Background: an optimization exercise with open tools, aiming at small area, a short achievable clock period and few clock cycles. Do not read the settings as production practice. RTL that was checked went through simulation tests only; none was proved equivalent to the original. Some runs may be left out. An edit can pass the tests and still lose a function that they never use. Only the layout flow was run in runs 7 and 8; the RTL was not checked for function there.

[flow/design.v]
module postfix(input clk,
               input rst,
               input [7:0] infix,
               input infix_valid,
               output infix_ready,
               output reg [7:0] result,
               output reg done);
localparam NV = 16;    
localparam NO = 12;    
localparam NB = 24;    
function [10:0] fadd(input [9:0] a, input [9:0] b, input cin);
  reg [9:0] g, p, G, P;
  reg [10:0] c;
  integer i, d;
  begin
    g = a & b;
    p = a ^ b;
    G = g;
    P = p;
    G[0] = g[0] | (p[0] & cin);
    for (d = 1; d < 10; d = d * 2)
      for (i = 9; i >= d; i = i - 1) begin
        G[i] = G[i] | (P[i] & G[i-d]);
        P[i] = P[i] & P[i-d];
      end
    c = {G, cin};
    fadd = {c[10], p ^ c[9:0]};
  end
endfunction
reg [4:0] q0, q1;
reg [1:0] cnt;
assign infix_ready = ~cnt[1];
wire [4:0] inc = {infix[4], infix[3:0]};
wire take;
wire push_q = infix_valid & ~cnt[1];
always @(posedge clk) begin
  if (rst) cnt <= 2'd0;
  else     cnt <= cnt + {1'b0, push_q} - {1'b0, take};
  if (take ? (cnt != 2'd2) : (cnt == 2'd0)) q0 <= inc;
  else if (take) q0 <= q1;
  if (take ? (cnt == 2'd2) : (cnt == 2'd1)) q1 <= inc;
end
wire c_v   = cnt != 2'd0;
wire [3:0] c_d = q0[3:0];
wire c_eq  = q0[4] & q0[3] & q0[2];
wire c_dig = q0[4] & ~(q0[3] & q0[2]);
wire c_mod = ~q0[4] & (q0[3:0] == 4'h5);
wire c_lp  = ~q0[4] & (q0[3:0] == 4'h8);
wire c_rp  = ~q0[4] & (q0[3:0] == 4'h9);
wire c_mul = ~q0[4] & (q0[3:0] == 4'hA);
wire c_add = ~q0[4] & (q0[3:0] == 4'hB);
wire c_sub = ~q0[4] & (q0[3:0] == 4'hD);
reg [7:0] S, T;
reg [1:0] aop;    
reg [1:0] mop;    
reg [7:0]    vst [0:NV-1];
reg [3:0]    ost [0:NO-1];
reg [NB-1:0] bst;
reg          pend_s;    
wire [7:0] V0 = vst[0];
wire [1:0] ap = ost[0][3:2];
wire [1:0] mp = ost[0][1:0];
wire       triv = bst[0];
wire [10:0] sum  = fadd({2'b0, S}, {2'b0, (aop == 2'd2) ? ~T : T}, aop == 2'd2);
wire [7:0] inner = (aop == 2'd0) ? T : sum[7:0];
reg  [1:0] ph;         
reg  [1:0] dcnt;
reg  [7:0] R;          
wire [3:0] mb   = (ph == 2'd1) ? V0[3:0] : c_d;
wire [7:0] prod = T * mb;
wire [3:0] phi  = T[3:0] * V0[7:4];
wire [3:0] s3 = T[1:0] + T[3:2] + T[5:4] + T[7:6];
wire [4:0] s5 = T[3:0] + T[7:4];
wire [4:0] s7 = T[2:0] + T[5:3] + T[7:6];
wire [6:0] s9 = T[5:0] + T[7:6];
reg [1:0] r3; reg [2:0] r5, r6, r7; reg [3:0] r9;
always @(*) begin
  case (s3)
    4'd0, 4'd3, 4'd6, 4'd9, 4'd12: r3 = 2'd0;
    4'd1, 4'd4, 4'd7, 4'd10, 4'd13: r3 = 2'd1;
    default: r3 = 2'd2;
  endcase
  r5 = (s5 >= 5'd25) ? s5 - 5'd25 : (s5 >= 5'd20) ? s5 - 5'd20 : (s5 >= 5'd15) ? s5 - 5'd15 :
       (s5 >= 5'd10) ? s5 - 5'd10 : (s5 >= 5'd5) ? s5 - 5'd5 : s5;
  r7 = (s7 >= 5'd14) ? s7 - 5'd14 : (s7 >= 5'd7) ? s7 - 5'd7 : s7;
  case ({r3, T[0]})
    3'b000: r6 = 3'd0; 3'b011: r6 = 3'd1; 3'b100: r6 = 3'd2;
    3'b001: r6 = 3'd3; 3'b010: r6 = 3'd4; default: r6 = 3'd5;
  endcase
  r9 = (s9 >= 7'd63) ? s9 - 7'd63 : (s9 >= 7'd54) ? s9 - 7'd54 : (s9 >= 7'd45) ? s9 - 7'd45 :
       (s9 >= 7'd36) ? s9 - 7'd36 : (s9 >= 7'd27) ? s9 - 7'd27 : (s9 >= 7'd18) ? s9 - 7'd18 :
       (s9 >= 7'd9) ? s9 - 7'd9 : s9;
end
reg [3:0] drem;
always @(*) begin
  case (c_d)
    4'd2: drem = {3'd0, T[0]};
    4'd3: drem = {2'd0, r3};
    4'd4: drem = {2'd0, T[1:0]};
    4'd5: drem = {1'd0, r5};
    4'd6: drem = {1'd0, r6};
    4'd7: drem = {1'd0, r7};
    4'd8: drem = {1'd0, T[2:0]};
    4'd9: drem = r9;
    default: drem = 4'd0;
  endcase
end
function [7:0] dstep(input [7:0] r, input b, input [7:0] v);
  reg [10:0] t;
  begin
    t = fadd({1'b0, r, b}, {2'b11, ~v}, 1'b1);
    dstep = t[9] ? {r[6:0], b} : t[7:0];
  end
endfunction
function [3:0] mod4(input [3:0] x, input [3:0] v);
  case ({x, v})
    8'h11: mod4 = 4'd0;
    8'h21: mod4 = 4'd0;
    8'h22: mod4 = 4'd0;
    8'h31: mod4 = 4'd0;
    8'h32: mod4 = 4'd1;
    8'h33: mod4 = 4'd0;
    8'h41: mod4 = 4'd0;
    8'h42: mod4 = 4'd0;
    8'h43: mod4 = 4'd1;
    8'h44: mod4 = 4'd0;
    8'h51: mod4 = 4'd0;
    8'h52: mod4 = 4'd1;
    8'h53: mod4 = 4'd2;
    8'h54: mod4 = 4'd1;
    8'h55: mod4 = 4'd0;
    8'h61: mod4 = 4'd0;
    8'h62: mod4 = 4'd0;
    8'h63: mod4 = 4'd0;
    8'h64: mod4 = 4'd2;
    8'h65: mod4 = 4'd1;
    8'h66: mod4 = 4'd0;
    8'h71: mod4 = 4'd0;
    8'h72: mod4 = 4'd1;
    8'h73: mod4 = 4'd1;
    8'h74: mod4 = 4'd3;
    8'h75: mod4 = 4'd2;
    8'h76: mod4 = 4'd1;
    8'h77: mod4 = 4'd0;
    8'h81: mod4 = 4'd0;
    8'h82: mod4 = 4'd0;
    8'h83: mod4 = 4'd2;
    8'h84: mod4 = 4'd0;
    8'h85: mod4 = 4'd3;
    8'h86: mod4 = 4'd2;
    8'h87: mod4 = 4'd1;
    8'h88: mod4 = 4'd0;
    8'h91: mod4 = 4'd0;
    8'h92: mod4 = 4'd1;
    8'h93: mod4 = 4'd0;
    8'h94: mod4 = 4'd1;
    8'h95: mod4 = 4'd4;
    8'h96: mod4 = 4'd3;
    8'h97: mod4 = 4'd2;
    8'h98: mod4 = 4'd1;
    8'h99: mod4 = 4'd0;
    8'ha1: mod4 = 4'd0;
    8'ha2: mod4 = 4'd0;
    8'ha3: mod4 = 4'd1;
    8'ha4: mod4 = 4'd2;
    8'ha5: mod4 = 4'd0;
    8'ha6: mod4 = 4'd4;
    8'ha7: mod4 = 4'd3;
    8'ha8: mod4 = 4'd2;
    8'ha9: mod4 = 4'd1;
    8'haa: mod4 = 4'd0;
    8'hb1: mod4 = 4'd0;
    8'hb2: mod4 = 4'd1;
    8'hb3: mod4 = 4'd2;
    8'hb4: mod4 = 4'd3;
    8'hb5: mod4 = 4'd1;
    8'hb6: mod4 = 4'd5;
    8'hb7: mod4 = 4'd4;
    8'hb8: mod4 = 4'd3;
    8'hb9: mod4 = 4'd2;
    8'hba: mod4 = 4'd1;
    8'hbb: mod4 = 4'd0;
    8'hc1: mod4 = 4'd0;
    8'hc2: mod4 = 4'd0;
    8'hc3: mod4 = 4'd0;
    8'hc4: mod4 = 4'd0;
    8'hc5: mod4 = 4'd2;
    8'hc6: mod4 = 4'd0;
    8'hc7: mod4 = 4'd5;
    8'hc8: mod4 = 4'd4;
    8'hc9: mod4 = 4'd3;
    8'hca: mod4 = 4'd2;
    8'hcb: mod4 = 4'd1;
    8'hcc: mod4 = 4'd0;
    8'hd1: mod4 = 4'd0;
    8'hd2: mod4 = 4'd1;
    8'hd3: mod4 = 4'd1;
    8'hd4: mod4 = 4'd1;
    8'hd5: mod4 = 4'd3;
    8'hd6: mod4 = 4'd1;
    8'hd7: mod4 = 4'd6;
    8'hd8: mod4 = 4'd5;
    8'hd9: mod4 = 4'd4;
    8'hda: mod4 = 4'd3;
    8'hdb: mod4 = 4'd2;
    8'hdc: mod4 = 4'd1;
    8'hdd: mod4 = 4'd0;
    8'he1: mod4 = 4'd0;
    8'he2: mod4 = 4'd0;
    8'he3: mod4 = 4'd2;
    8'he4: mod4 = 4'd2;
    8'he5: mod4 = 4'd4;
    8'he6: mod4 = 4'd2;
    8'he7: mod4 = 4'd0;
    8'he8: mod4 = 4'd6;
    8'he9: mod4 = 4'd5;
    8'hea: mod4 = 4'd4;
    8'heb: mod4 = 4'd3;
    8'hec: mod4 = 4'd2;
    8'hed: mod4 = 4'd1;
    8'hee: mod4 = 4'd0;
    8'hf1: mod4 = 4'd0;
    8'hf2: mod4 = 4'd1;
    8'hf3: mod4 = 4'd0;
    8'hf4: mod4 = 4'd3;
    8'hf5: mod4 = 4'd0;
    8'hf6: mod4 = 4'd3;
    8'hf7: mod4 = 4'd1;
    8'hf8: mod4 = 4'd7;
    8'hf9: mod4 = 4'd6;
    8'hfa: mod4 = 4'd5;
    8'hfb: mod4 = 4'd4;
    8'hfc: mod4 = 4'd3;
    8'hfd: mod4 = 4'd2;
    8'hfe: mod4 = 4'd1;
    8'hff: mod4 = 4'd0;
    default: mod4 = x;
  endcase
endfunction
wire [7:0] dvd = (ap != 2'd0) ? vst[1] : vst[0];    
wire [3:0] r4  = (inner[7:4] != 4'd0) ? dvd[7:4] : mod4(dvd[7:4], inner[3:0]);
reg [7:0] rnext;
always @(*) begin
  if (dcnt == 2'd0) rnext = dstep(dstep(R, V0[3], T), V0[2], T);
  else              rnext = dstep(dstep(R, V0[1], T), V0[0], T);
end
wire slow   = c_rp & ~triv & (mp != 2'd0);
wire finish = (ph != 2'd0) && dcnt == 2'd1;
assign take = c_v & ((ph == 2'd0) ? ~slow : finish);
wire empty   = (aop == 2'd0) && (mop == 2'd0);
wire lp_go   = c_v & (ph == 2'd0) & c_lp;
wire o_push  = lp_go & ~empty;
wire o_pop   = take & c_rp & ~triv;
wire v_push  = o_push | pend_s;
wire [7:0] v_in = (pend_s || mop == 2'd0) ? S : T;
wire v_pop   = c_v & c_rp & ~triv & (ph == 2'd0) & (ap != 2'd0) |
               take & c_rp & ~triv & (mp != 2'd0);
integer n;
always @(posedge clk) begin
  if (v_push) begin
    vst[0] <= v_in;
    for (n = 1; n < NV; n = n + 1) vst[n] <= vst[n-1];
  end else if (v_pop) begin
    for (n = 0; n < NV-1; n = n + 1) vst[n] <= vst[n+1];
  end
  if (o_push) begin
    ost[0] <= {aop, mop};
    for (n = 1; n < NO; n = n + 1) ost[n] <= ost[n-1];
  end else if (o_pop) begin
    for (n = 0; n < NO-1; n = n + 1) ost[n] <= ost[n+1];
  end
  if (lp_go) bst <= {bst[NB-2:0], empty};
  else if (take & c_rp) bst <= {1'b0, bst[NB-1:1]};
end
always @(posedge clk) begin
  done <= 1'b0;
  if (rst) begin
    aop <= 2'd0;
    mop <= 2'd0;
    ph <= 2'd0;
    pend_s <= 1'b0;
  end else begin
    pend_s <= o_push & (aop != 2'd0) & (mop != 2'd0);
    if (c_v) begin
      if (ph == 2'd1) begin
        dcnt <= dcnt + 2'd1;
        if (dcnt == 2'd0) R <= prod;
        else begin
          T <= {R[7:4] + phi, R[3:0]};
          ph <= 2'd0;
        end
      end else if (ph == 2'd2) begin
        R <= rnext;
        dcnt <= dcnt + 2'd1;
        if (dcnt == 2'd1) begin
          T <= (T == 8'd0) ? V0 : rnext;
          ph <= 2'd0;
        end
      end else begin
        if (c_dig) begin
          if (mop == 2'd1) T <= prod;
          else if (mop == 2'd0) T <= {4'd0, c_d};
          else if (c_d != 4'd0) T <= {4'd0, drem};
          mop <= 2'd0;
        end
        if (c_mul) mop <= 2'd1;
        if (c_mod) mop <= 2'd2;
        if (c_add | c_sub) begin
          S <= inner;
          aop <= c_add ? 2'd1 : 2'd2;
        end
        if (c_lp) begin
          aop <= 2'd0;
          mop <= 2'd0;
        end
        if (c_rp) begin
          T <= inner;
          mop <= 2'd0;
          if (triv) aop <= 2'd0;
          else begin
            aop <= ap;
            if (ap != 2'd0) S <= V0;
          end
          if (slow) begin
            ph <= mp;
            dcnt <= 2'd0;
            R <= {4'd0, r4};
          end
        end
        if (c_eq) begin
          result <= inner + 8'd48;
          done <= 1'b1;
          aop <= 2'd0;
          mop <= 2'd0;
        end
      end
    end
  end
end
endmodule
[flow/run.sh]
#!/bin/bash
# synth_recipe.tcl (not shown) runs the flow's synth.tcl, then flattens the netlist and writes it again
# the make line also repeats each setting of config.mk as NAME=value (left out here)
make -C /OpenROAD-flow-scripts/flow DESIGN_CONFIG=/design/flow/config.mk WORK_HOME=/design/flow/orfs CLKGATE_MAP_FILE= SYNTH_SCRIPT=/design/flow/synth_recipe.tcl finish
[flow/constraint.sdc]
create_clock -name core_clock -period 17.0 [get_ports {clk}]
set_input_delay 3.4000 -clock core_clock [delete_from_list [all_inputs] [get_ports {clk}]]
set_output_delay 3.4000 -clock core_clock [all_outputs]
set_load 0.01 [all_outputs]
[flow/config.mk]
export PLATFORM = sky130hd
export DESIGN_NAME = postfix
export DESIGN_NICKNAME = postfix
export VERILOG_FILES = /design/flow/design.v
export SDC_FILE = /design/flow/constraint.sdc
export NUM_CORES = 4
export LEC_CHECK = 0
export ABC_AREA = 1
export CAP_MARGIN = 20
export CORE_MARGIN = 2
export CORE_UTILIZATION = 45
export PLACE_DENSITY = 0.6
export SLEW_MARGIN = 20
### Clock network drawn from the DEF, run 1

Scale: 3 px per um.
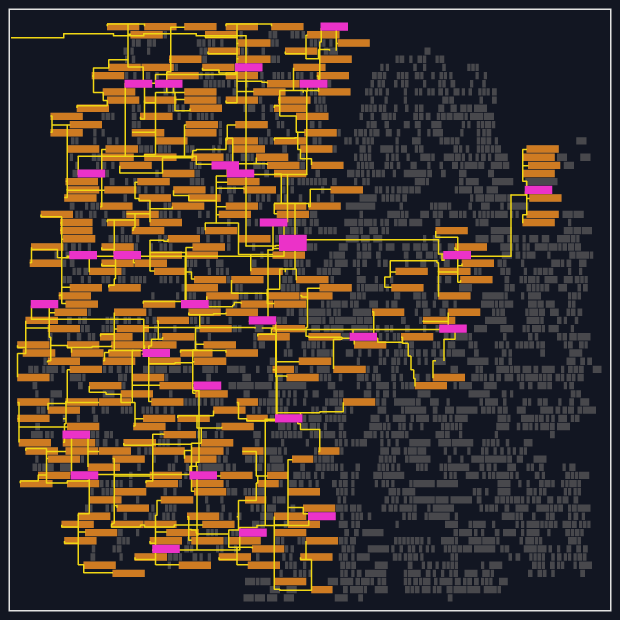
[flip-flops] orange | count: 254
[clock-net drivers] magenta | count: 29
[clock wires] yellow | length: 3450 um
routed clock nets: 30
Clk Latency, worst-skew pair: 0.55 ns
Fin Clk Skew: 0.01698 ns

### Routed metal, one colour a layer, run 1

Scale: 2 px per um. Two of the layers only.
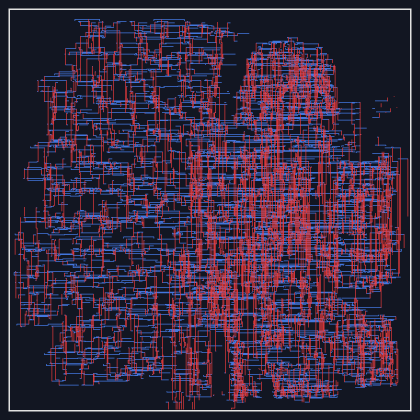
| layer | colour | wire length |
|---|---|---|
| M2 | red | 18700 um |
| M1 | blue | 19600 um |
total wirelength of the detailed-routed design: 41.43 mm
average wire length per cell after detail routing: 15.69 um
total track usage: 20.91%
Via Count: 14030

==> run_summary.xml, run 1 <==
<?xml version="1.0" encoding="UTF-8"?>
<metrics>
  <group name="cells_and_area">
    <metric name="fraction_of_layout_cells_with_a_size_suffix_above_1" unit="%">6.717</metric>
    <metric name="clockNetworkAreaShare" unit="%">4.715</metric>
    <metric name="post-route-util" unit="%">49.83</metric>
    <metric name="design.seq.count" unit="">254</metric>
    <metric name="final.fill_count" unit="">3652</metric>
    <metric name="postLayoutCellArea" unit="um^2">18810</metric>
    <metric name="largest_register" unit="">vst</metric>
    <metric name="area_share_nonclk_buffers" unit="%">1.510</metric>
  </group>
  <group name="synth">
    <metric name="synth_mux_area_share" unit="%">0.6512</metric>
    <metric name="synth_top_cell_area_share" unit="%">42.37</metric>
    <metric name="synth_adder_area_share" unit="%">9.522</metric>
    <metric name="async_sr_flop_fraction" unit="%">0</metric>
    <metric name="total_standard_cell_area_after_synthesis" unit="um^2">17290</metric>
    <metric name="synth.yosys.seq_area_share" unit="%">43.53</metric>
  </group>
  <group name="min_path">
    <metric name="hold_path_end" unit="">vst[15][3]</metric>
    <metric name="worst_hold_path_type" unit="">flop to flop</metric>
    <metric name="worstHoldStart" unit="">vst[14][3]</metric>
  </group>
  <group name="place">
    <metric name="placedCellCount" unit="">2588</metric>
    <metric name="postPlaceCellArea" unit="um^2">17900</metric>
  </group>
  <group name="clocking">
    <metric name="htreeDepth" unit="">1</metric>
    <metric name="clk_transition_reported_paths" unit="ns">0.06</metric>
    <metric name="cts_inserted_buffers" unit="">29</metric>
    <metric name="holdBufCountCts" unit="">0</metric>
    <metric name="cts_root_buffer" unit="">sky130_fd_sc_hd__clkbuf_16</metric>
  </group>
  <group name="route">
    <metric name="dr.max_layer_used" unit="">met4</metric>
    <metric name="remaining_drc_errors" unit="">0</metric>
    <metric name="drtAntennaViolNets" unit="">0</metric>
  </group>
  <group name="setup_path">
    <metric name="timing.reg2reg.worst_path_depth" unit="">23</metric>
    <metric name="timing.critical_path.fanout_max" unit="">12</metric>
    <metric name="cp_slowest_cell" unit="">sky130_fd_sc_hd__edfxtp_1</metric>
    <metric name="critical_path.endpoint_type" unit="">flop</metric>
    <metric name="r2r-end" unit="">T[6]</metric>
    <metric name="cp_data_required_time" unit="ns">17.27</metric>
    <metric name="critical-path-max-stage-delay" unit="ns">0.69</metric>
    <metric name="wp_depth" unit="">23</metric>
  </group>
  <group name="global_routing">
    <metric name="grt.met1_usage" unit="%">29.18</metric>
    <metric name="number_of_global_route_vias_before_repair" unit="">13280</metric>
    <metric name="grt_pass1_wl" unit="mm">67.50</metric>
    <metric name="top_usage_layer" unit="">met2</metric>
    <metric name="grt_overflow" unit="">0</metric>
  </group>
  <group name="timing">
    <metric name="rsz0062_at_grt" unit="">false</metric>
    <metric name="fmax" unit="MHz">172.8</metric>
    <metric name="slack_of_the_critical_path" unit="ns">11.21</metric>
    <metric name="timing_max_transition_violations_final" unit="">0</metric>
  </group>
  <group name="floorplanning">
    <metric name="floorplan.die_area" unit="um^2">40010</metric>
    <metric name="floorplan.io_pins" unit="">21</metric>
    <metric name="tap_cells" unit="">511</metric>
  </group>
  <group name="run">
    <metric name="maxCapViolCount" unit="">0</metric>
  </group>
  <group name="outcome">
    <metric name="status" unit="">no timing/DRC/antenna violations</metric>
  </group>
</metrics>
Testbench counts for the RTL of run 1, summed over its fixed seeds: cycles 9,282.
### The metal 3 layer, run 1

Scale: 2 px per um.
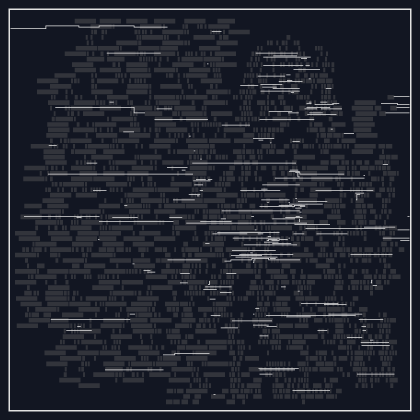
wire length on this layer: 2110 um
share of all routed wire: 5.1%
main direction: horizontal
met3 GRT Util: 3.075%

### Placement view, run 1

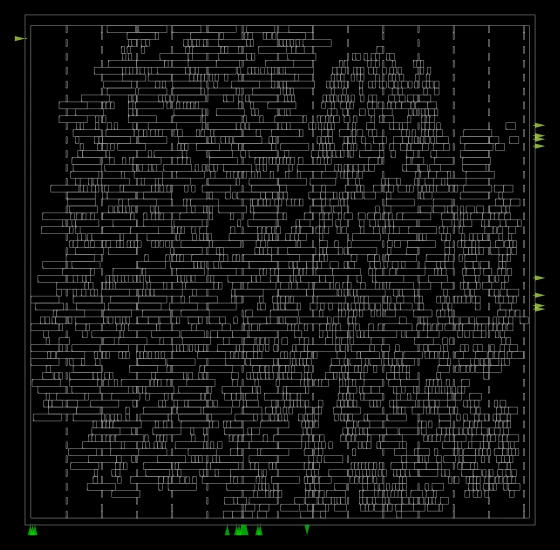
Final Instance Count excl. Fillers: 2641
number of rows in the core area: 71
core region area: 37760 um^2

## Run 2: what changed since run 1
==> flow/flow/run.sh (new file) <==
#!/bin/bash
# Standard layout, with timing repair aimed well below the clock period:
# the SDC and its period stay as given, only repair_timing's setup margin
# is raised so that it keeps improving paths that already meet 17 ns.
set -euo pipefail
MARGIN=${MARGIN:-12.5}
bash standard.sh synth > synth.log 2>&1
bash standard.sh SETUP_SLACK_MARGIN=$MARGIN finish > layout.log 2>&1
==> flow/standard.sh (new file) <==
#!/bin/bash
# synth_recipe.tcl (not shown) runs the flow's synth.tcl, then flattens the netlist and writes it again
# the make line also repeats each setting of config.mk as NAME=value (left out here)
make -C /OpenROAD-flow-scripts/flow DESIGN_CONFIG=/design/flow/config.mk WORK_HOME=/design/flow/orfs CLKGATE_MAP_FILE= SYNTH_SCRIPT=/design/flow/synth_recipe.tcl "${@:-finish}"
removed: flow/run.sh
==> run 2 against run 1 <==
  * Still clean
  * Register-to-register slack improved by 1.5 ns
  * Final area increased by 1.5%
  * Critical path type is now flop to output port
==> run_summary.xml, run 2 <==
<?xml version="1.0" encoding="UTF-8"?>
<metrics>
  <group name="timing">
    <metric name="slack_of_the_critical_path" unit="ns">12.53</metric>
    <metric name="fmax" unit="MHz">223.9</metric>
    <metric name="maxSlewHeadroom" unit="%">28.89</metric>
    <metric name="timing_max_transition_violations_final" unit="">0</metric>
    <metric name="rsz0062_at_grt" unit="">true</metric>
  </group>
  <group name="global_routing">
    <metric name="top_usage_layer" unit="">met2</metric>
    <metric name="grt_pass1_wl" unit="mm">68.51</metric>
    <metric name="grt_overflow" unit="">0</metric>
    <metric name="number_of_global_route_vias_before_repair" unit="">13500</metric>
    <metric name="grt.met1_usage" unit="%">29.43</metric>
  </group>
  <group name="synth">
    <metric name="synth-warning-count" unit="">3</metric>
    <metric name="synth_mux_area_share" unit="%">0.6512</metric>
    <metric name="async_sr_flop_fraction" unit="%">0</metric>
    <metric name="synth.yosys.seq_area_share" unit="%">43.53</metric>
    <metric name="synth_adder_area_share" unit="%">9.522</metric>
    <metric name="yosys.cell_count.top_type" unit="">sky130_fd_sc_hd__nand2_1</metric>
    <metric name="synth_top_cell_area_share" unit="%">42.37</metric>
  </group>
  <group name="route">
    <metric name="remaining_drc_errors" unit="">0</metric>
    <metric name="dr.max_layer_used" unit="">met4</metric>
  </group>
  <group name="clocking">
    <metric name="cts_root_buffer" unit="">sky130_fd_sc_hd__clkbuf_16</metric>
    <metric name="holdBufCountCts" unit="">0</metric>
    <metric name="cts_inserted_buffers" unit="">28</metric>
    <metric name="clk_transition_reported_paths" unit="ns">0.06</metric>
    <metric name="htreeDepth" unit="">1</metric>
    <metric name="clock_insertion_delay_worst_skew" unit="ns">0.55</metric>
  </group>
  <group name="cells_and_area">
    <metric name="postLayoutCellArea" unit="um^2">19090</metric>
    <metric name="clockNetworkAreaShare" unit="%">4.948</metric>
    <metric name="final.fill_count" unit="">3628</metric>
    <metric name="post-route-util" unit="%">50.57</metric>
    <metric name="fin_cells" unit="">2658</metric>
    <metric name="area_share_nonclk_buffers" unit="%">1.841</metric>
    <metric name="fraction_of_layout_cells_with_a_size_suffix_above_1" unit="%">9.408</metric>
    <metric name="largest_register" unit="">vst</metric>
  </group>
  <group name="floorplanning">
    <metric name="rows" unit="">71</metric>
    <metric name="floorplan.io_pins" unit="">21</metric>
    <metric name="floorplan.die_area" unit="um^2">40010</metric>
  </group>
  <group name="place">
    <metric name="postPlaceCellArea" unit="um^2">17900</metric>
  </group>
  <group name="setup_path">
    <metric name="wp_depth" unit="">1</metric>
    <metric name="critical_path.endpoint_type" unit="">output port</metric>
    <metric name="timing_worst_setup_path_type" unit="">flop to output port</metric>
    <metric name="critical-path-max-stage-delay" unit="ns">0.37</metric>
    <metric name="timing.reg2reg.worst_path_depth" unit="">21</metric>
    <metric name="timing.critical_path.fanout_max" unit="">1</metric>
  </group>
  <group name="min_path">
    <metric name="worstHoldStart" unit="">ost[10][2]</metric>
    <metric name="hold_path_end" unit="">ost[11][2]</metric>
    <metric name="worst_hold_path_type" unit="">flop to flop</metric>
  </group>
  <group name="run">
    <metric name="maxCapViolCount" unit="">0</metric>
  </group>
  <group name="outcome">
    <metric name="status" unit="">no timing/DRC/antenna violations</metric>
  </group>
</metrics>
### M2 wires, run 2

Scale: 3 px per um.
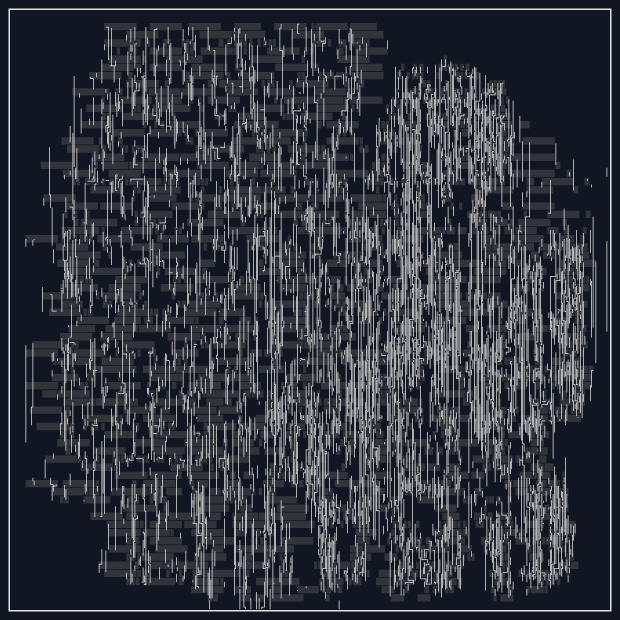
main direction: vertical
share of all routed wire: 45%
total wirelength of the detailed-routed design: 42.37 mm
met2 layer usage reported by global route: 34.08%
Via Count: 14270

### The metal 3 layer, run 2

Scale: 2 px per um.
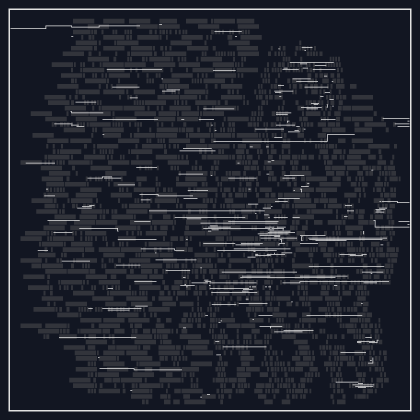
met3 GRT Util: 2.705%

### Clock network drawn from the DEF, run 2

Scale: 3 px per um.
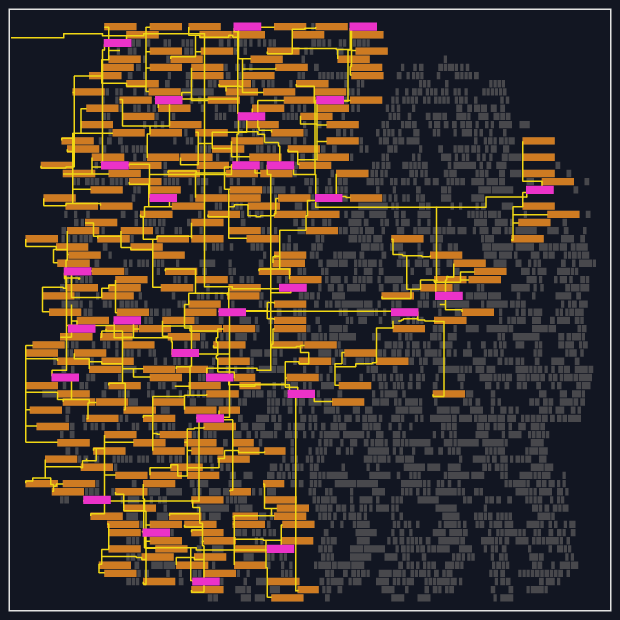
[clock wires] yellow | length: 3430 um
[clock-net drivers] magenta | count: 28
[flip-flops] orange | count: 254
routed clock nets: 29
Fin Clk Skew: 0.01379 ns

### Routed metal, one colour a layer, run 2

Scale: 2 px per um. Two of the layers only.
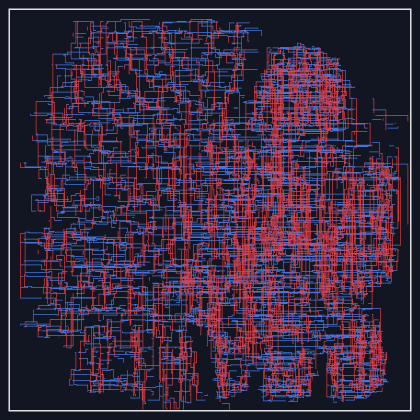
| layer | colour | wire length |
|---|---|---|
| M2 | red | 19100 um |
| M1 | blue | 19400 um |
average wire length per cell after detail routing: 15.94 um
total track usage: 21.29%

## Run 3: what changed since run 2
--- a/flow/design.v
+++ b/flow/design.v
@@ -28,19 +28,27 @@
   end
 endfunction
 reg [4:0] q0, q1;
-reg [1:0] cnt;
-assign infix_ready = ~cnt[1];
+reg       has0, has1;    
+reg       rdy;           
+assign infix_ready = rdy;
 wire [4:0] inc = {infix[4], infix[3:0]};
 wire take;
-wire push_q = infix_valid & ~cnt[1];
+wire push_q = infix_valid & rdy;
+wire has1_n = has1 ? ~take : has0 & ~take & push_q;
 always @(posedge clk) begin
-  if (rst) cnt <= 2'd0;
-  else     cnt <= cnt + {1'b0, push_q} - {1'b0, take};
-  if (take ? (cnt != 2'd2) : (cnt == 2'd0)) q0 <= inc;
-  else if (take) q0 <= q1;
-  if (take ? (cnt == 2'd2) : (cnt == 2'd1)) q1 <= inc;
+  if (rst) begin
+    has0 <= 1'b0;
+    has1 <= 1'b0;
+    rdy  <= 1'b1;
+  end else begin
+    has0 <= has1 | push_q | has0 & ~take;
+    has1 <= has1_n;
+    rdy  <= ~has1_n;
+  end
+  if (has1 ? take : (push_q & (take | ~has0))) q0 <= has1 ? q1 : inc;
+  if (~has1 & has0 & ~take) q1 <= inc;
 end
-wire c_v   = cnt != 2'd0;
+wire c_v   = has0;
 wire [3:0] c_d = q0[3:0];
 wire c_eq  = q0[4] & q0[3] & q0[2];
 wire c_dig = q0[4] & ~(q0[3] & q0[2]);
@@ -54,12 +62,16 @@
 reg [1:0] aop;    
 reg [1:0] mop;    
 reg [7:0]    vst [0:NV-1];
-reg [3:0]    ost [0:NO-1];
+reg [2:0]    ost [0:NO-1];
 reg [NB-1:0] bst;
 reg          pend_s;    
 wire [7:0] V0 = vst[0];
-wire [1:0] ap = ost[0][3:2];
-wire [1:0] mp = ost[0][1:0];
+function [2:0] openc(input [1:0] a, input [1:0] m);
+  openc = (a == 2'd0) ? {m[1], 2'b11} : {a[1], m};
+endfunction
+wire [2:0] o0 = ost[0];
+wire [1:0] ap = (o0[1:0] == 2'b11) ? 2'd0 : {o0[2], ~o0[2]};
+wire [1:0] mp = (o0[1:0] == 2'b11) ? {o0[2], ~o0[2]} : o0[1:0];
 wire       triv = bst[0];
 wire [10:0] sum  = fadd({2'b0, S}, {2'b0, (aop == 2'd2) ? ~T : T}, aop == 2'd2);
 wire [7:0] inner = (aop == 2'd0) ? T : sum[7:0];
@@ -80,7 +92,7 @@
     4'd1, 4'd4, 4'd7, 4'd10, 4'd13: r3 = 2'd1;
     default: r3 = 2'd2;
   endcase
-  r5 = (s5 >= 5'd25) ? s5 - 5'd25 : (s5 >= 5'd20) ? s5 - 5'd20 : (s5 >= 5'd15) ? s5 - 5'd15 :
+  r5 = (s5 >= 5'd30) ? 3'd0 : (s5 >= 5'd25) ? s5 - 5'd25 : (s5 >= 5'd20) ? s5 - 5'd20 : (s5 >= 5'd15) ? s5 - 5'd15 :
        (s5 >= 5'd10) ? s5 - 5'd10 : (s5 >= 5'd5) ? s5 - 5'd5 : s5;
   r7 = (s7 >= 5'd14) ? s7 - 5'd14 : (s7 >= 5'd7) ? s7 - 5'd7 : s7;
   case ({r3, T[0]})
@@ -264,7 +276,7 @@
     for (n = 0; n < NV-1; n = n + 1) vst[n] <= vst[n+1];
   end
   if (o_push) begin
-    ost[0] <= {aop, mop};
+    ost[0] <= openc(aop, mop);
     for (n = 1; n < NO; n = n + 1) ost[n] <= ost[n-1];
   end else if (o_pop) begin
     for (n = 0; n < NO-1; n = n + 1) ost[n] <= ost[n+1];
@@ -273,65 +285,60 @@
   else if (take & c_rp) bst <= {1'b0, bst[NB-1:1]};
 end
 always @(posedge clk) begin
-  done <= 1'b0;
   if (rst) begin
     aop <= 2'd0;
     mop <= 2'd0;
     ph <= 2'd0;
     pend_s <= 1'b0;
+    done <= 1'b0;
   end else begin
     pend_s <= o_push & (aop != 2'd0) & (mop != 2'd0);
+    done <= c_v & (ph == 2'd0) & c_eq;
     if (c_v) begin
-      if (ph == 2'd1) begin
-        dcnt <= dcnt + 2'd1;
-        if (dcnt == 2'd0) R <= prod;
-        else begin
-          T <= {R[7:4] + phi, R[3:0]};
-          ph <= 2'd0;
-        end
-      end else if (ph == 2'd2) begin
-        R <= rnext;
-        dcnt <= dcnt + 2'd1;
-        if (dcnt == 2'd1) begin
-          T <= (T == 8'd0) ? V0 : rnext;
-          ph <= 2'd0;
-        end
+      if (ph != 2'd0) begin
+        if (dcnt == 2'd1) ph <= 2'd0;
       end else begin
-        if (c_dig) begin
-          if (mop == 2'd1) T <= prod;
-          else if (mop == 2'd0) T <= {4'd0, c_d};
-          else if (c_d != 4'd0) T <= {4'd0, drem};
-          mop <= 2'd0;
-        end
+        if (c_dig) mop <= 2'd0;
         if (c_mul) mop <= 2'd1;
         if (c_mod) mop <= 2'd2;
-        if (c_add | c_sub) begin
-          S <= inner;
-          aop <= c_add ? 2'd1 : 2'd2;
-        end
-        if (c_lp) begin
+        if (c_add | c_sub) aop <= c_add ? 2'd1 : 2'd2;
+        if (c_lp | c_eq) begin
           aop <= 2'd0;
           mop <= 2'd0;
         end
         if (c_rp) begin
-          T <= inner;
           mop <= 2'd0;
-          if (triv) aop <= 2'd0;
-          else begin
-            aop <= ap;
-            if (ap != 2'd0) S <= V0;
-          end
-          if (slow) begin
-            ph <= mp;
-            dcnt <= 2'd0;
-            R <= {4'd0, r4};
-          end
+          aop <= triv ? 2'd0 : ap;
+          if (slow) ph <= mp;
         end
-        if (c_eq) begin
-          result <= inner + 8'd48;
-          done <= 1'b1;
-          aop <= 2'd0;
-          mop <= 2'd0;
+      end
+    end
+  end
+end
+always @(posedge clk) begin
+  result <= inner + 8'd48;    
+  if (c_v) begin
+    if (ph == 2'd1) begin
+      dcnt <= dcnt + 2'd1;
+      if (dcnt == 2'd0) R <= prod;
+      else T <= {R[7:4] + phi, R[3:0]};
+    end else if (ph == 2'd2) begin
+      R <= rnext;
+      dcnt <= dcnt + 2'd1;
+      if (dcnt == 2'd1) T <= (T == 8'd0) ? V0 : rnext;
+    end else begin
+      if (c_dig) begin
+        if (mop == 2'd1) T <= prod;
+        else if (mop == 2'd0) T <= {4'd0, c_d};
+        else if (c_d != 4'd0) T <= {4'd0, drem};
+      end
+      if (c_add | c_sub) S <= inner;
+      if (c_rp) begin
+        T <= inner;
+        if (~triv && ap != 2'd0) S <= V0;
+        if (slow) begin
+          dcnt <= 2'd0;
+          R <= {4'd0, r4};
         end
       end
     end
==> flow/flow/run.sh (replaced) <==
#!/bin/bash
# Standard layout, with timing repair aimed well below the clock period:
# the SDC and its period stay as given, only repair_timing's setup margin
# is raised so that it keeps improving paths that already meet 17 ns.
set -euo pipefail
MARGIN=${MARGIN:-13.0}
bash standard.sh synth > synth.log 2>&1
bash standard.sh SETUP_SLACK_MARGIN=$MARGIN finish > layout.log 2>&1
==> run 3 against run 2 <==
  * Cell count decreased by 1.3%
  * Critical path type unchanged
  * Worst hold slack got worse by 0.00058 ns
  * Setup slack improved by 0.088 ns
  * Die area decreased by 3.4%
  * Maximum frequency increased by 2.0%
  * Synthesized area decreased by 3.5%
  * Wire length increased by 1.6%
  * Clock skew increased by 0.0063 ns
  * Critical endpoint is now result[3]
==> run_summary.xml, run 3 <==
<?xml version="1.0" encoding="UTF-8"?>
<metrics>
  <group name="outcome">
    <metric name="status" unit="">no timing/DRC/antenna violations</metric>
  </group>
  <group name="synth">
    <metric name="async_sr_flop_fraction" unit="%">0</metric>
    <metric name="total_standard_cell_area_after_synthesis" unit="um^2">16690</metric>
    <metric name="synth.yosys.seq_area_share" unit="%">42.58</metric>
  </group>
  <group name="clocking">
    <metric name="cts_root_buffer" unit="">sky130_fd_sc_hd__clkbuf_16</metric>
    <metric name="holdBufCountCts" unit="">0</metric>
    <metric name="clk_transition_reported_paths" unit="ns">0.08</metric>
  </group>
  <group name="timing">
    <metric name="timing.clock.skew" unit="ns">0.02009</metric>
    <metric name="fmax" unit="MHz">228.4</metric>
    <metric name="maxSlewHeadroom" unit="%">34.61</metric>
    <metric name="slack_of_the_critical_path" unit="ns">12.62</metric>
  </group>
  <group name="place">
    <metric name="postPlaceCellArea" unit="um^2">17260</metric>
  </group>
  <group name="cells_and_area">
    <metric name="clockNetworkAreaShare" unit="%">4.450</metric>
    <metric name="largest_register" unit="">vst</metric>
  </group>
  <group name="global_routing">
    <metric name="grt.met1_usage" unit="%">30.93</metric>
    <metric name="number_of_global_route_vias_before_repair" unit="">13660</metric>
    <metric name="grt_pass1_wl" unit="mm">69.60</metric>
  </group>
  <group name="setup_path">
    <metric name="cp_slowest_cell" unit="">sky130_fd_sc_hd__dfxtp_1</metric>
    <metric name="cp_data_required_time" unit="ns">13.60</metric>
    <metric name="critical_path.endpoint_type" unit="">output port</metric>
    <metric name="timing_worst_setup_path_type" unit="">flop to output port</metric>
    <metric name="critical-path-max-stage-delay" unit="ns">0.31</metric>
  </group>
  <group name="route">
    <metric name="dr.max_layer_used" unit="">met4</metric>
    <metric name="drtAntennaViolNets" unit="">0</metric>
    <metric name="route.detailed.wl_per_inst" unit="um">16.40</metric>
    <metric name="remaining_drc_errors" unit="">0</metric>
  </group>
  <group name="min_path">
    <metric name="worstHoldStart" unit="">vst[14][7]</metric>
    <metric name="hold_path_end" unit="">vst[15][7]</metric>
  </group>
</metrics>
Testbench counts for the RTL of run 3, summed over its fixed seeds: cycles 9,282.
### Routed metal, one colour a layer, run 3

Scale: 2 px per um. Two of the layers only.
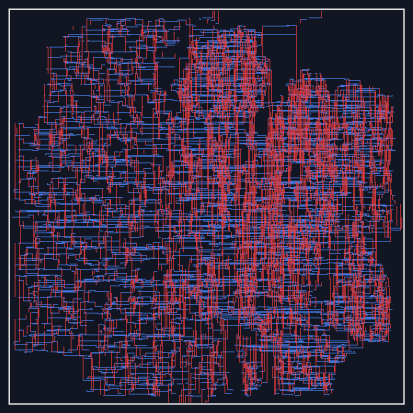
| layer | colour | wire length |
|---|---|---|
| M1 | blue | 19700 um |
| M2 | red | 19800 um |
total track usage: 22.17%
Via Count: 14330

### The metal 3 layer, run 3

Scale: 2 px per um.
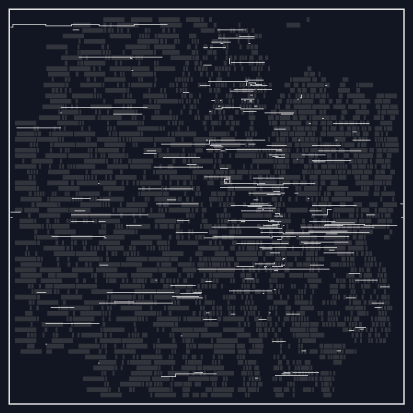
nets with wire on the layer: 137
main direction: horizontal
wire length on this layer: 2180 um
longest straight run: 65.7 um
met3 GRT Util: 2.806%
total wirelength of the detailed-routed design: 43.04 mm

### Placement view, run 3

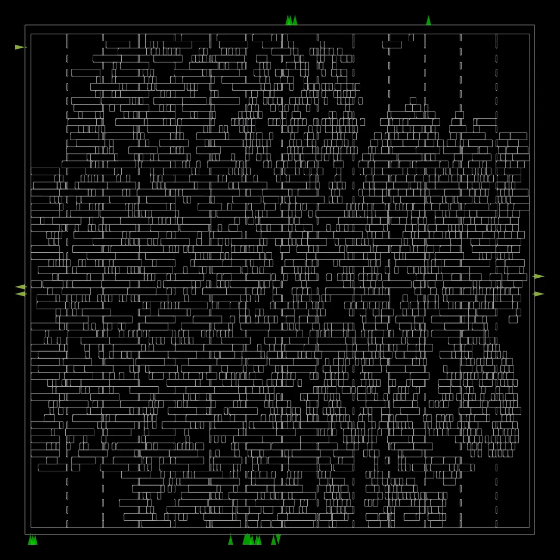
number of sequential cells in the layout: 243
number of rows in the core area: 70

### M2 wires, run 3

Scale: 3 px per um.
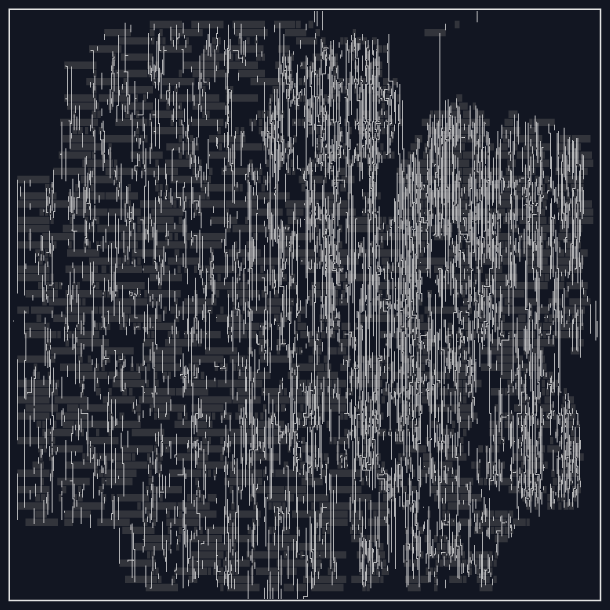
met2 layer usage reported by global route: 35.84%

## Run 4: what changed since run 3
--- a/flow/design.v
+++ b/flow/design.v
@@ -81,42 +81,6 @@
 wire [3:0] mb   = (ph == 2'd1) ? V0[3:0] : c_d;
 wire [7:0] prod = T * mb;
 wire [3:0] phi  = T[3:0] * V0[7:4];
-wire [3:0] s3 = T[1:0] + T[3:2] + T[5:4] + T[7:6];
-wire [4:0] s5 = T[3:0] + T[7:4];
-wire [4:0] s7 = T[2:0] + T[5:3] + T[7:6];
-wire [6:0] s9 = T[5:0] + T[7:6];
-reg [1:0] r3; reg [2:0] r5, r6, r7; reg [3:0] r9;
-always @(*) begin
-  case (s3)
-    4'd0, 4'd3, 4'd6, 4'd9, 4'd12: r3 = 2'd0;
-    4'd1, 4'd4, 4'd7, 4'd10, 4'd13: r3 = 2'd1;
-    default: r3 = 2'd2;
-  endcase
-  r5 = (s5 >= 5'd30) ? 3'd0 : (s5 >= 5'd25) ? s5 - 5'd25 : (s5 >= 5'd20) ? s5 - 5'd20 : (s5 >= 5'd15) ? s5 - 5'd15 :
-       (s5 >= 5'd10) ? s5 - 5'd10 : (s5 >= 5'd5) ? s5 - 5'd5 : s5;
-  r7 = (s7 >= 5'd14) ? s7 - 5'd14 : (s7 >= 5'd7) ? s7 - 5'd7 : s7;
-  case ({r3, T[0]})
-    3'b000: r6 = 3'd0; 3'b011: r6 = 3'd1; 3'b100: r6 = 3'd2;
-    3'b001: r6 = 3'd3; 3'b010: r6 = 3'd4; default: r6 = 3'd5;
-  endcase
-  r9 = (s9 >= 7'd63) ? s9 - 7'd63 : (s9 >= 7'd54) ? s9 - 7'd54 : (s9 >= 7'd45) ? s9 - 7'd45 :
-       (s9 >= 7'd36) ? s9 - 7'd36 : (s9 >= 7'd27) ? s9 - 7'd27 : (s9 >= 7'd18) ? s9 - 7'd18 :
-       (s9 >= 7'd9) ? s9 - 7'd9 : s9;
-end
-reg [3:0] drem;
-always @(*) begin
-  case (c_d)
-    4'd2: drem = {3'd0, T[0]};
-    4'd3: drem = {2'd0, r3};
-    4'd4: drem = {2'd0, T[1:0]};
-    4'd5: drem = {1'd0, r5};
-    4'd6: drem = {1'd0, r6};
-    4'd7: drem = {1'd0, r7};
-    4'd8: drem = {1'd0, T[2:0]};
-    4'd9: drem = r9;
-    default: drem = 4'd0;
-  endcase
-end
 function [7:0] dstep(input [7:0] r, input b, input [7:0] v);
   reg [10:0] t;
   begin
@@ -250,13 +214,18 @@
   endcase
 endfunction
 wire [7:0] dvd = (ap != 2'd0) ? vst[1] : vst[0];    
-wire [3:0] r4  = (inner[7:4] != 4'd0) ? dvd[7:4] : mod4(dvd[7:4], inner[3:0]);
+wire       thi = (T[7:4] != 4'd0);
+wire [3:0] m4  = c_dig ? mod4(thi ? T[7:4] : T[3:0], c_d) : mod4(dvd[7:4], inner[3:0]);
+wire [3:0] r4  = (inner[7:4] != 4'd0) ? dvd[7:4] : m4;
+wire [3:0] dd = (ph == 2'd3) ? T[3:0] : V0[3:0];
+wire [7:0] dv = (ph == 2'd3) ? {4'd0, c_d} : T;
 reg [7:0] rnext;
 always @(*) begin
-  if (dcnt == 2'd0) rnext = dstep(dstep(R, V0[3], T), V0[2], T);
-  else              rnext = dstep(dstep(R, V0[1], T), V0[0], T);
+  if (dcnt == 2'd0) rnext = dstep(dstep(R, dd[3], dv), dd[2], dv);
+  else              rnext = dstep(dstep(R, dd[1], dv), dd[0], dv);
 end
-wire slow   = c_rp & ~triv & (mp != 2'd0);
+wire dslow  = c_dig & (mop == 2'd2) & (c_d != 4'd0) & thi;
+wire slow   = c_rp & ~triv & (mp != 2'd0) | dslow;
 wire finish = (ph != 2'd0) && dcnt == 2'd1;
 assign take = c_v & ((ph == 2'd0) ? ~slow : finish);
 wire empty   = (aop == 2'd0) && (mop == 2'd0);
@@ -298,7 +267,10 @@
       if (ph != 2'd0) begin
         if (dcnt == 2'd1) ph <= 2'd0;
       end else begin
-        if (c_dig) mop <= 2'd0;
+        if (c_dig) begin
+          if (dslow) ph <= 2'd3;
+          mop <= 2'd0;
+        end
         if (c_mul) mop <= 2'd1;
         if (c_mod) mop <= 2'd2;
         if (c_add | c_sub) aop <= c_add ? 2'd1 : 2'd2;
@@ -322,15 +294,18 @@
       dcnt <= dcnt + 2'd1;
       if (dcnt == 2'd0) R <= prod;
       else T <= {R[7:4] + phi, R[3:0]};
-    end else if (ph == 2'd2) begin
+    end else if (ph[1]) begin
       R <= rnext;
       dcnt <= dcnt + 2'd1;
-      if (dcnt == 2'd1) T <= (T == 8'd0) ? V0 : rnext;
+      if (dcnt == 2'd1) T <= (ph == 2'd2 && T == 8'd0) ? V0 : rnext;
     end else begin
       if (c_dig) begin
         if (mop == 2'd1) T <= prod;
         else if (mop == 2'd0) T <= {4'd0, c_d};
-        else if (c_d != 4'd0) T <= {4'd0, drem};
+        else if (dslow) begin
+          R <= {4'd0, m4};
+          dcnt <= 2'd0;
+        end else if (c_d != 4'd0) T <= {4'd0, m4};
       end
       if (c_add | c_sub) S <= inner;
       if (c_rp) begin
--- a/flow/config.mk
+++ b/flow/config.mk
@@ -8,6 +8,6 @@
 export ABC_AREA = 1
 export CAP_MARGIN = 20
 export CORE_MARGIN = 2
-export CORE_UTILIZATION = 45
-export PLACE_DENSITY = 0.6
+export CORE_UTILIZATION = 60
+export PLACE_DENSITY = 0.75
 export SLEW_MARGIN = 20
==> run 4 against run 3 <==
  * Still clean
  * Global-route usage increased by 8.4 points
  * Non-clock buffer count increased by 34
  * Via count decreased by 0.96%
  * Wire length increased by 1.7%
  * Count of clock-buffer cells in the layout increased by 6
  * Cell count decreased by 8.2%
  * Critical path type unchanged
  * Critical endpoint is now result[2]
==> run_summary.xml, run 4 <==
<?xml version="1.0" encoding="UTF-8"?>
<metrics>
  <group name="outcome">
    <metric name="status" unit="">no timing/DRC/antenna violations</metric>
  </group>
  <group name="setup_path">
    <metric name="timing.reg2reg.worst_path_depth" unit="">27</metric>
    <metric name="cp_data_required_time" unit="ns">13.60</metric>
    <metric name="timing_worst_setup_path_type" unit="">flop to output port</metric>
    <metric name="critical_path.endpoint_type" unit="">output port</metric>
    <metric name="cp_slowest_cell" unit="">sky130_fd_sc_hd__dfxtp_2</metric>
    <metric name="critical-path-max-stage-delay" unit="ns">0.36</metric>
  </group>
  <group name="timing">
    <metric name="timing_max_transition_violations_final" unit="">0</metric>
    <metric name="fmax" unit="MHz">227.1</metric>
    <metric name="slack_of_the_critical_path" unit="ns">12.60</metric>
  </group>
  <group name="cells_and_area">
    <metric name="post-route-util" unit="%">72.40</metric>
    <metric name="clockNetworkAreaShare" unit="%">4.435</metric>
    <metric name="postLayoutCellArea" unit="um^2">18760</metric>
    <metric name="final.fill_count" unit="">2014</metric>
    <metric name="area_share_nonclk_buffers" unit="%">5.843</metric>
    <metric name="largest_register" unit="">vst</metric>
  </group>
  <group name="clocking">
    <metric name="clk_transition_reported_paths" unit="ns">0.06</metric>
    <metric name="cts_inserted_buffers" unit="">27</metric>
    <metric name="clock_insertion_delay_worst_skew" unit="ns">0.55</metric>
    <metric name="cts_root_buffer" unit="">sky130_fd_sc_hd__clkbuf_16</metric>
    <metric name="htreeDepth" unit="">1</metric>
  </group>
  <group name="synth">
    <metric name="synth_mux_area_share" unit="%">0.06353</metric>
    <metric name="synth.yosys.seq_area_share" unit="%">45.11</metric>
    <metric name="yosys.cell_count.top_type" unit="">sky130_fd_sc_hd__nand2_1</metric>
    <metric name="synth-warning-count" unit="">3</metric>
    <metric name="async_sr_flop_fraction" unit="%">0</metric>
    <metric name="synth_top_cell_area_share" unit="%">42.69</metric>
  </group>
  <group name="global_routing">
    <metric name="grt.met1_usage" unit="%">42.70</metric>
    <metric name="grtUsageTotal" unit="%">30.54</metric>
    <metric name="grt_overflow" unit="">0</metric>
    <metric name="grt_pass1_wl" unit="mm">69.18</metric>
    <metric name="number_of_global_route_vias_before_repair" unit="">13430</metric>
  </group>
  <group name="floorplanning">
    <metric name="rows" unit="">59</metric>
  </group>
  <group name="place">
    <metric name="postPlaceCellArea" unit="um^2">16340</metric>
    <metric name="placedCellCount" unit="">2267</metric>
  </group>
  <group name="route">
    <metric name="drtAntennaViolNets" unit="">0</metric>
    <metric name="route.detailed.wl_per_inst" unit="um">18.16</metric>
  </group>
  <group name="min_path">
    <metric name="worst_hold_path_type" unit="">flop to flop</metric>
    <metric name="hold_path_end" unit="">vst[15][7]</metric>
    <metric name="worstHoldStart" unit="">vst[14][7]</metric>
  </group>
  <group name="run">
    <metric name="maxCapViolCount" unit="">0</metric>
  </group>
</metrics>
Testbench counts for the RTL of run 4, summed over its fixed seeds: cycles 9,396.
### Clock network drawn from the DEF, run 4

Scale: 3 px per um.
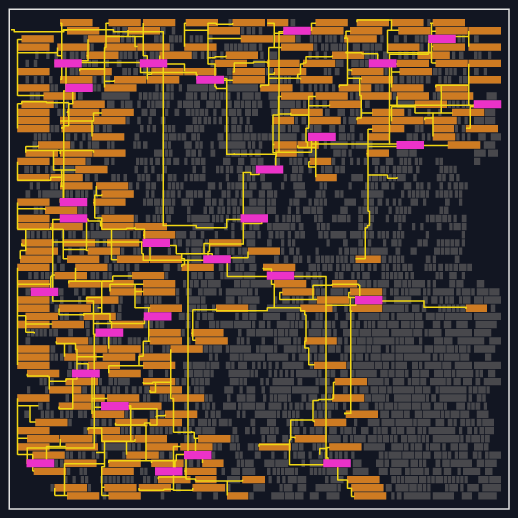
[flip-flops] orange | count: 243
[clock-net drivers] magenta | count: 27
[clock wires] yellow | length: 3090 um
routed clock nets: 28
Fin Clk Skew: 0.02639 ns

### M2 wires, run 4

Scale: 4 px per um.
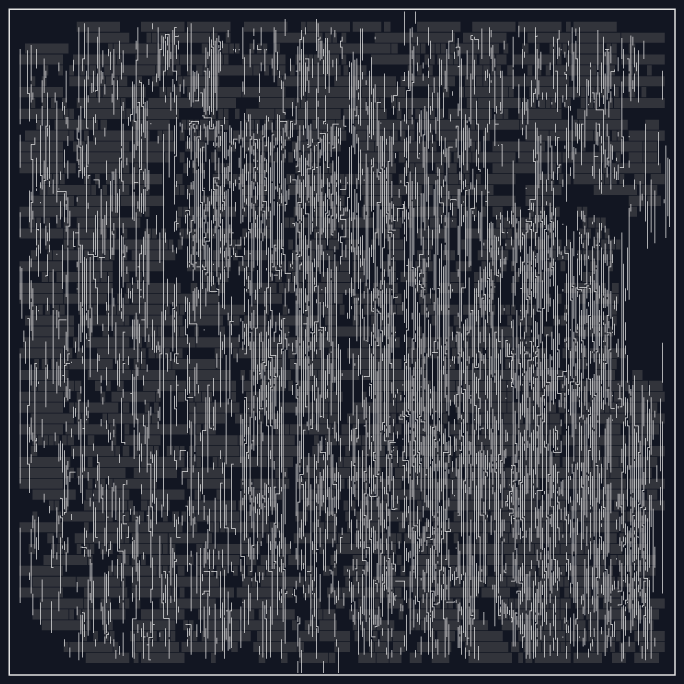
nets with wire on the layer: 1750
wire length on this layer: 20.3 mm
longest straight run: 93.0 um
total wirelength of the detailed-routed design: 43.76 mm
Via Count: 14190
met2 layer usage reported by global route: 49.13%

### The metal 3 layer, run 4

Scale: 2 px per um.
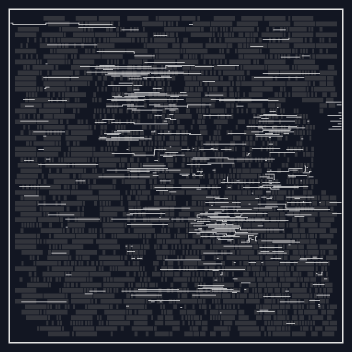
met3 GRT Util: 3.861%

### Placement view, run 4

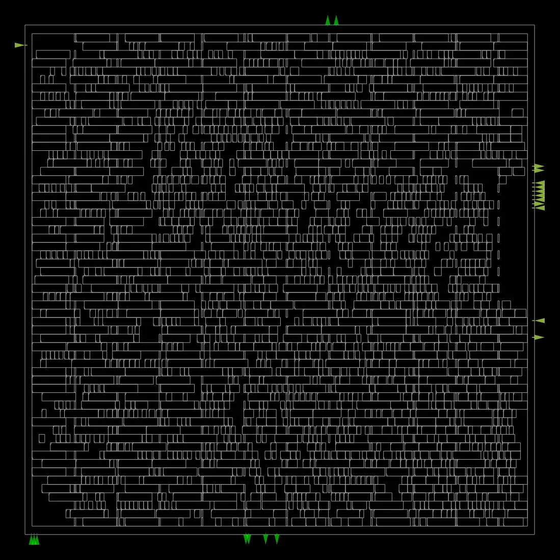
tap cell count: 335
Final Instance Count excl. Fillers: 2410
sequential share of cell area: 37.95%
core region area: 25910 um^2

## Run 5: what changed since run 4
--- a/flow/design.v
+++ b/flow/design.v
@@ -215,8 +215,10 @@
 endfunction
 wire [7:0] dvd = (ap != 2'd0) ? vst[1] : vst[0];    
 wire       thi = (T[7:4] != 4'd0);
-wire [3:0] m4  = c_dig ? mod4(thi ? T[7:4] : T[3:0], c_d) : mod4(dvd[7:4], inner[3:0]);
-wire [3:0] r4  = (inner[7:4] != 4'd0) ? dvd[7:4] : m4;
+wire       tps = (dvd[7:4] == 4'd0);
+wire [3:0] mx  = tps ? dvd[3:0] : dvd[7:4];
+wire [3:0] m4  = c_dig ? mod4(thi ? T[7:4] : T[3:0], c_d) : mod4(mx, inner[3:0]);
+wire [3:0] r4  = (inner[7:4] != 4'd0) ? mx : m4;
 wire [3:0] dd = (ph == 2'd3) ? T[3:0] : V0[3:0];
 wire [7:0] dv = (ph == 2'd3) ? {4'd0, c_d} : T;
 reg [7:0] rnext;
@@ -225,17 +227,23 @@
   else              rnext = dstep(dstep(R, dd[1], dv), dd[0], dv);
 end
 wire dslow  = c_dig & (mop == 2'd2) & (c_d != 4'd0) & thi;
-wire slow   = c_rp & ~triv & (mp != 2'd0) | dslow;
-wire finish = (ph != 2'd0) && dcnt == 2'd1;
-assign take = c_v & ((ph == 2'd0) ? ~slow : finish);
+wire pfast  = (ph == 2'd0) & c_rp & ~triv & (mp == 2'd2) & tps;
+wire slow   = c_rp & ~triv & (mp != 2'd0) & ~pfast | dslow;
+wire mfast  = (V0[7:4] == 4'd0);
+wire finish = (ph != 2'd0) && dcnt == 2'd1 || (ph == 2'd1) && mfast;
+reg  pend_p;
+wire hold   = pend_p & c_rp & ~triv;
+wire go     = c_v & ~hold;
+assign take = (ph == 2'd0) ? go & ~slow : c_v & finish;
 wire empty   = (aop == 2'd0) && (mop == 2'd0);
-wire lp_go   = c_v & (ph == 2'd0) & c_lp;
+wire lp_go   = go & (ph == 2'd0) & c_lp;
 wire o_push  = lp_go & ~empty;
 wire o_pop   = take & c_rp & ~triv;
 wire v_push  = o_push | pend_s;
 wire [7:0] v_in = (pend_s || mop == 2'd0) ? S : T;
-wire v_pop   = c_v & c_rp & ~triv & (ph == 2'd0) & (ap != 2'd0) |
-               take & c_rp & ~triv & (mp != 2'd0);
+wire v_pop   = go & c_rp & ~triv & (ph == 2'd0) & (ap != 2'd0) |
+               take & c_rp & ~triv & (mp != 2'd0) & ~(pfast & (ap != 2'd0)) |
+               pend_p;
 integer n;
 always @(posedge clk) begin
   if (v_push) begin
@@ -259,62 +267,65 @@
     mop <= 2'd0;
     ph <= 2'd0;
     pend_s <= 1'b0;
+    pend_p <= 1'b0;
     done <= 1'b0;
   end else begin
     pend_s <= o_push & (aop != 2'd0) & (mop != 2'd0);
-    done <= c_v & (ph == 2'd0) & c_eq;
-    if (c_v) begin
-      if (ph != 2'd0) begin
-        if (dcnt == 2'd1) ph <= 2'd0;
-      end else begin
-        if (c_dig) begin
-          if (dslow) ph <= 2'd3;
-          mop <= 2'd0;
-        end
-        if (c_mul) mop <= 2'd1;
-        if (c_mod) mop <= 2'd2;
-        if (c_add | c_sub) aop <= c_add ? 2'd1 : 2'd2;
-        if (c_lp | c_eq) begin
-          aop <= 2'd0;
-          mop <= 2'd0;
-        end
-        if (c_rp) begin
-          mop <= 2'd0;
-          aop <= triv ? 2'd0 : ap;
-          if (slow) ph <= mp;
-        end
+    pend_p <= go & (ph == 2'd0) & pfast & (ap != 2'd0);
+    done <= go & (ph == 2'd0) & c_eq;
+    if (ph != 2'd0) begin
+      if (c_v & finish) ph <= 2'd0;
+    end else if (go) begin
+      if (c_dig) begin
+        if (dslow) ph <= 2'd3;
+        mop <= 2'd0;
+      end
+      if (c_mul) mop <= 2'd1;
+      if (c_mod) mop <= 2'd2;
+      if (c_add | c_sub) aop <= c_add ? 2'd1 : 2'd2;
+      if (c_lp | c_eq) begin
+        aop <= 2'd0;
+        mop <= 2'd0;
+      end
+      if (c_rp) begin
+        mop <= 2'd0;
+        aop <= triv ? 2'd0 : ap;
+        if (slow) ph <= mp;
       end
     end
   end
 end
 always @(posedge clk) begin
   result <= inner + 8'd48;    
-  if (c_v) begin
-    if (ph == 2'd1) begin
+  if (ph == 2'd1) begin
+    if (c_v) begin
       dcnt <= dcnt + 2'd1;
-      if (dcnt == 2'd0) R <= prod;
+      if (dcnt == 2'd0 && !mfast) R <= prod;
+      else if (dcnt == 2'd0) T <= prod;
       else T <= {R[7:4] + phi, R[3:0]};
-    end else if (ph[1]) begin
+    end
+  end else if (ph[1]) begin
+    if (c_v) begin
       R <= rnext;
       dcnt <= dcnt + 2'd1;
       if (dcnt == 2'd1) T <= (ph == 2'd2 && T == 8'd0) ? V0 : rnext;
-    end else begin
-      if (c_dig) begin
-        if (mop == 2'd1) T <= prod;
-        else if (mop == 2'd0) T <= {4'd0, c_d};
-        else if (dslow) begin
-          R <= {4'd0, m4};
-          dcnt <= 2'd0;
-        end else if (c_d != 4'd0) T <= {4'd0, m4};
-      end
-      if (c_add | c_sub) S <= inner;
-      if (c_rp) begin
-        T <= inner;
-        if (~triv && ap != 2'd0) S <= V0;
-        if (slow) begin
-          dcnt <= 2'd0;
-          R <= {4'd0, r4};
-        end
+    end
+  end else if (go) begin
+    if (c_dig) begin
+      if (mop == 2'd1) T <= prod;
+      else if (mop == 2'd0) T <= {4'd0, c_d};
+      else if (dslow) begin
+        R <= {4'd0, m4};
+        dcnt <= 2'd0;
+      end else if (c_d != 4'd0) T <= {4'd0, m4};
+    end
+    if (c_add | c_sub) S <= inner;
+    if (c_rp) begin
+      T <= pfast ? {4'd0, r4} : inner;
+      if (~triv && ap != 2'd0) S <= V0;
+      if (slow) begin
+        dcnt <= 2'd0;
+        R <= {4'd0, r4};
       end
     end
   end
==> run 5 against run 4 <==
  * Flip-flop and latch count rose by 1
  * First-iteration DRC count increased by 28%
  * Final area rose by 2.1%
  * Wire length rose by 11%
  * Die area rose by 2.0%
  * Worst hold slack improved by 0.0049 ns
  * Critical path type is now flop to flop
==> run_summary.xml, run 5 <==
<?xml version="1.0" encoding="UTF-8"?>
<metrics>
  <group name="outcome">
    <metric name="status" unit="">no timing/DRC/antenna violations</metric>
  </group>
  <group name="clocking">
    <metric name="cts_inserted_buffers" unit="">26</metric>
    <metric name="holdBufCountCts" unit="">0</metric>
    <metric name="clock_insertion_delay_worst_skew" unit="ns">0.54</metric>
    <metric name="clk_transition_reported_paths" unit="ns">0.06</metric>
    <metric name="htreeDepth" unit="">1</metric>
  </group>
  <group name="timing">
    <metric name="rsz0062_at_grt" unit="">true</metric>
    <metric name="fmax" unit="MHz">210.8</metric>
    <metric name="slack_of_the_critical_path" unit="ns">12.26</metric>
    <metric name="timing_max_transition_violations_final" unit="">0</metric>
  </group>
  <group name="global_routing">
    <metric name="top_usage_layer" unit="">met2</metric>
    <metric name="grt.met1_usage" unit="%">46.13</metric>
    <metric name="number_of_global_route_vias_before_repair" unit="">14400</metric>
    <metric name="grt_overflow" unit="">0</metric>
    <metric name="global_route.usage.met3" unit="%">6.003</metric>
  </group>
  <group name="cells_and_area">
    <metric name="area_share_nonclk_buffers" unit="%">5.960</metric>
    <metric name="fraction_of_layout_cells_with_a_size_suffix_above_1" unit="%">18.54</metric>
    <metric name="clockNetworkAreaShare" unit="%">4.221</metric>
    <metric name="post-route-util" unit="%">73.06</metric>
    <metric name="design.seq.count" unit="">244</metric>
    <metric name="postLayoutCellArea" unit="um^2">19150</metric>
    <metric name="final.fill_count" unit="">1875</metric>
  </group>
  <group name="min_path">
    <metric name="hold_path_end" unit="">vst[15][1]</metric>
    <metric name="worstHoldStart" unit="">vst[14][1]</metric>
  </group>
  <group name="setup_path">
    <metric name="timing.reg2reg.worst_path_depth" unit="">28</metric>
    <metric name="timing_worst_setup_path_type" unit="">flop to flop</metric>
    <metric name="timing.critical_path.fanout_max" unit="">5</metric>
    <metric name="wp_depth" unit="">28</metric>
    <metric name="critical-path-max-stage-delay" unit="ns">0.45</metric>
  </group>
  <group name="synth">
    <metric name="yosys.cell_count.top_type" unit="">sky130_fd_sc_hd__nand2_1</metric>
    <metric name="async_sr_flop_fraction" unit="%">0</metric>
    <metric name="synth_adder_area_share" unit="%">5.804</metric>
    <metric name="synth-warning-count" unit="">3</metric>
    <metric name="synth_mux_area_share" unit="%">0.06224</metric>
    <metric name="total_standard_cell_area_after_synthesis" unit="um^2">16080</metric>
  </group>
  <group name="route">
    <metric name="remaining_drc_errors" unit="">0</metric>
  </group>
  <group name="floorplanning">
    <metric name="tap_cells" unit="">335</metric>
    <metric name="floorplan.die_area" unit="um^2">28130</metric>
    <metric name="floorplan.io_pins" unit="">21</metric>
    <metric name="rows" unit="">59</metric>
  </group>
  <group name="place">
    <metric name="postPlaceCellArea" unit="um^2">16690</metric>
    <metric name="placedCellCount" unit="">2336</metric>
  </group>
</metrics>
Testbench counts for the RTL of run 5, summed over its fixed seeds: cycles 8,939.
### Placement view, run 5

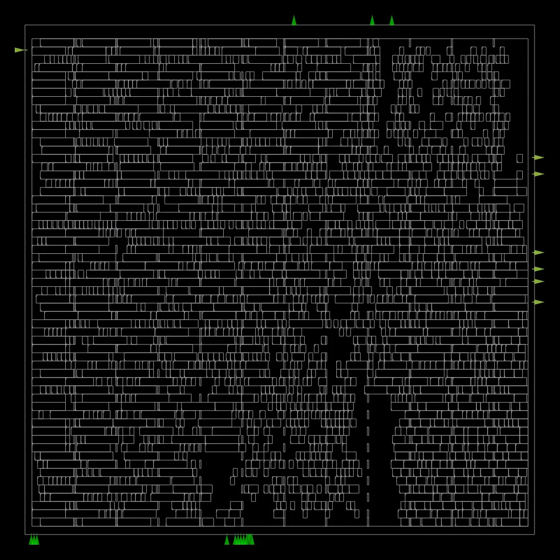
core region area: 26210 um^2
sequential share of cell area: 37.29%

### Clock network drawn from the DEF, run 5

Scale: 3 px per um.
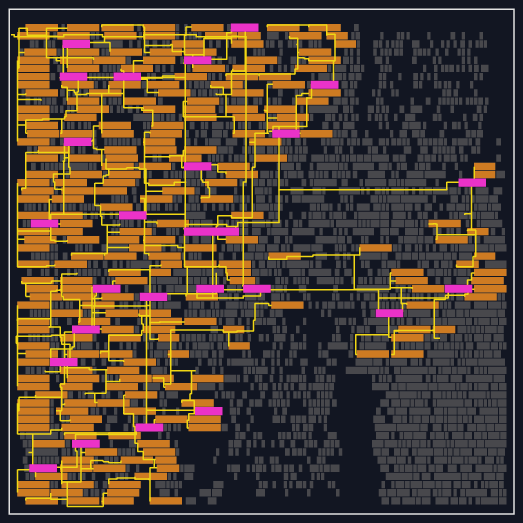
[clock wires] yellow | length: 3010 um
[flip-flops] orange | count: 244
[clock-net drivers] magenta | count: 26
routed clock nets: 27

### Routed metal, one colour a layer, run 5

Scale: 2 px per um. Two of the layers only.
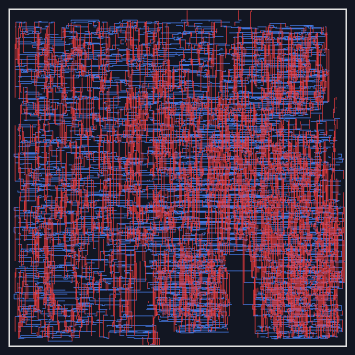
| layer | colour | wire length |
|---|---|---|
| M1 | blue | 19500 um |
| M2 | red | 22.2 mm |
total wirelength of the detailed-routed design: 48.78 mm
Via Count: 15250
total track usage: 33.56%
average wire length per cell after detail routing: 19.61 um

### M2 wires, run 5

Scale: 4 px per um.
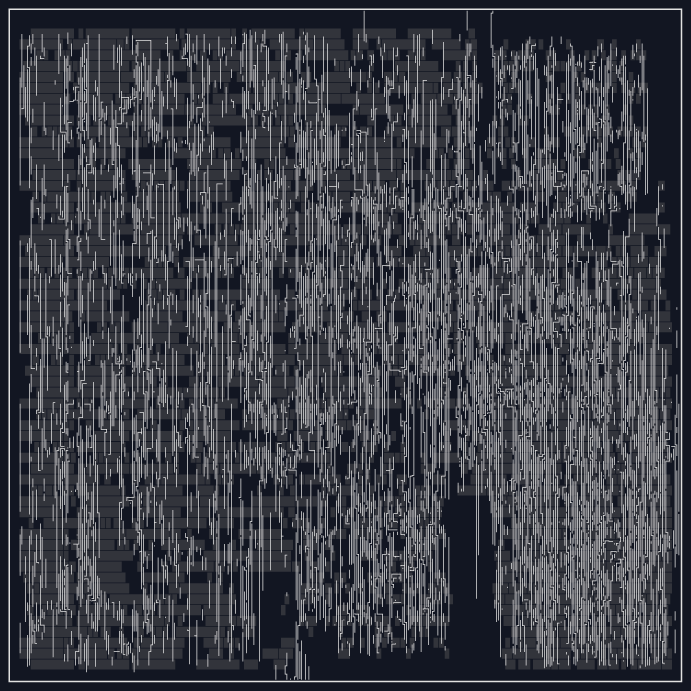
main direction: vertical
share of all routed wire: 46%
wire length on this layer: 22.2 mm
longest straight run: 65.6 um
nets with wire on the layer: 1853
met2 layer usage reported by global route: 53.74%

## Run 6: what changed since run 5
--- a/flow/design.v
+++ b/flow/design.v
@@ -61,15 +61,15 @@
 reg [7:0] S, T;
 reg [1:0] aop;    
 reg [1:0] mop;    
-reg [7:0]    vst [0:NV-1];
-reg [2:0]    ost [0:NO-1];
-reg [NB-1:0] bst;
+reg [8*NV-1:0] vst;
+reg [3*NO-1:0] ost;
+reg [NB-1:0]   bst;
 reg          pend_s;    
-wire [7:0] V0 = vst[0];
+wire [7:0] V0 = vst[7:0];
 function [2:0] openc(input [1:0] a, input [1:0] m);
   openc = (a == 2'd0) ? {m[1], 2'b11} : {a[1], m};
 endfunction
-wire [2:0] o0 = ost[0];
+wire [2:0] o0 = ost[2:0];
 wire [1:0] ap = (o0[1:0] == 2'b11) ? 2'd0 : {o0[2], ~o0[2]};
 wire [1:0] mp = (o0[1:0] == 2'b11) ? {o0[2], ~o0[2]} : o0[1:0];
 wire       triv = bst[0];
@@ -213,14 +213,15 @@
     default: mod4 = x;
   endcase
 endfunction
-wire [7:0] dvd = (ap != 2'd0) ? vst[1] : vst[0];    
+wire [7:0] dvd = (ap != 2'd0) ? vst[15:8] : vst[7:0];    
 wire       thi = (T[7:4] != 4'd0);
 wire       tps = (dvd[7:4] == 4'd0);
 wire [3:0] mx  = tps ? dvd[3:0] : dvd[7:4];
 wire [3:0] m4  = c_dig ? mod4(thi ? T[7:4] : T[3:0], c_d) : mod4(mx, inner[3:0]);
 wire [3:0] r4  = (inner[7:4] != 4'd0) ? mx : m4;
-wire [3:0] dd = (ph == 2'd3) ? T[3:0] : V0[3:0];
-wire [7:0] dv = (ph == 2'd3) ? {4'd0, c_d} : T;
+reg  [3:0] DN;
+wire [3:0] dd = DN;
+wire [7:0] dv = T;
 reg [7:0] rnext;
 always @(*) begin
   if (dcnt == 2'd0) rnext = dstep(dstep(R, dd[3], dv), dd[2], dv);
@@ -244,22 +245,23 @@
 wire v_pop   = go & c_rp & ~triv & (ph == 2'd0) & (ap != 2'd0) |
                take & c_rp & ~triv & (mp != 2'd0) & ~(pfast & (ap != 2'd0)) |
                pend_p;
-integer n;
+wire v_pop1 = v_pop & ~v_push;
+wire v_hold = ~v_push & ~v_pop;
+wire o_pop1 = o_pop & ~o_push;
+wire o_hold = ~o_push & ~o_pop;
+wire b_push = lp_go;
+wire b_pop  = take & c_rp & ~b_push;
+wire b_hold = ~b_push & ~(take & c_rp);
 always @(posedge clk) begin
-  if (v_push) begin
-    vst[0] <= v_in;
-    for (n = 1; n < NV; n = n + 1) vst[n] <= vst[n-1];
-  end else if (v_pop) begin
-    for (n = 0; n < NV-1; n = n + 1) vst[n] <= vst[n+1];
-  end
-  if (o_push) begin
-    ost[0] <= openc(aop, mop);
-    for (n = 1; n < NO; n = n + 1) ost[n] <= ost[n-1];
-  end else if (o_pop) begin
-    for (n = 0; n < NO-1; n = n + 1) ost[n] <= ost[n+1];
-  end
-  if (lp_go) bst <= {bst[NB-2:0], empty};
-  else if (take & c_rp) bst <= {1'b0, bst[NB-1:1]};
+  vst <= {8*NV{v_push}} & {vst[8*NV-9:0], v_in} |
+         {8*NV{v_pop1}} & {8'd0, vst[8*NV-1:8]} |
+         {8*NV{v_hold}} & vst;
+  ost <= {3*NO{o_push}} & {ost[3*NO-4:0], openc(aop, mop)} |
+         {3*NO{o_pop1}} & {3'd0, ost[3*NO-1:3]} |
+         {3*NO{o_hold}} & ost;
+  bst <= {NB{b_push}} & {bst[NB-2:0], empty} |
+         {NB{b_pop}} & {1'b0, bst[NB-1:1]} |
+         {NB{b_hold}} & bst;
 end
 always @(posedge clk) begin
   if (rst) begin
@@ -277,7 +279,7 @@
       if (c_v & finish) ph <= 2'd0;
     end else if (go) begin
       if (c_dig) begin
-        if (dslow) ph <= 2'd3;
+        if (dslow) ph <= 2'd2;
         mop <= 2'd0;
       end
       if (c_mul) mop <= 2'd1;
@@ -308,7 +310,7 @@
     if (c_v) begin
       R <= rnext;
       dcnt <= dcnt + 2'd1;
-      if (dcnt == 2'd1) T <= (ph == 2'd2 && T == 8'd0) ? V0 : rnext;
+      if (dcnt == 2'd1) T <= (T == 8'd0) ? V0 : rnext;
     end
   end else if (go) begin
     if (c_dig) begin
@@ -316,6 +318,8 @@
       else if (mop == 2'd0) T <= {4'd0, c_d};
       else if (dslow) begin
         R <= {4'd0, m4};
+        DN <= T[3:0];
+        T <= {4'd0, c_d};
         dcnt <= 2'd0;
       end else if (c_d != 4'd0) T <= {4'd0, m4};
     end
@@ -326,6 +330,7 @@
       if (slow) begin
         dcnt <= 2'd0;
         R <= {4'd0, r4};
+        DN <= dvd[3:0];
       end
     end
   end
==> run 6 against run 5 <==
  * Flip-flop and latch count rose by 4
  * First-iteration DRC count fell by 6.5%
  * Count of clock-buffer cells in the layout shrank 2
  * Via count up 4.1%
  * Critical path depth shrank 27
  * Clock skew fell by 0.0024 ns
  * Die area is 4.2% lower
==> run_summary.xml, run 6 <==
<?xml version="1.0" encoding="UTF-8"?>
<metrics>
  <group name="setup_path">
    <metric name="cp_data_required_time" unit="ns">13.60</metric>
    <metric name="critical_path.endpoint_type" unit="">output port</metric>
    <metric name="wp_depth" unit="">1</metric>
    <metric name="critical-path-max-stage-delay" unit="ns">0.32</metric>
    <metric name="cp_slowest_cell" unit="">sky130_fd_sc_hd__dfxtp_2</metric>
    <metric name="timing.reg2reg.worst_path_depth" unit="">21</metric>
    <metric name="timing_worst_setup_path_type" unit="">flop to output port</metric>
    <metric name="timing.critical_path.fanout_max" unit="">2</metric>
    <metric name="r2r-end" unit="">T[1]</metric>
  </group>
  <group name="cells_and_area">
    <metric name="post-route-util" unit="%">71.12</metric>
    <metric name="final.fill_count" unit="">2032</metric>
    <metric name="postLayoutCellArea" unit="um^2">17910</metric>
    <metric name="seq_area_share" unit="%">30.04</metric>
    <metric name="area_share_nonclk_buffers" unit="%">5.086</metric>
    <metric name="clockNetworkAreaShare" unit="%">5.156</metric>
    <metric name="design.seq.count" unit="">248</metric>
    <metric name="largest_register" unit="">vst</metric>
    <metric name="fraction_of_layout_cells_with_a_size_suffix_above_1" unit="%">14.53</metric>
    <metric name="area_growth" unit="%">16.40</metric>
    <metric name="fin_cells" unit="">2635</metric>
  </group>
  <group name="global_routing">
    <metric name="grt_pass1_wl" unit="mm">72.12</metric>
    <metric name="number_of_global_route_vias_before_repair" unit="">14460</metric>
    <metric name="grt_overflow" unit="">0</metric>
    <metric name="grtUsageTotal" unit="%">32.75</metric>
  </group>
  <group name="clocking">
    <metric name="htreeDepth" unit="">1</metric>
    <metric name="cts_root_buffer" unit="">sky130_fd_sc_hd__clkbuf_16</metric>
    <metric name="cts_inserted_buffers" unit="">26</metric>
    <metric name="clk_transition_reported_paths" unit="ns">0.07</metric>
  </group>
  <group name="route">
    <metric name="route.detailed.wl_per_inst" unit="um">17.72</metric>
    <metric name="remaining_drc_errors" unit="">0</metric>
    <metric name="dr.max_layer_used" unit="">met4</metric>
  </group>
  <group name="synth">
    <metric name="synth.yosys.seq_area_share" unit="%">34.87</metric>
    <metric name="yosys.cell_count.top_type" unit="">sky130_fd_sc_hd__nand2_1</metric>
    <metric name="synth_top_cell_area_share" unit="%">27.07</metric>
    <metric name="synth_mux_area_share" unit="%">0</metric>
    <metric name="synth_adder_area_share" unit="%">6.067</metric>
    <metric name="total_standard_cell_area_after_synthesis" unit="um^2">15380</metric>
    <metric name="async_sr_flop_fraction" unit="%">0</metric>
    <metric name="synth-warning-count" unit="">1</metric>
  </group>
  <group name="place">
    <metric name="postPlaceCellArea" unit="um^2">15720</metric>
  </group>
  <group name="timing">
    <metric name="rsz0062_at_grt" unit="">true</metric>
    <metric name="maxSlewHeadroom" unit="%">30.22</metric>
    <metric name="fmax" unit="MHz">228.0</metric>
    <metric name="slack_of_the_critical_path" unit="ns">12.61</metric>
  </group>
  <group name="run">
    <metric name="maxCapViolCount" unit="">0</metric>
  </group>
  <group name="floorplanning">
    <metric name="tap_cells" unit="">330</metric>
    <metric name="floorplan.die_area" unit="um^2">26940</metric>
    <metric name="floorplan.io_pins" unit="">21</metric>
  </group>
  <group name="outcome">
    <metric name="status" unit="">no timing/DRC/antenna violations</metric>
  </group>
  <group name="min_path">
    <metric name="worst_hold_path_type" unit="">flop to flop</metric>
  </group>
</metrics>
Testbench counts for the RTL of run 6, summed over its fixed seeds: cycles 8,939.
### Placement view, run 6

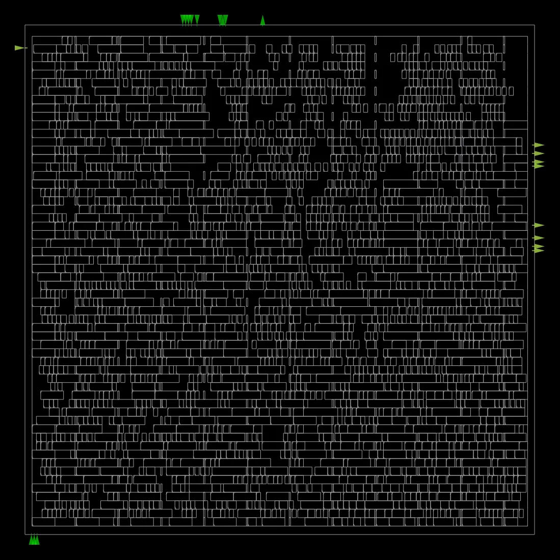
number of rows in the core area: 58
core region area: 25180 um^2

### Clock network drawn from the DEF, run 6

Scale: 3 px per um.
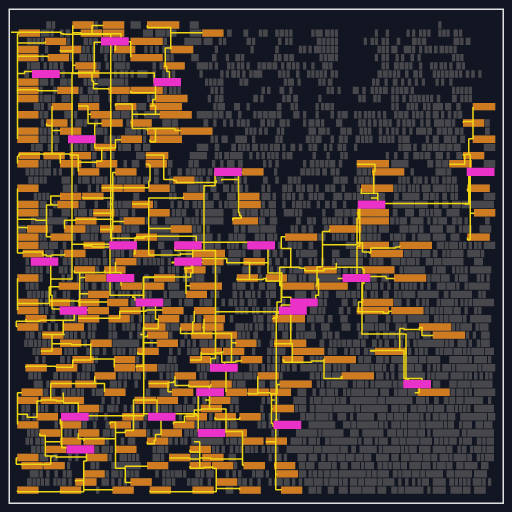
[clock wires] yellow | length: 2910 um
[flip-flops] orange | count: 248
[clock-net drivers] magenta | count: 26
routed clock nets: 27
Fin Clk Skew: 0.01893 ns

### The metal 3 layer, run 6

Scale: 2 px per um.
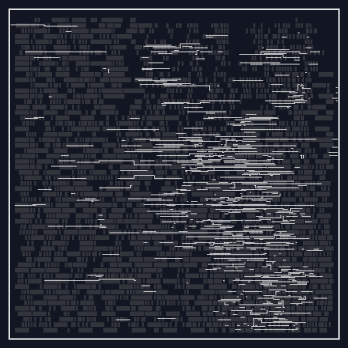
total wirelength of the detailed-routed design: 46.68 mm
Via Count: 15880
met3 GRT Util: 4.874%

### M2 wires, run 6

Scale: 4 px per um.
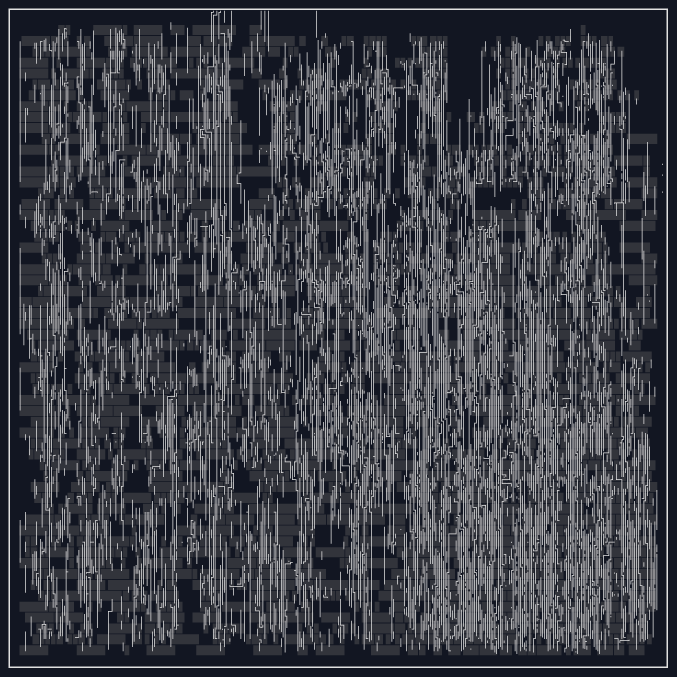
share of all routed wire: 46%
wire length on this layer: 21.3 mm
main direction: vertical
nets with wire on the layer: 1918
longest straight run: 73.4 um
met2 layer usage reported by global route: 53.46%

## Run 7: what changed since run 6
==> flow/design.v (replaced) <==
`timescale 1ns / 1ps
module postfix(input clk,
               input rst,
               input [7:0] infix,
               input infix_valid,
               output infix_ready,
               output reg [7:0] result,
               output reg done);
reg [7:0] in_val[0:50];
reg [7:0] out_val[0:50];
reg [7:0] stack[0:50];
reg [7:0] ch;
reg [5:0] top;
reg [1:0] ch_pr;
reg [1:0] stacktop_pr;
reg [1:0] k;
reg [5:0] i;
reg [5:0] j;
reg [5:0] l;
localparam RECEIVE = 0,
           INIT = 1,
           GET_INPUT = 2,
           POP_VAL = 3,
           CHECK_PRECEDENCE = 4,
           COMPARE_PRECEDENCE = 5,
           EMPTY_STACK = 6,
           EVALUATE = 7;
reg [2:0] p_s;
assign infix_ready = (p_s == RECEIVE);
function [1:0] ret_val(input [7:0] temp);
  case (temp)
    "#": ret_val = 2'b00;
    "(": ret_val = 2'b01;
    "+": ret_val = 2'b10;
    "-": ret_val = 2'b10;
    "*": ret_val = 2'b11;
    "%": ret_val = 2'b11;
    default: ret_val = 2'b00;
  endcase
endfunction
wire [7:0] in_ch = in_val[i];
wire [7:0] st_top = stack[top];
wire [7:0] st_next = stack[top - 6'd1];
wire [7:0] out_ch = out_val[i];
wire [7:0] op1 = st_top - 8'd48;
wire [7:0] op2 = st_next - 8'd48;
reg  [7:0] res;
always @(*) begin
  case (out_ch)
    "+": res = op1 + op2;
    "-": res = op2 - op1;
    "*": res = op1 * op2;
    default: res = (op1 == 8'd0) ? op2 : op2 % op1;
  endcase
end
always @(posedge clk)
begin
  done <= 1'b0;
  if (rst) begin
    p_s <= RECEIVE;
    l <= 6'd0;
    result <= 8'd0;
  end else begin
    case (p_s)
    RECEIVE:
    begin
      if (infix_valid) begin
        in_val[l] <= infix;
        l <= l + 6'd1;
        if (infix == "=")
          p_s <= INIT;
      end
    end
    INIT:
    begin
      stack[0] <= "#";
      top <= 6'd0;
      i <= 6'd0;
      j <= 6'd0;
      k <= 2'd0;
      p_s <= GET_INPUT;
    end
    GET_INPUT:
    begin
      ch <= in_ch;
      if (in_ch != "=") begin
        if (in_ch == "(") begin
          top <= top + 6'd1;
          stack[top + 6'd1] <= in_ch;
          i <= i + 6'd1;
        end else if (in_ch >= "0" && in_ch <= "9") begin
          out_val[j] <= in_ch;
          j <= j + 6'd1;
          i <= i + 6'd1;
        end else if (in_ch == ")") begin
          p_s <= POP_VAL;
        end else begin
          p_s <= CHECK_PRECEDENCE;
        end
      end else begin
        p_s <= EMPTY_STACK;  
      end
    end
    POP_VAL:
    begin
      if (st_top != "(") begin
        out_val[j] <= st_top;
        top <= top - 6'd1;
        j <= j + 6'd1;
      end else begin
        top <= top - 6'd1;  
        i <= i + 6'd1;
        p_s <= GET_INPUT;
      end
    end
    CHECK_PRECEDENCE:
    begin
      if (k == 2'd0) begin
        stacktop_pr <= ret_val(st_top);
        k <= 2'd1;
      end else if (k == 2'd1) begin
        ch_pr <= ret_val(ch);
        k <= 2'd2;
      end else begin
        k <= 2'd0;
        p_s <= COMPARE_PRECEDENCE;
      end
    end
    COMPARE_PRECEDENCE:
    begin
      if (stacktop_pr >= ch_pr) begin
        out_val[j] <= st_top;
        top <= top - 6'd1;
        j <= j + 6'd1;
        p_s <= CHECK_PRECEDENCE;
      end else begin
        top <= top + 6'd1;
        stack[top + 6'd1] <= ch;
        i <= i + 6'd1;
        p_s <= GET_INPUT;
      end
    end
    EMPTY_STACK:
    begin
      if (st_top != "#") begin  
        out_val[j] <= st_top;
        top <= top - 6'd1;
        j <= j + 6'd1;
      end else begin
        i <= 6'd0;
        top <= 6'd0;
        p_s <= EVALUATE;
      end
    end
    EVALUATE:
    begin
      if (i < j) begin
        if (out_ch >= "0" && out_ch <= "9") begin
          top <= top + 6'd1;
          stack[top + 6'd1] <= out_ch;
        end else begin
          top <= top - 6'd1;
          stack[top - 6'd1] <= res + 8'd48;
        end
        i <= i + 6'd1;
      end else begin
        result <= st_top;
        done <= 1'b1;
        l <= 6'd0;
        p_s <= RECEIVE;
      end
    end
    endcase
  end
end
endmodule
==> flow/run.sh (new file) <==
#!/bin/bash
# synth_recipe.tcl (not shown) runs the flow's synth.tcl, then flattens the netlist and writes it again
# the make line also repeats each setting of config.mk as NAME=value (left out here)
make -C /OpenROAD-flow-scripts/flow DESIGN_CONFIG=/design/flow/config.mk WORK_HOME=/design/flow/orfs CLKGATE_MAP_FILE= SYNTH_SCRIPT=/design/flow/synth_recipe.tcl finish
==> flow/config.mk (replaced) <==
export PLATFORM = sky130hd
export DESIGN_NAME = postfix
export DESIGN_NICKNAME = postfix
export VERILOG_FILES = /design/flow/design.v
export SDC_FILE = /design/flow/constraint.sdc
export NUM_CORES = 4
export LEC_CHECK = 0
export CAP_MARGIN = 20
export CORE_MARGIN = 2
export CORE_UTILIZATION = 45
export PLACE_DENSITY = 0.6
export SLEW_MARGIN = 20
removed: flow/flow/run.sh
removed: flow/standard.sh
==> run 7 against run 6 <==
  * Count of clock-buffer cells in the layout increased by 137
  * Clock skew increased by 0.027 ns
  * Global-route usage decreased by 9.5 points
  * Sequential share of layout area increased by 27 points
  * Non-clock buffer count increased by 166
  * First-iteration DRC count increased by 93%
  * Die area increased to 4.9 times the previous value
  * Still clean
  * Utilization decreased by 19 points
==> run_summary.xml, run 7 <==
<?xml version="1.0" encoding="UTF-8"?>
<metrics>
  <group name="synth">
    <metric name="synth-warning-count" unit="">1</metric>
    <metric name="synth_adder_area_share" unit="%">2.316</metric>
    <metric name="synth_top_cell_area_share" unit="%">64.39</metric>
    <metric name="async_sr_flop_fraction" unit="%">0</metric>
    <metric name="total_standard_cell_area_after_synthesis" unit="um^2">58570</metric>
  </group>
  <group name="clocking">
    <metric name="clk_transition_reported_paths" unit="ns">0.06</metric>
    <metric name="clock_insertion_delay_worst_skew" unit="ns">0.78</metric>
    <metric name="holdBufCountCts" unit="">0</metric>
    <metric name="htreeDepth" unit="">4</metric>
  </group>
  <group name="global_routing">
    <metric name="number_of_global_route_vias_before_repair" unit="">33360</metric>
    <metric name="grt_overflow" unit="">0</metric>
    <metric name="grt_pass1_wl" unit="mm">226.5</metric>
  </group>
  <group name="floorplanning">
    <metric name="floorplan.die_area" unit="um^2">133100</metric>
  </group>
  <group name="cells_and_area">
    <metric name="area_growth" unit="%">15.11</metric>
    <metric name="final.fill_count" unit="">10420</metric>
    <metric name="fin_cells" unit="">5543</metric>
    <metric name="area_share_nonclk_buffers" unit="%">3.702</metric>
    <metric name="design.seq.count" unit="">1286</metric>
    <metric name="fraction_of_layout_cells_with_a_size_suffix_above_1" unit="%">26.60</metric>
  </group>
  <group name="place">
    <metric name="postPlaceCellArea" unit="um^2">62150</metric>
    <metric name="placedCellCount" unit="">5253</metric>
  </group>
  <group name="setup_path">
    <metric name="critical_path.endpoint_type" unit="">flop</metric>
    <metric name="timing_worst_setup_path_type" unit="">flop to flop</metric>
    <metric name="critical-path-max-stage-delay" unit="ns">0.49</metric>
    <metric name="cp_slowest_cell" unit="">sky130_fd_sc_hd__nor4_1</metric>
    <metric name="wp_depth" unit="">81</metric>
    <metric name="r2r-end" unit="">stack[28][7]</metric>
  </group>
  <group name="min_path">
    <metric name="hold_path_end" unit="">result[2]</metric>
    <metric name="worstHoldStart" unit="">result[2]</metric>
    <metric name="worst_hold_path_type" unit="">flop to flop</metric>
  </group>
  <group name="route">
    <metric name="dr.max_layer_used" unit="">met5</metric>
  </group>
  <group name="timing">
    <metric name="fmax" unit="MHz">60.52</metric>
    <metric name="maxSlewHeadroom" unit="%">23.52</metric>
  </group>
  <group name="outcome">
    <metric name="status" unit="">no timing/DRC/antenna violations</metric>
  </group>
</metrics>
### M2 wires, run 7

Scale: 2 px per um.
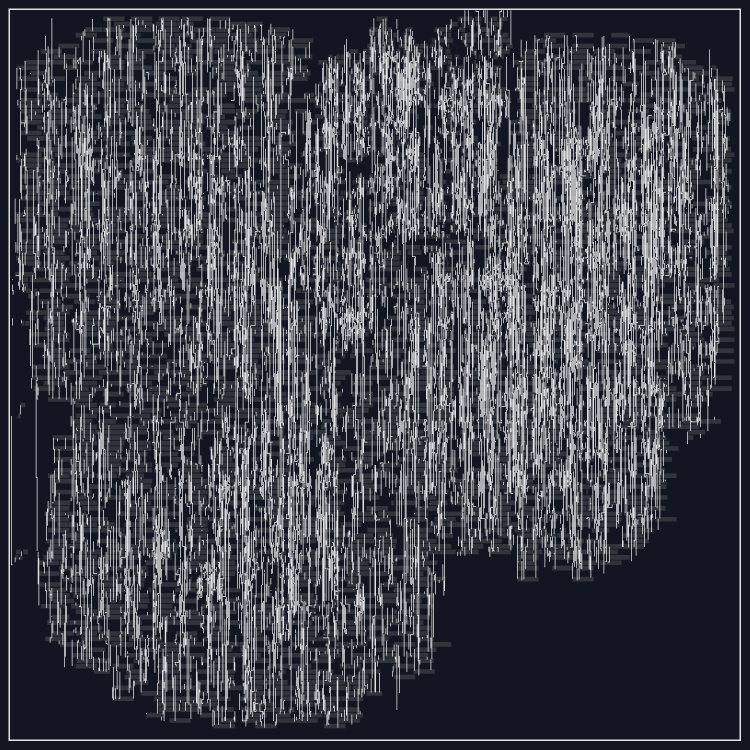
wire length on this layer: 74.4 mm
main direction: vertical
share of all routed wire: 48%
nets with wire on the layer: 3361
total wirelength of the detailed-routed design: 155.6 mm
met2 layer usage reported by global route: 37.00%
Via Count: 33530

### Routed metal, one colour a layer, run 7

Scale: 1 px per um. Two of the layers only.
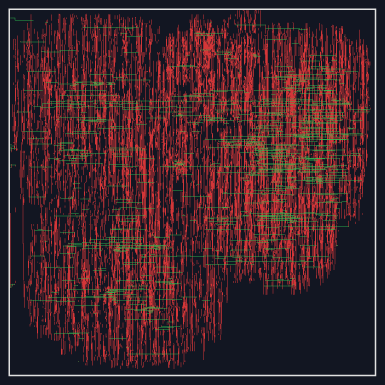
average wire length per cell after detail routing: 28.07 um
total track usage: 23.26%

### The metal 3 layer, run 7

Scale: 1 px per um.
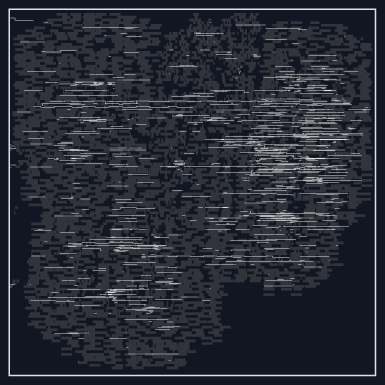
met3 GRT Util: 3.775%

### Placement view, run 7

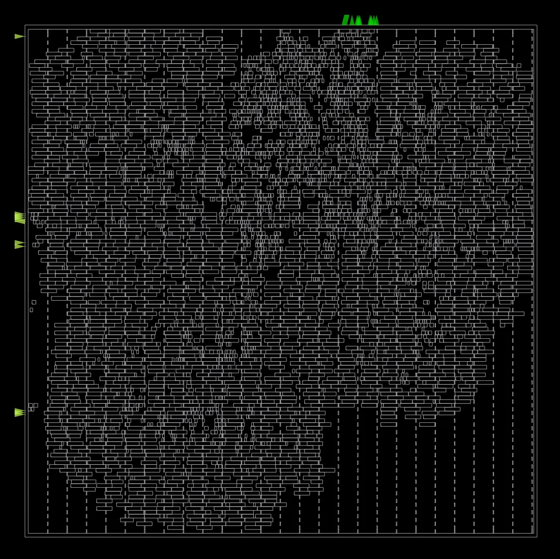
number of rows in the core area: 132
sequential share of cell area: 56.87%
Post-Route Utilization: 52.14%
core region area: 129300 um^2

==> run 8: a larger rewrite; changed files in full <==
==> flow/design.v <==
module postfix(input clk,
               input rst,
               input [7:0] infix,
               input infix_valid,
               output infix_ready,
               output reg [7:0] result,
               output reg done);
localparam NE = 12;    
localparam NB = 24;    
reg [11:0] q0, q1;
reg [1:0]  cnt;
assign infix_ready = ~cnt[1];
wire b4 = infix[4];
wire [11:0] dec = { b4 & ~(infix[3] & infix[2]),
                    ~b4 & (infix[3:0] == 4'hB),
                    ~b4 & (infix[3:0] == 4'hD),
                    ~b4 & (infix[3:0] == 4'hA),
                    ~b4 & (infix[3:0] == 4'h5),
                    ~b4 & (infix[3:0] == 4'h8),
                    ~b4 & (infix[3:0] == 4'h9),
                    b4 & infix[3] & infix[2],
                    infix[3:0] };
wire c_v   = cnt != 2'd0;
wire c_dig = q0[11], c_add = q0[10], c_sub = q0[9], c_mul = q0[8],
     c_mod = q0[7],  c_lp  = q0[6],  c_rp  = q0[5], c_eq  = q0[4];
wire [3:0] c_d = q0[3:0];
wire take;    
wire push_q = infix_valid & ~cnt[1];
always @(posedge clk) begin
  if (rst) cnt <= 2'd0;
  else     cnt <= cnt + {1'b0, push_q} - {1'b0, take};
  if (take) begin
    q0 <= (cnt == 2'd2) ? q1 : dec;
  end else if (cnt == 2'd0) begin
    q0 <= dec;
  end
  if (cnt == 2'd1 && !take) q1 <= dec;
  if (cnt == 2'd2 && take) q1 <= dec;
end
reg [7:0] S, T;
reg [1:0] aop;    
reg [1:0] mop;    
reg [19:0] stk [0:NE-1];
reg [NB-1:0] bst;
wire [7:0] Sp = stk[0][19:12];
wire [7:0] Tp = stk[0][11:4];
wire [1:0] ap = stk[0][3:2];
wire [1:0] mp = stk[0][1:0];
wire [7:0] inner = (aop == 2'd1) ? S + T : (aop == 2'd2) ? S - T : T;
wire       triv  = bst[0];
wire [7:0] dprod = T * c_d;
reg  [7:0] drem;
always @(*) begin
  case (c_d)
    4'd0: drem = T;
    4'd1: drem = 8'd0;
    4'd2: drem = {7'd0, T[0]};
    4'd3: drem = T % 8'd3;
    4'd4: drem = {6'd0, T[1:0]};
    4'd5: drem = T % 8'd5;
    4'd6: drem = T % 8'd6;
    4'd7: drem = T % 8'd7;
    4'd8: drem = {5'd0, T[2:0]};
    default: drem = T % 8'd9;
  endcase
end
wire [7:0] tdig = (mop == 2'd1) ? dprod : (mop == 2'd2) ? drem : {4'd0, c_d};
reg  [1:0] ph;         
reg  [2:0] dcnt;
reg  [7:0] R;          
wire slow = c_rp & ~triv & (mp != 2'd0);
function [8:0] dstep(input [8:0] r, input b, input [7:0] v);
  reg [9:0] t;
  begin
    t = {r[8:0], b} - {2'd0, v};
    dstep = t[9] ? {r[7:0], b} : t[8:0];
  end
endfunction
reg [7:0] rnext;
always @(*) begin : divblk
  reg [8:0] r;
  r = {1'b0, R};
  case (dcnt)
    3'd0: begin r = 9'd0; r = dstep(r, Tp[7], T); r = dstep(r, Tp[6], T); r = dstep(r, Tp[5], T); end
    3'd1: begin r = dstep(r, Tp[4], T); r = dstep(r, Tp[3], T); r = dstep(r, Tp[2], T); end
    default: begin r = dstep(r, Tp[1], T); r = dstep(r, Tp[0], T); end
  endcase
  rnext = r[7:0];
end
wire finish_slow = (ph == 2'd1) | (ph == 2'd2 && dcnt == 3'd2);
assign take = c_v & ((ph == 2'd0) ? ~slow : finish_slow);
wire empty = (aop == 2'd0) && (mop == 2'd0);
wire do_push = c_v & (ph == 2'd0) & c_lp & ~empty;
wire do_pop  = c_v & c_rp & ~triv & take;
integer n;
always @(posedge clk) begin
  if (do_push) begin
    stk[0] <= {S, T, aop, mop};
    for (n = 1; n < NE; n = n + 1) stk[n] <= stk[n-1];
  end else if (do_pop) begin
    for (n = 0; n < NE-1; n = n + 1) stk[n] <= stk[n+1];
  end
  if (c_v & c_lp) bst <= {bst[NB-2:0], empty};
  else if (c_v & c_rp & take) bst <= {1'b0, bst[NB-1:1]};
end
always @(posedge clk) begin
  done <= 1'b0;
  if (rst) begin
    aop <= 2'd0;
    mop <= 2'd0;
    ph <= 2'd0;
  end else if (c_v) begin
    if (ph == 2'd1) begin
      T <= Tp * T;
      ph <= 2'd0;
    end else if (ph == 2'd2) begin
      R <= rnext;
      dcnt <= dcnt + 3'd1;
      if (dcnt == 3'd2) begin
        T <= (T == 8'd0) ? Tp : rnext;
        ph <= 2'd0;
      end
    end else begin
      if (c_dig) begin
        T <= tdig;
        mop <= 2'd0;
      end
      if (c_mul) mop <= 2'd1;
      if (c_mod) mop <= 2'd2;
      if (c_add | c_sub) begin
        S <= inner;
        aop <= c_add ? 2'd1 : 2'd2;
      end
      if (c_lp) begin
        aop <= 2'd0;
        mop <= 2'd0;
      end
      if (c_rp) begin
        T <= inner;
        mop <= 2'd0;
        if (slow) begin
          ph <= mp;
          dcnt <= 3'd0;
        end
      end
      if (c_eq) begin
        result <= inner + 8'd48;
        done <= 1'b1;
        aop <= 2'd0;
        mop <= 2'd0;
      end
    end
    if (do_pop) begin
      aop <= ap;
      S <= Sp;
    end else if (c_rp & take & triv) begin
      aop <= 2'd0;
    end
  end
end
endmodule
==> run 8 against run 7 <==
  * Still clean on timing, DRC and antenna
  * Final area decreased by 65%
  * Synthesized area decreased by 64%
  * Largest cell class is now multi-input gates
  * Highest routed layer is now met4
==> run_summary.xml, run 8 <==
<?xml version="1.0" encoding="UTF-8"?>
<metrics>
  <group name="outcome">
    <metric name="status" unit="">no timing/DRC/antenna violations</metric>
  </group>
  <group name="min_path">
    <metric name="worst_hold_path_type" unit="">flop to flop</metric>
    <metric name="worstHoldStart" unit="">stk[10][6]</metric>
    <metric name="hold_path_end" unit="">stk[11][6]</metric>
  </group>
  <group name="route">
    <metric name="drtAntennaViolNets" unit="">0</metric>
    <metric name="remaining_drc_errors" unit="">0</metric>
  </group>
  <group name="cells_and_area">
    <metric name="final.fill_count" unit="">4150</metric>
    <metric name="postLayoutCellArea" unit="um^2">23320</metric>
    <metric name="largest_register" unit="">stk</metric>
    <metric name="seq_area_share" unit="%">42.36</metric>
    <metric name="fin_cells" unit="">2446</metric>
    <metric name="area_growth" unit="%">10.15</metric>
  </group>
  <group name="global_routing">
    <metric name="grt_pass1_wl" unit="mm">71.28</metric>
    <metric name="number_of_global_route_vias_before_repair" unit="">13640</metric>
    <metric name="top_usage_layer" unit="">met2</metric>
  </group>
  <group name="synth">
    <metric name="yosys.cell_count.top_type" unit="">sky130_fd_sc_hd__edfxtp_1</metric>
    <metric name="synth.yosys.seq_area_share" unit="%">46.66</metric>
    <metric name="total_standard_cell_area_after_synthesis" unit="um^2">21180</metric>
    <metric name="synth_adder_area_share" unit="%">11.08</metric>
    <metric name="synth_mux_area_share" unit="%">15.20</metric>
  </group>
  <group name="floorplanning">
    <metric name="tap_cells" unit="">607</metric>
    <metric name="core" unit="um^2">46460</metric>
    <metric name="floorplan.io_pins" unit="">21</metric>
  </group>
  <group name="setup_path">
    <metric name="cp_slowest_cell" unit="">sky130_fd_sc_hd__edfxtp_1</metric>
    <metric name="wp_depth" unit="">54</metric>
    <metric name="r2r-end" unit="">T[4]</metric>
    <metric name="critical_path.endpoint_type" unit="">flop</metric>
    <metric name="critical-path-max-stage-delay" unit="ns">0.70</metric>
  </group>
  <group name="clocking">
    <metric name="cts_inserted_buffers" unit="">37</metric>
    <metric name="holdBufCountCts" unit="">0</metric>
    <metric name="clk_transition_reported_paths" unit="ns">0.06</metric>
  </group>
  <group name="place">
    <metric name="postPlaceCellArea" unit="um^2">22030</metric>
  </group>
  <group name="run">
    <metric name="maxCapViolCount" unit="">0</metric>
  </group>
  <group name="timing">
    <metric name="rsz0062_at_grt" unit="">false</metric>
  </group>
</metrics>
### Placement view, run 8

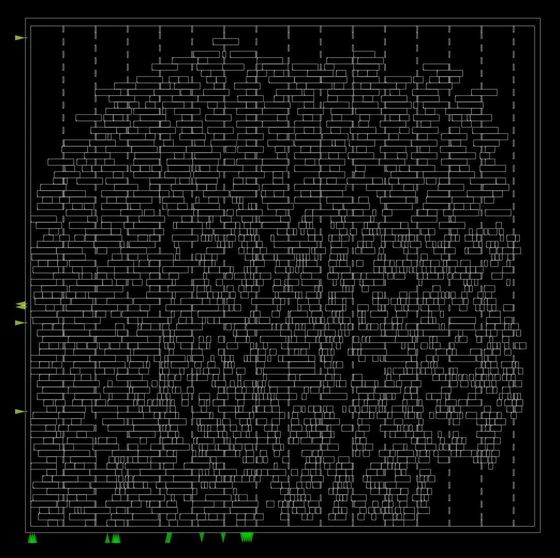
number of rows in the core area: 79
number of sequential cells in the layout: 332
Post-Route Utilization: 50.20%

### Clock network drawn from the DEF, run 8

Scale: 2 px per um.
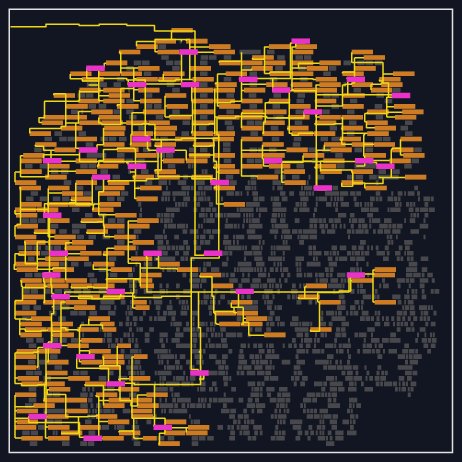
[clock wires] yellow | length: 4490 um
[flip-flops] orange | count: 332
[clock-net drivers] magenta | count: 37
routed clock nets: 38
Fin Clk Skew: 0.01566 ns

### Routed metal, one colour a layer, run 8

Scale: 1.5 px per um. Two of the layers only.
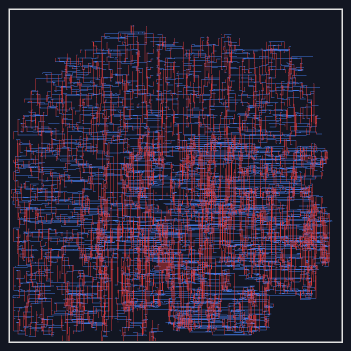
| layer | colour | wire length |
|---|---|---|
| M2 | red | 20.5 mm |
| M1 | blue | 20.5 mm |
average wire length per cell after detail routing: 17.83 um
total track usage: 17.78%
Via Count: 13720
total wirelength of the detailed-routed design: 43.61 mm

### The metal 3 layer, run 8

Scale: 1.5 px per um.
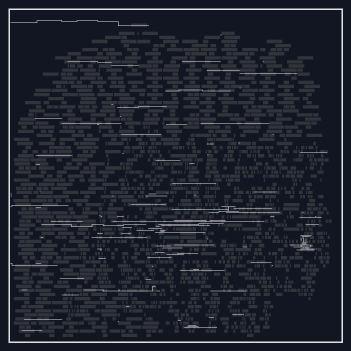
wire length on this layer: 1710 um
nets with wire on the layer: 77
share of all routed wire: 3.9%
met3 GRT Util: 2.881%

## Run 9: large edit since run 8, in outline
flow/design.v: 161 -> 206 lines; modules unchanged: 0
  postfix: edited, 161 -> 206 lines
==> flow/flow/run.sh (new file) <==
#!/bin/bash
# Standard layout, with timing repair aimed well below the clock period:
# the SDC and its period stay as given, only repair_timing's setup margin
# is raised so that it keeps improving paths that already meet 17 ns.
set -euo pipefail
MARGIN=${MARGIN:-12.5}
bash standard.sh synth > synth.log 2>&1
bash standard.sh SETUP_SLACK_MARGIN=$MARGIN finish > layout.log 2>&1
==> flow/standard.sh (new file) <==
#!/bin/bash
# synth_recipe.tcl (not shown) runs the flow's synth.tcl, then flattens the netlist and writes it again
# the make line also repeats each setting of config.mk as NAME=value (left out here)
make -C /OpenROAD-flow-scripts/flow DESIGN_CONFIG=/design/flow/config.mk WORK_HOME=/design/flow/orfs CLKGATE_MAP_FILE= SYNTH_SCRIPT=/design/flow/synth_recipe.tcl "${@:-finish}"
--- a/flow/config.mk
+++ b/flow/config.mk
@@ -6,4 +6,5 @@
 export NUM_CORES = 4
 export LEC_CHECK = 0
+export ABC_AREA = 1
 export CAP_MARGIN = 20
 export CORE_MARGIN = 2
removed: flow/run.sh
==> run 9 against run 8 <==
  * Still clean on timing, DRC and antenna
  * Utilization rose by 3.3 points
  * Flip-flop and latch count fell by 90
  * Global-route usage rose by 4.1 points
==> run_summary.xml, run 9 <==
<?xml version="1.0" encoding="UTF-8"?>
<metrics>
  <group name="outcome">
    <metric name="status" unit="">no timing/DRC/antenna violations</metric>
  </group>
  <group name="global_routing">
    <metric name="grt_pass1_wl" unit="mm">62.58</metric>
    <metric name="global_route.usage.met3" unit="%">2.552</metric>
    <metric name="number_of_global_route_vias_before_repair" unit="">11820</metric>
    <metric name="grt_overflow" unit="">0</metric>
    <metric name="top_usage_layer" unit="">met2</metric>
  </group>
  <group name="cells_and_area">
    <metric name="fraction_of_layout_cells_with_a_size_suffix_above_1" unit="%">16.35</metric>
    <metric name="largest_register" unit="">vst</metric>
    <metric name="area_share_nonclk_buffers" unit="%">4.286</metric>
    <metric name="final.fill_count" unit="">3170</metric>
    <metric name="postLayoutCellArea" unit="um^2">17950</metric>
    <metric name="fin_cells" unit="">2362</metric>
    <metric name="area_growth" unit="%">17.16</metric>
  </group>
  <group name="timing">
    <metric name="maxSlewHeadroom" unit="%">28.84</metric>
    <metric name="timing_max_transition_violations_final" unit="">0</metric>
    <metric name="fmax" unit="MHz">169.3</metric>
    <metric name="slack_of_the_critical_path" unit="ns">11.09</metric>
    <metric name="rsz0062_at_grt" unit="">true</metric>
  </group>
  <group name="place">
    <metric name="postPlaceCellArea" unit="um^2">16110</metric>
    <metric name="placedCellCount" unit="">2240</metric>
  </group>
  <group name="synth">
    <metric name="synth_top_cell_area_share" unit="%">45.46</metric>
    <metric name="async_sr_flop_fraction" unit="%">0</metric>
    <metric name="synth-warning-count" unit="">3</metric>
    <metric name="total_standard_cell_area_after_synthesis" unit="um^2">15320</metric>
    <metric name="synth_mux_area_share" unit="%">0</metric>
    <metric name="yosys.cell_count.top_type" unit="">sky130_fd_sc_hd__nand2_1</metric>
    <metric name="synth_adder_area_share" unit="%">8.410</metric>
    <metric name="synth.yosys.seq_area_share" unit="%">46.77</metric>
  </group>
  <group name="clocking">
    <metric name="clk_transition_reported_paths" unit="ns">0.06</metric>
    <metric name="cts_inserted_buffers" unit="">27</metric>
    <metric name="htreeDepth" unit="">1</metric>
    <metric name="holdBufCountCts" unit="">0</metric>
    <metric name="cts_root_buffer" unit="">sky130_fd_sc_hd__clkbuf_16</metric>
  </group>
  <group name="setup_path">
    <metric name="timing.critical_path.fanout_max" unit="">5</metric>
    <metric name="r2r-end" unit="">R[0]</metric>
    <metric name="critical-path-max-stage-delay" unit="ns">0.47</metric>
    <metric name="timing.reg2reg.worst_path_depth" unit="">47</metric>
    <metric name="critical_path.endpoint_type" unit="">flop</metric>
    <metric name="timing_worst_setup_path_type" unit="">flop to flop</metric>
    <metric name="timing.rr.start" unit="">dcnt[0]</metric>
    <metric name="wp_depth" unit="">47</metric>
    <metric name="cp_slowest_cell" unit="">sky130_fd_sc_hd__fa_1</metric>
    <metric name="cp_data_required_time" unit="ns">17.29</metric>
  </group>
  <group name="route">
    <metric name="drtAntennaViolNets" unit="">0</metric>
    <metric name="dr.max_layer_used" unit="">met4</metric>
  </group>
  <group name="floorplanning">
    <metric name="rows" unit="">67</metric>
    <metric name="floorplan.die_area" unit="um^2">35550</metric>
    <metric name="floorplan.io_pins" unit="">21</metric>
  </group>
  <group name="run">
    <metric name="maxCapViolCount" unit="">0</metric>
  </group>
  <group name="min_path">
    <metric name="worstHoldStart" unit="">vst[14][4]</metric>
    <metric name="worst_hold_path_type" unit="">flop to flop</metric>
  </group>
</metrics>
Testbench counts for the RTL of run 9, summed over its fixed seeds: cycles 9,339.
### Routed metal, one colour a layer, run 9

Scale: 2 px per um. Two of the layers only.
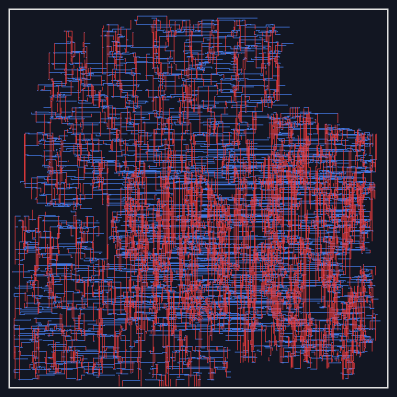
| layer | colour | wire length |
|---|---|---|
| M2 | red | 18100 um |
| M1 | blue | 17400 um |
total track usage: 21.83%
average wire length per cell after detail routing: 16.69 um
total wirelength of the detailed-routed design: 39.43 mm

### Placement view, run 9

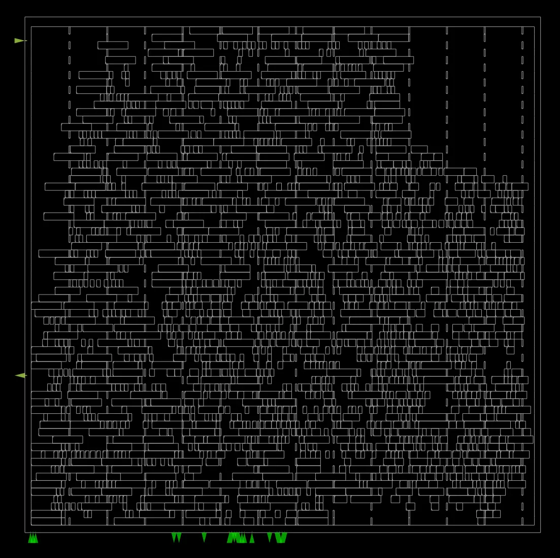
core region area: 33530 um^2
number of sequential cells in the layout: 242
sequential share of cell area: 39.97%
Post-Route Utilization: 53.54%
tap cell count: 448

### M2 wires, run 9

Scale: 4 px per um.
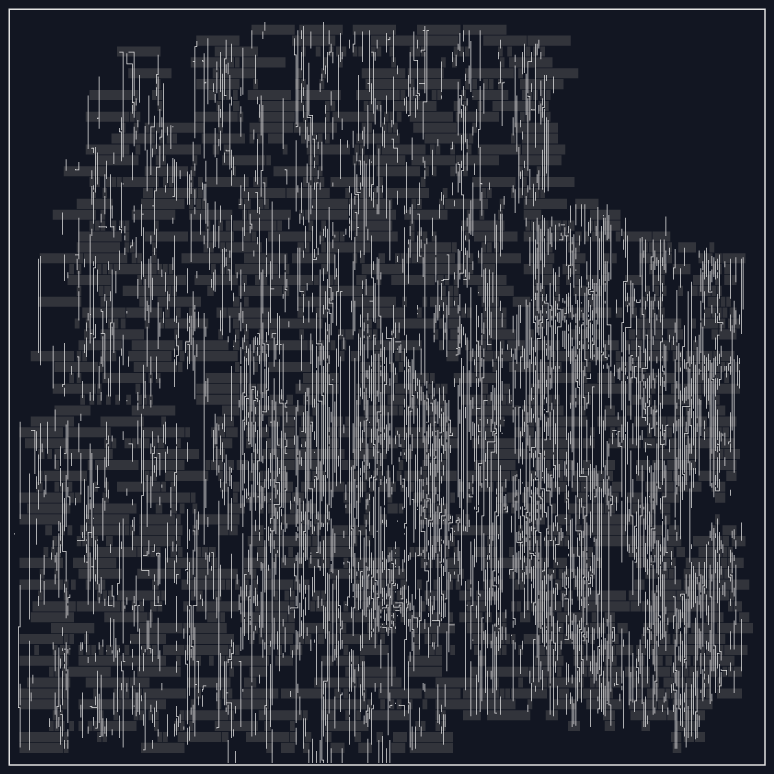
longest straight run: 66.1 um
wire length on this layer: 18100 um
share of all routed wire: 46%
nets with wire on the layer: 1610
met2 layer usage reported by global route: 34.83%
Via Count: 12660

### Clock network drawn from the DEF, run 9

Scale: 3 px per um.
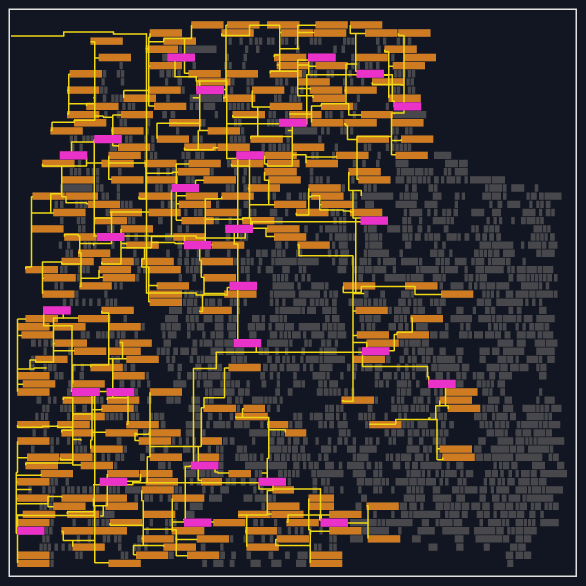
[clock-net drivers] magenta | count: 27
[clock wires] yellow | length: 3220 um
[flip-flops] orange | count: 242
routed clock nets: 28
Clk Latency, worst-skew pair: 0.54 ns

## afterwards: timing with drivers on the ports
How much do the figures lean on ideal ports? The routed layouts below were timed once more, with nothing changed but the port constraints. Step 1, drivers: a clkbuf_16 drives clk and a buf_2 each remaining input, both assumed. Step 2 moves the port delays by t, midway between the first and last clock arrival at a register: inputs arrive t later, outputs are due t later. That takes back most of the time a late clock gives input paths. Three values: ideal, step 1, step 2; two values: the first two.
run | t, ns | setup WS [ns] | worst register clock-pin slew, ns | worst slew at a driven data input, ns | pins driven straight from the clock port
run 1 | 0.593 | 11.212 / 11.212 / 10.978 | 0.06 / 0.06 | 0.03 | 1
run 2 | 0.593 | 12.534 / 12.484 / 12.089 | 0.07 / 0.07 | 0.03 | 1
run 3 | 0.589 | 12.622 / 12.573 / 12.759 | 0.08 / 0.08 | 0.03 | 1
run 4 | 0.587 | 12.597 / 12.547 / 12.464 | 0.07 / 0.07 | 0.04 | 1
run 5 | 0.584 | 12.255 / 12.255 / 12.255 | 0.07 / 0.07 | 0.05 | 1
run 6 | 0.593 | 12.615 / 12.564 / 12.617 | 0.07 / 0.07 | 0.04 | 1
run 7 | 0.839 | 0.477 / 0.477 / 0.477 | 0.07 / 0.07 | 0.05 | 1
run 8 | 0.593 | 3.675 / 3.675 / 3.675 | 0.06 / 0.06 | 0.05 | 1
run 9 | 0.581 | 11.093 / 11.093 / 11.093 | 0.06 / 0.06 | 0.04 | 1
After both steps setup and hold are still met in every run listed. For run 2, which loses most, drivers alone change the setup slack by -0.050 ns; drivers and shift together by -0.445 ns.
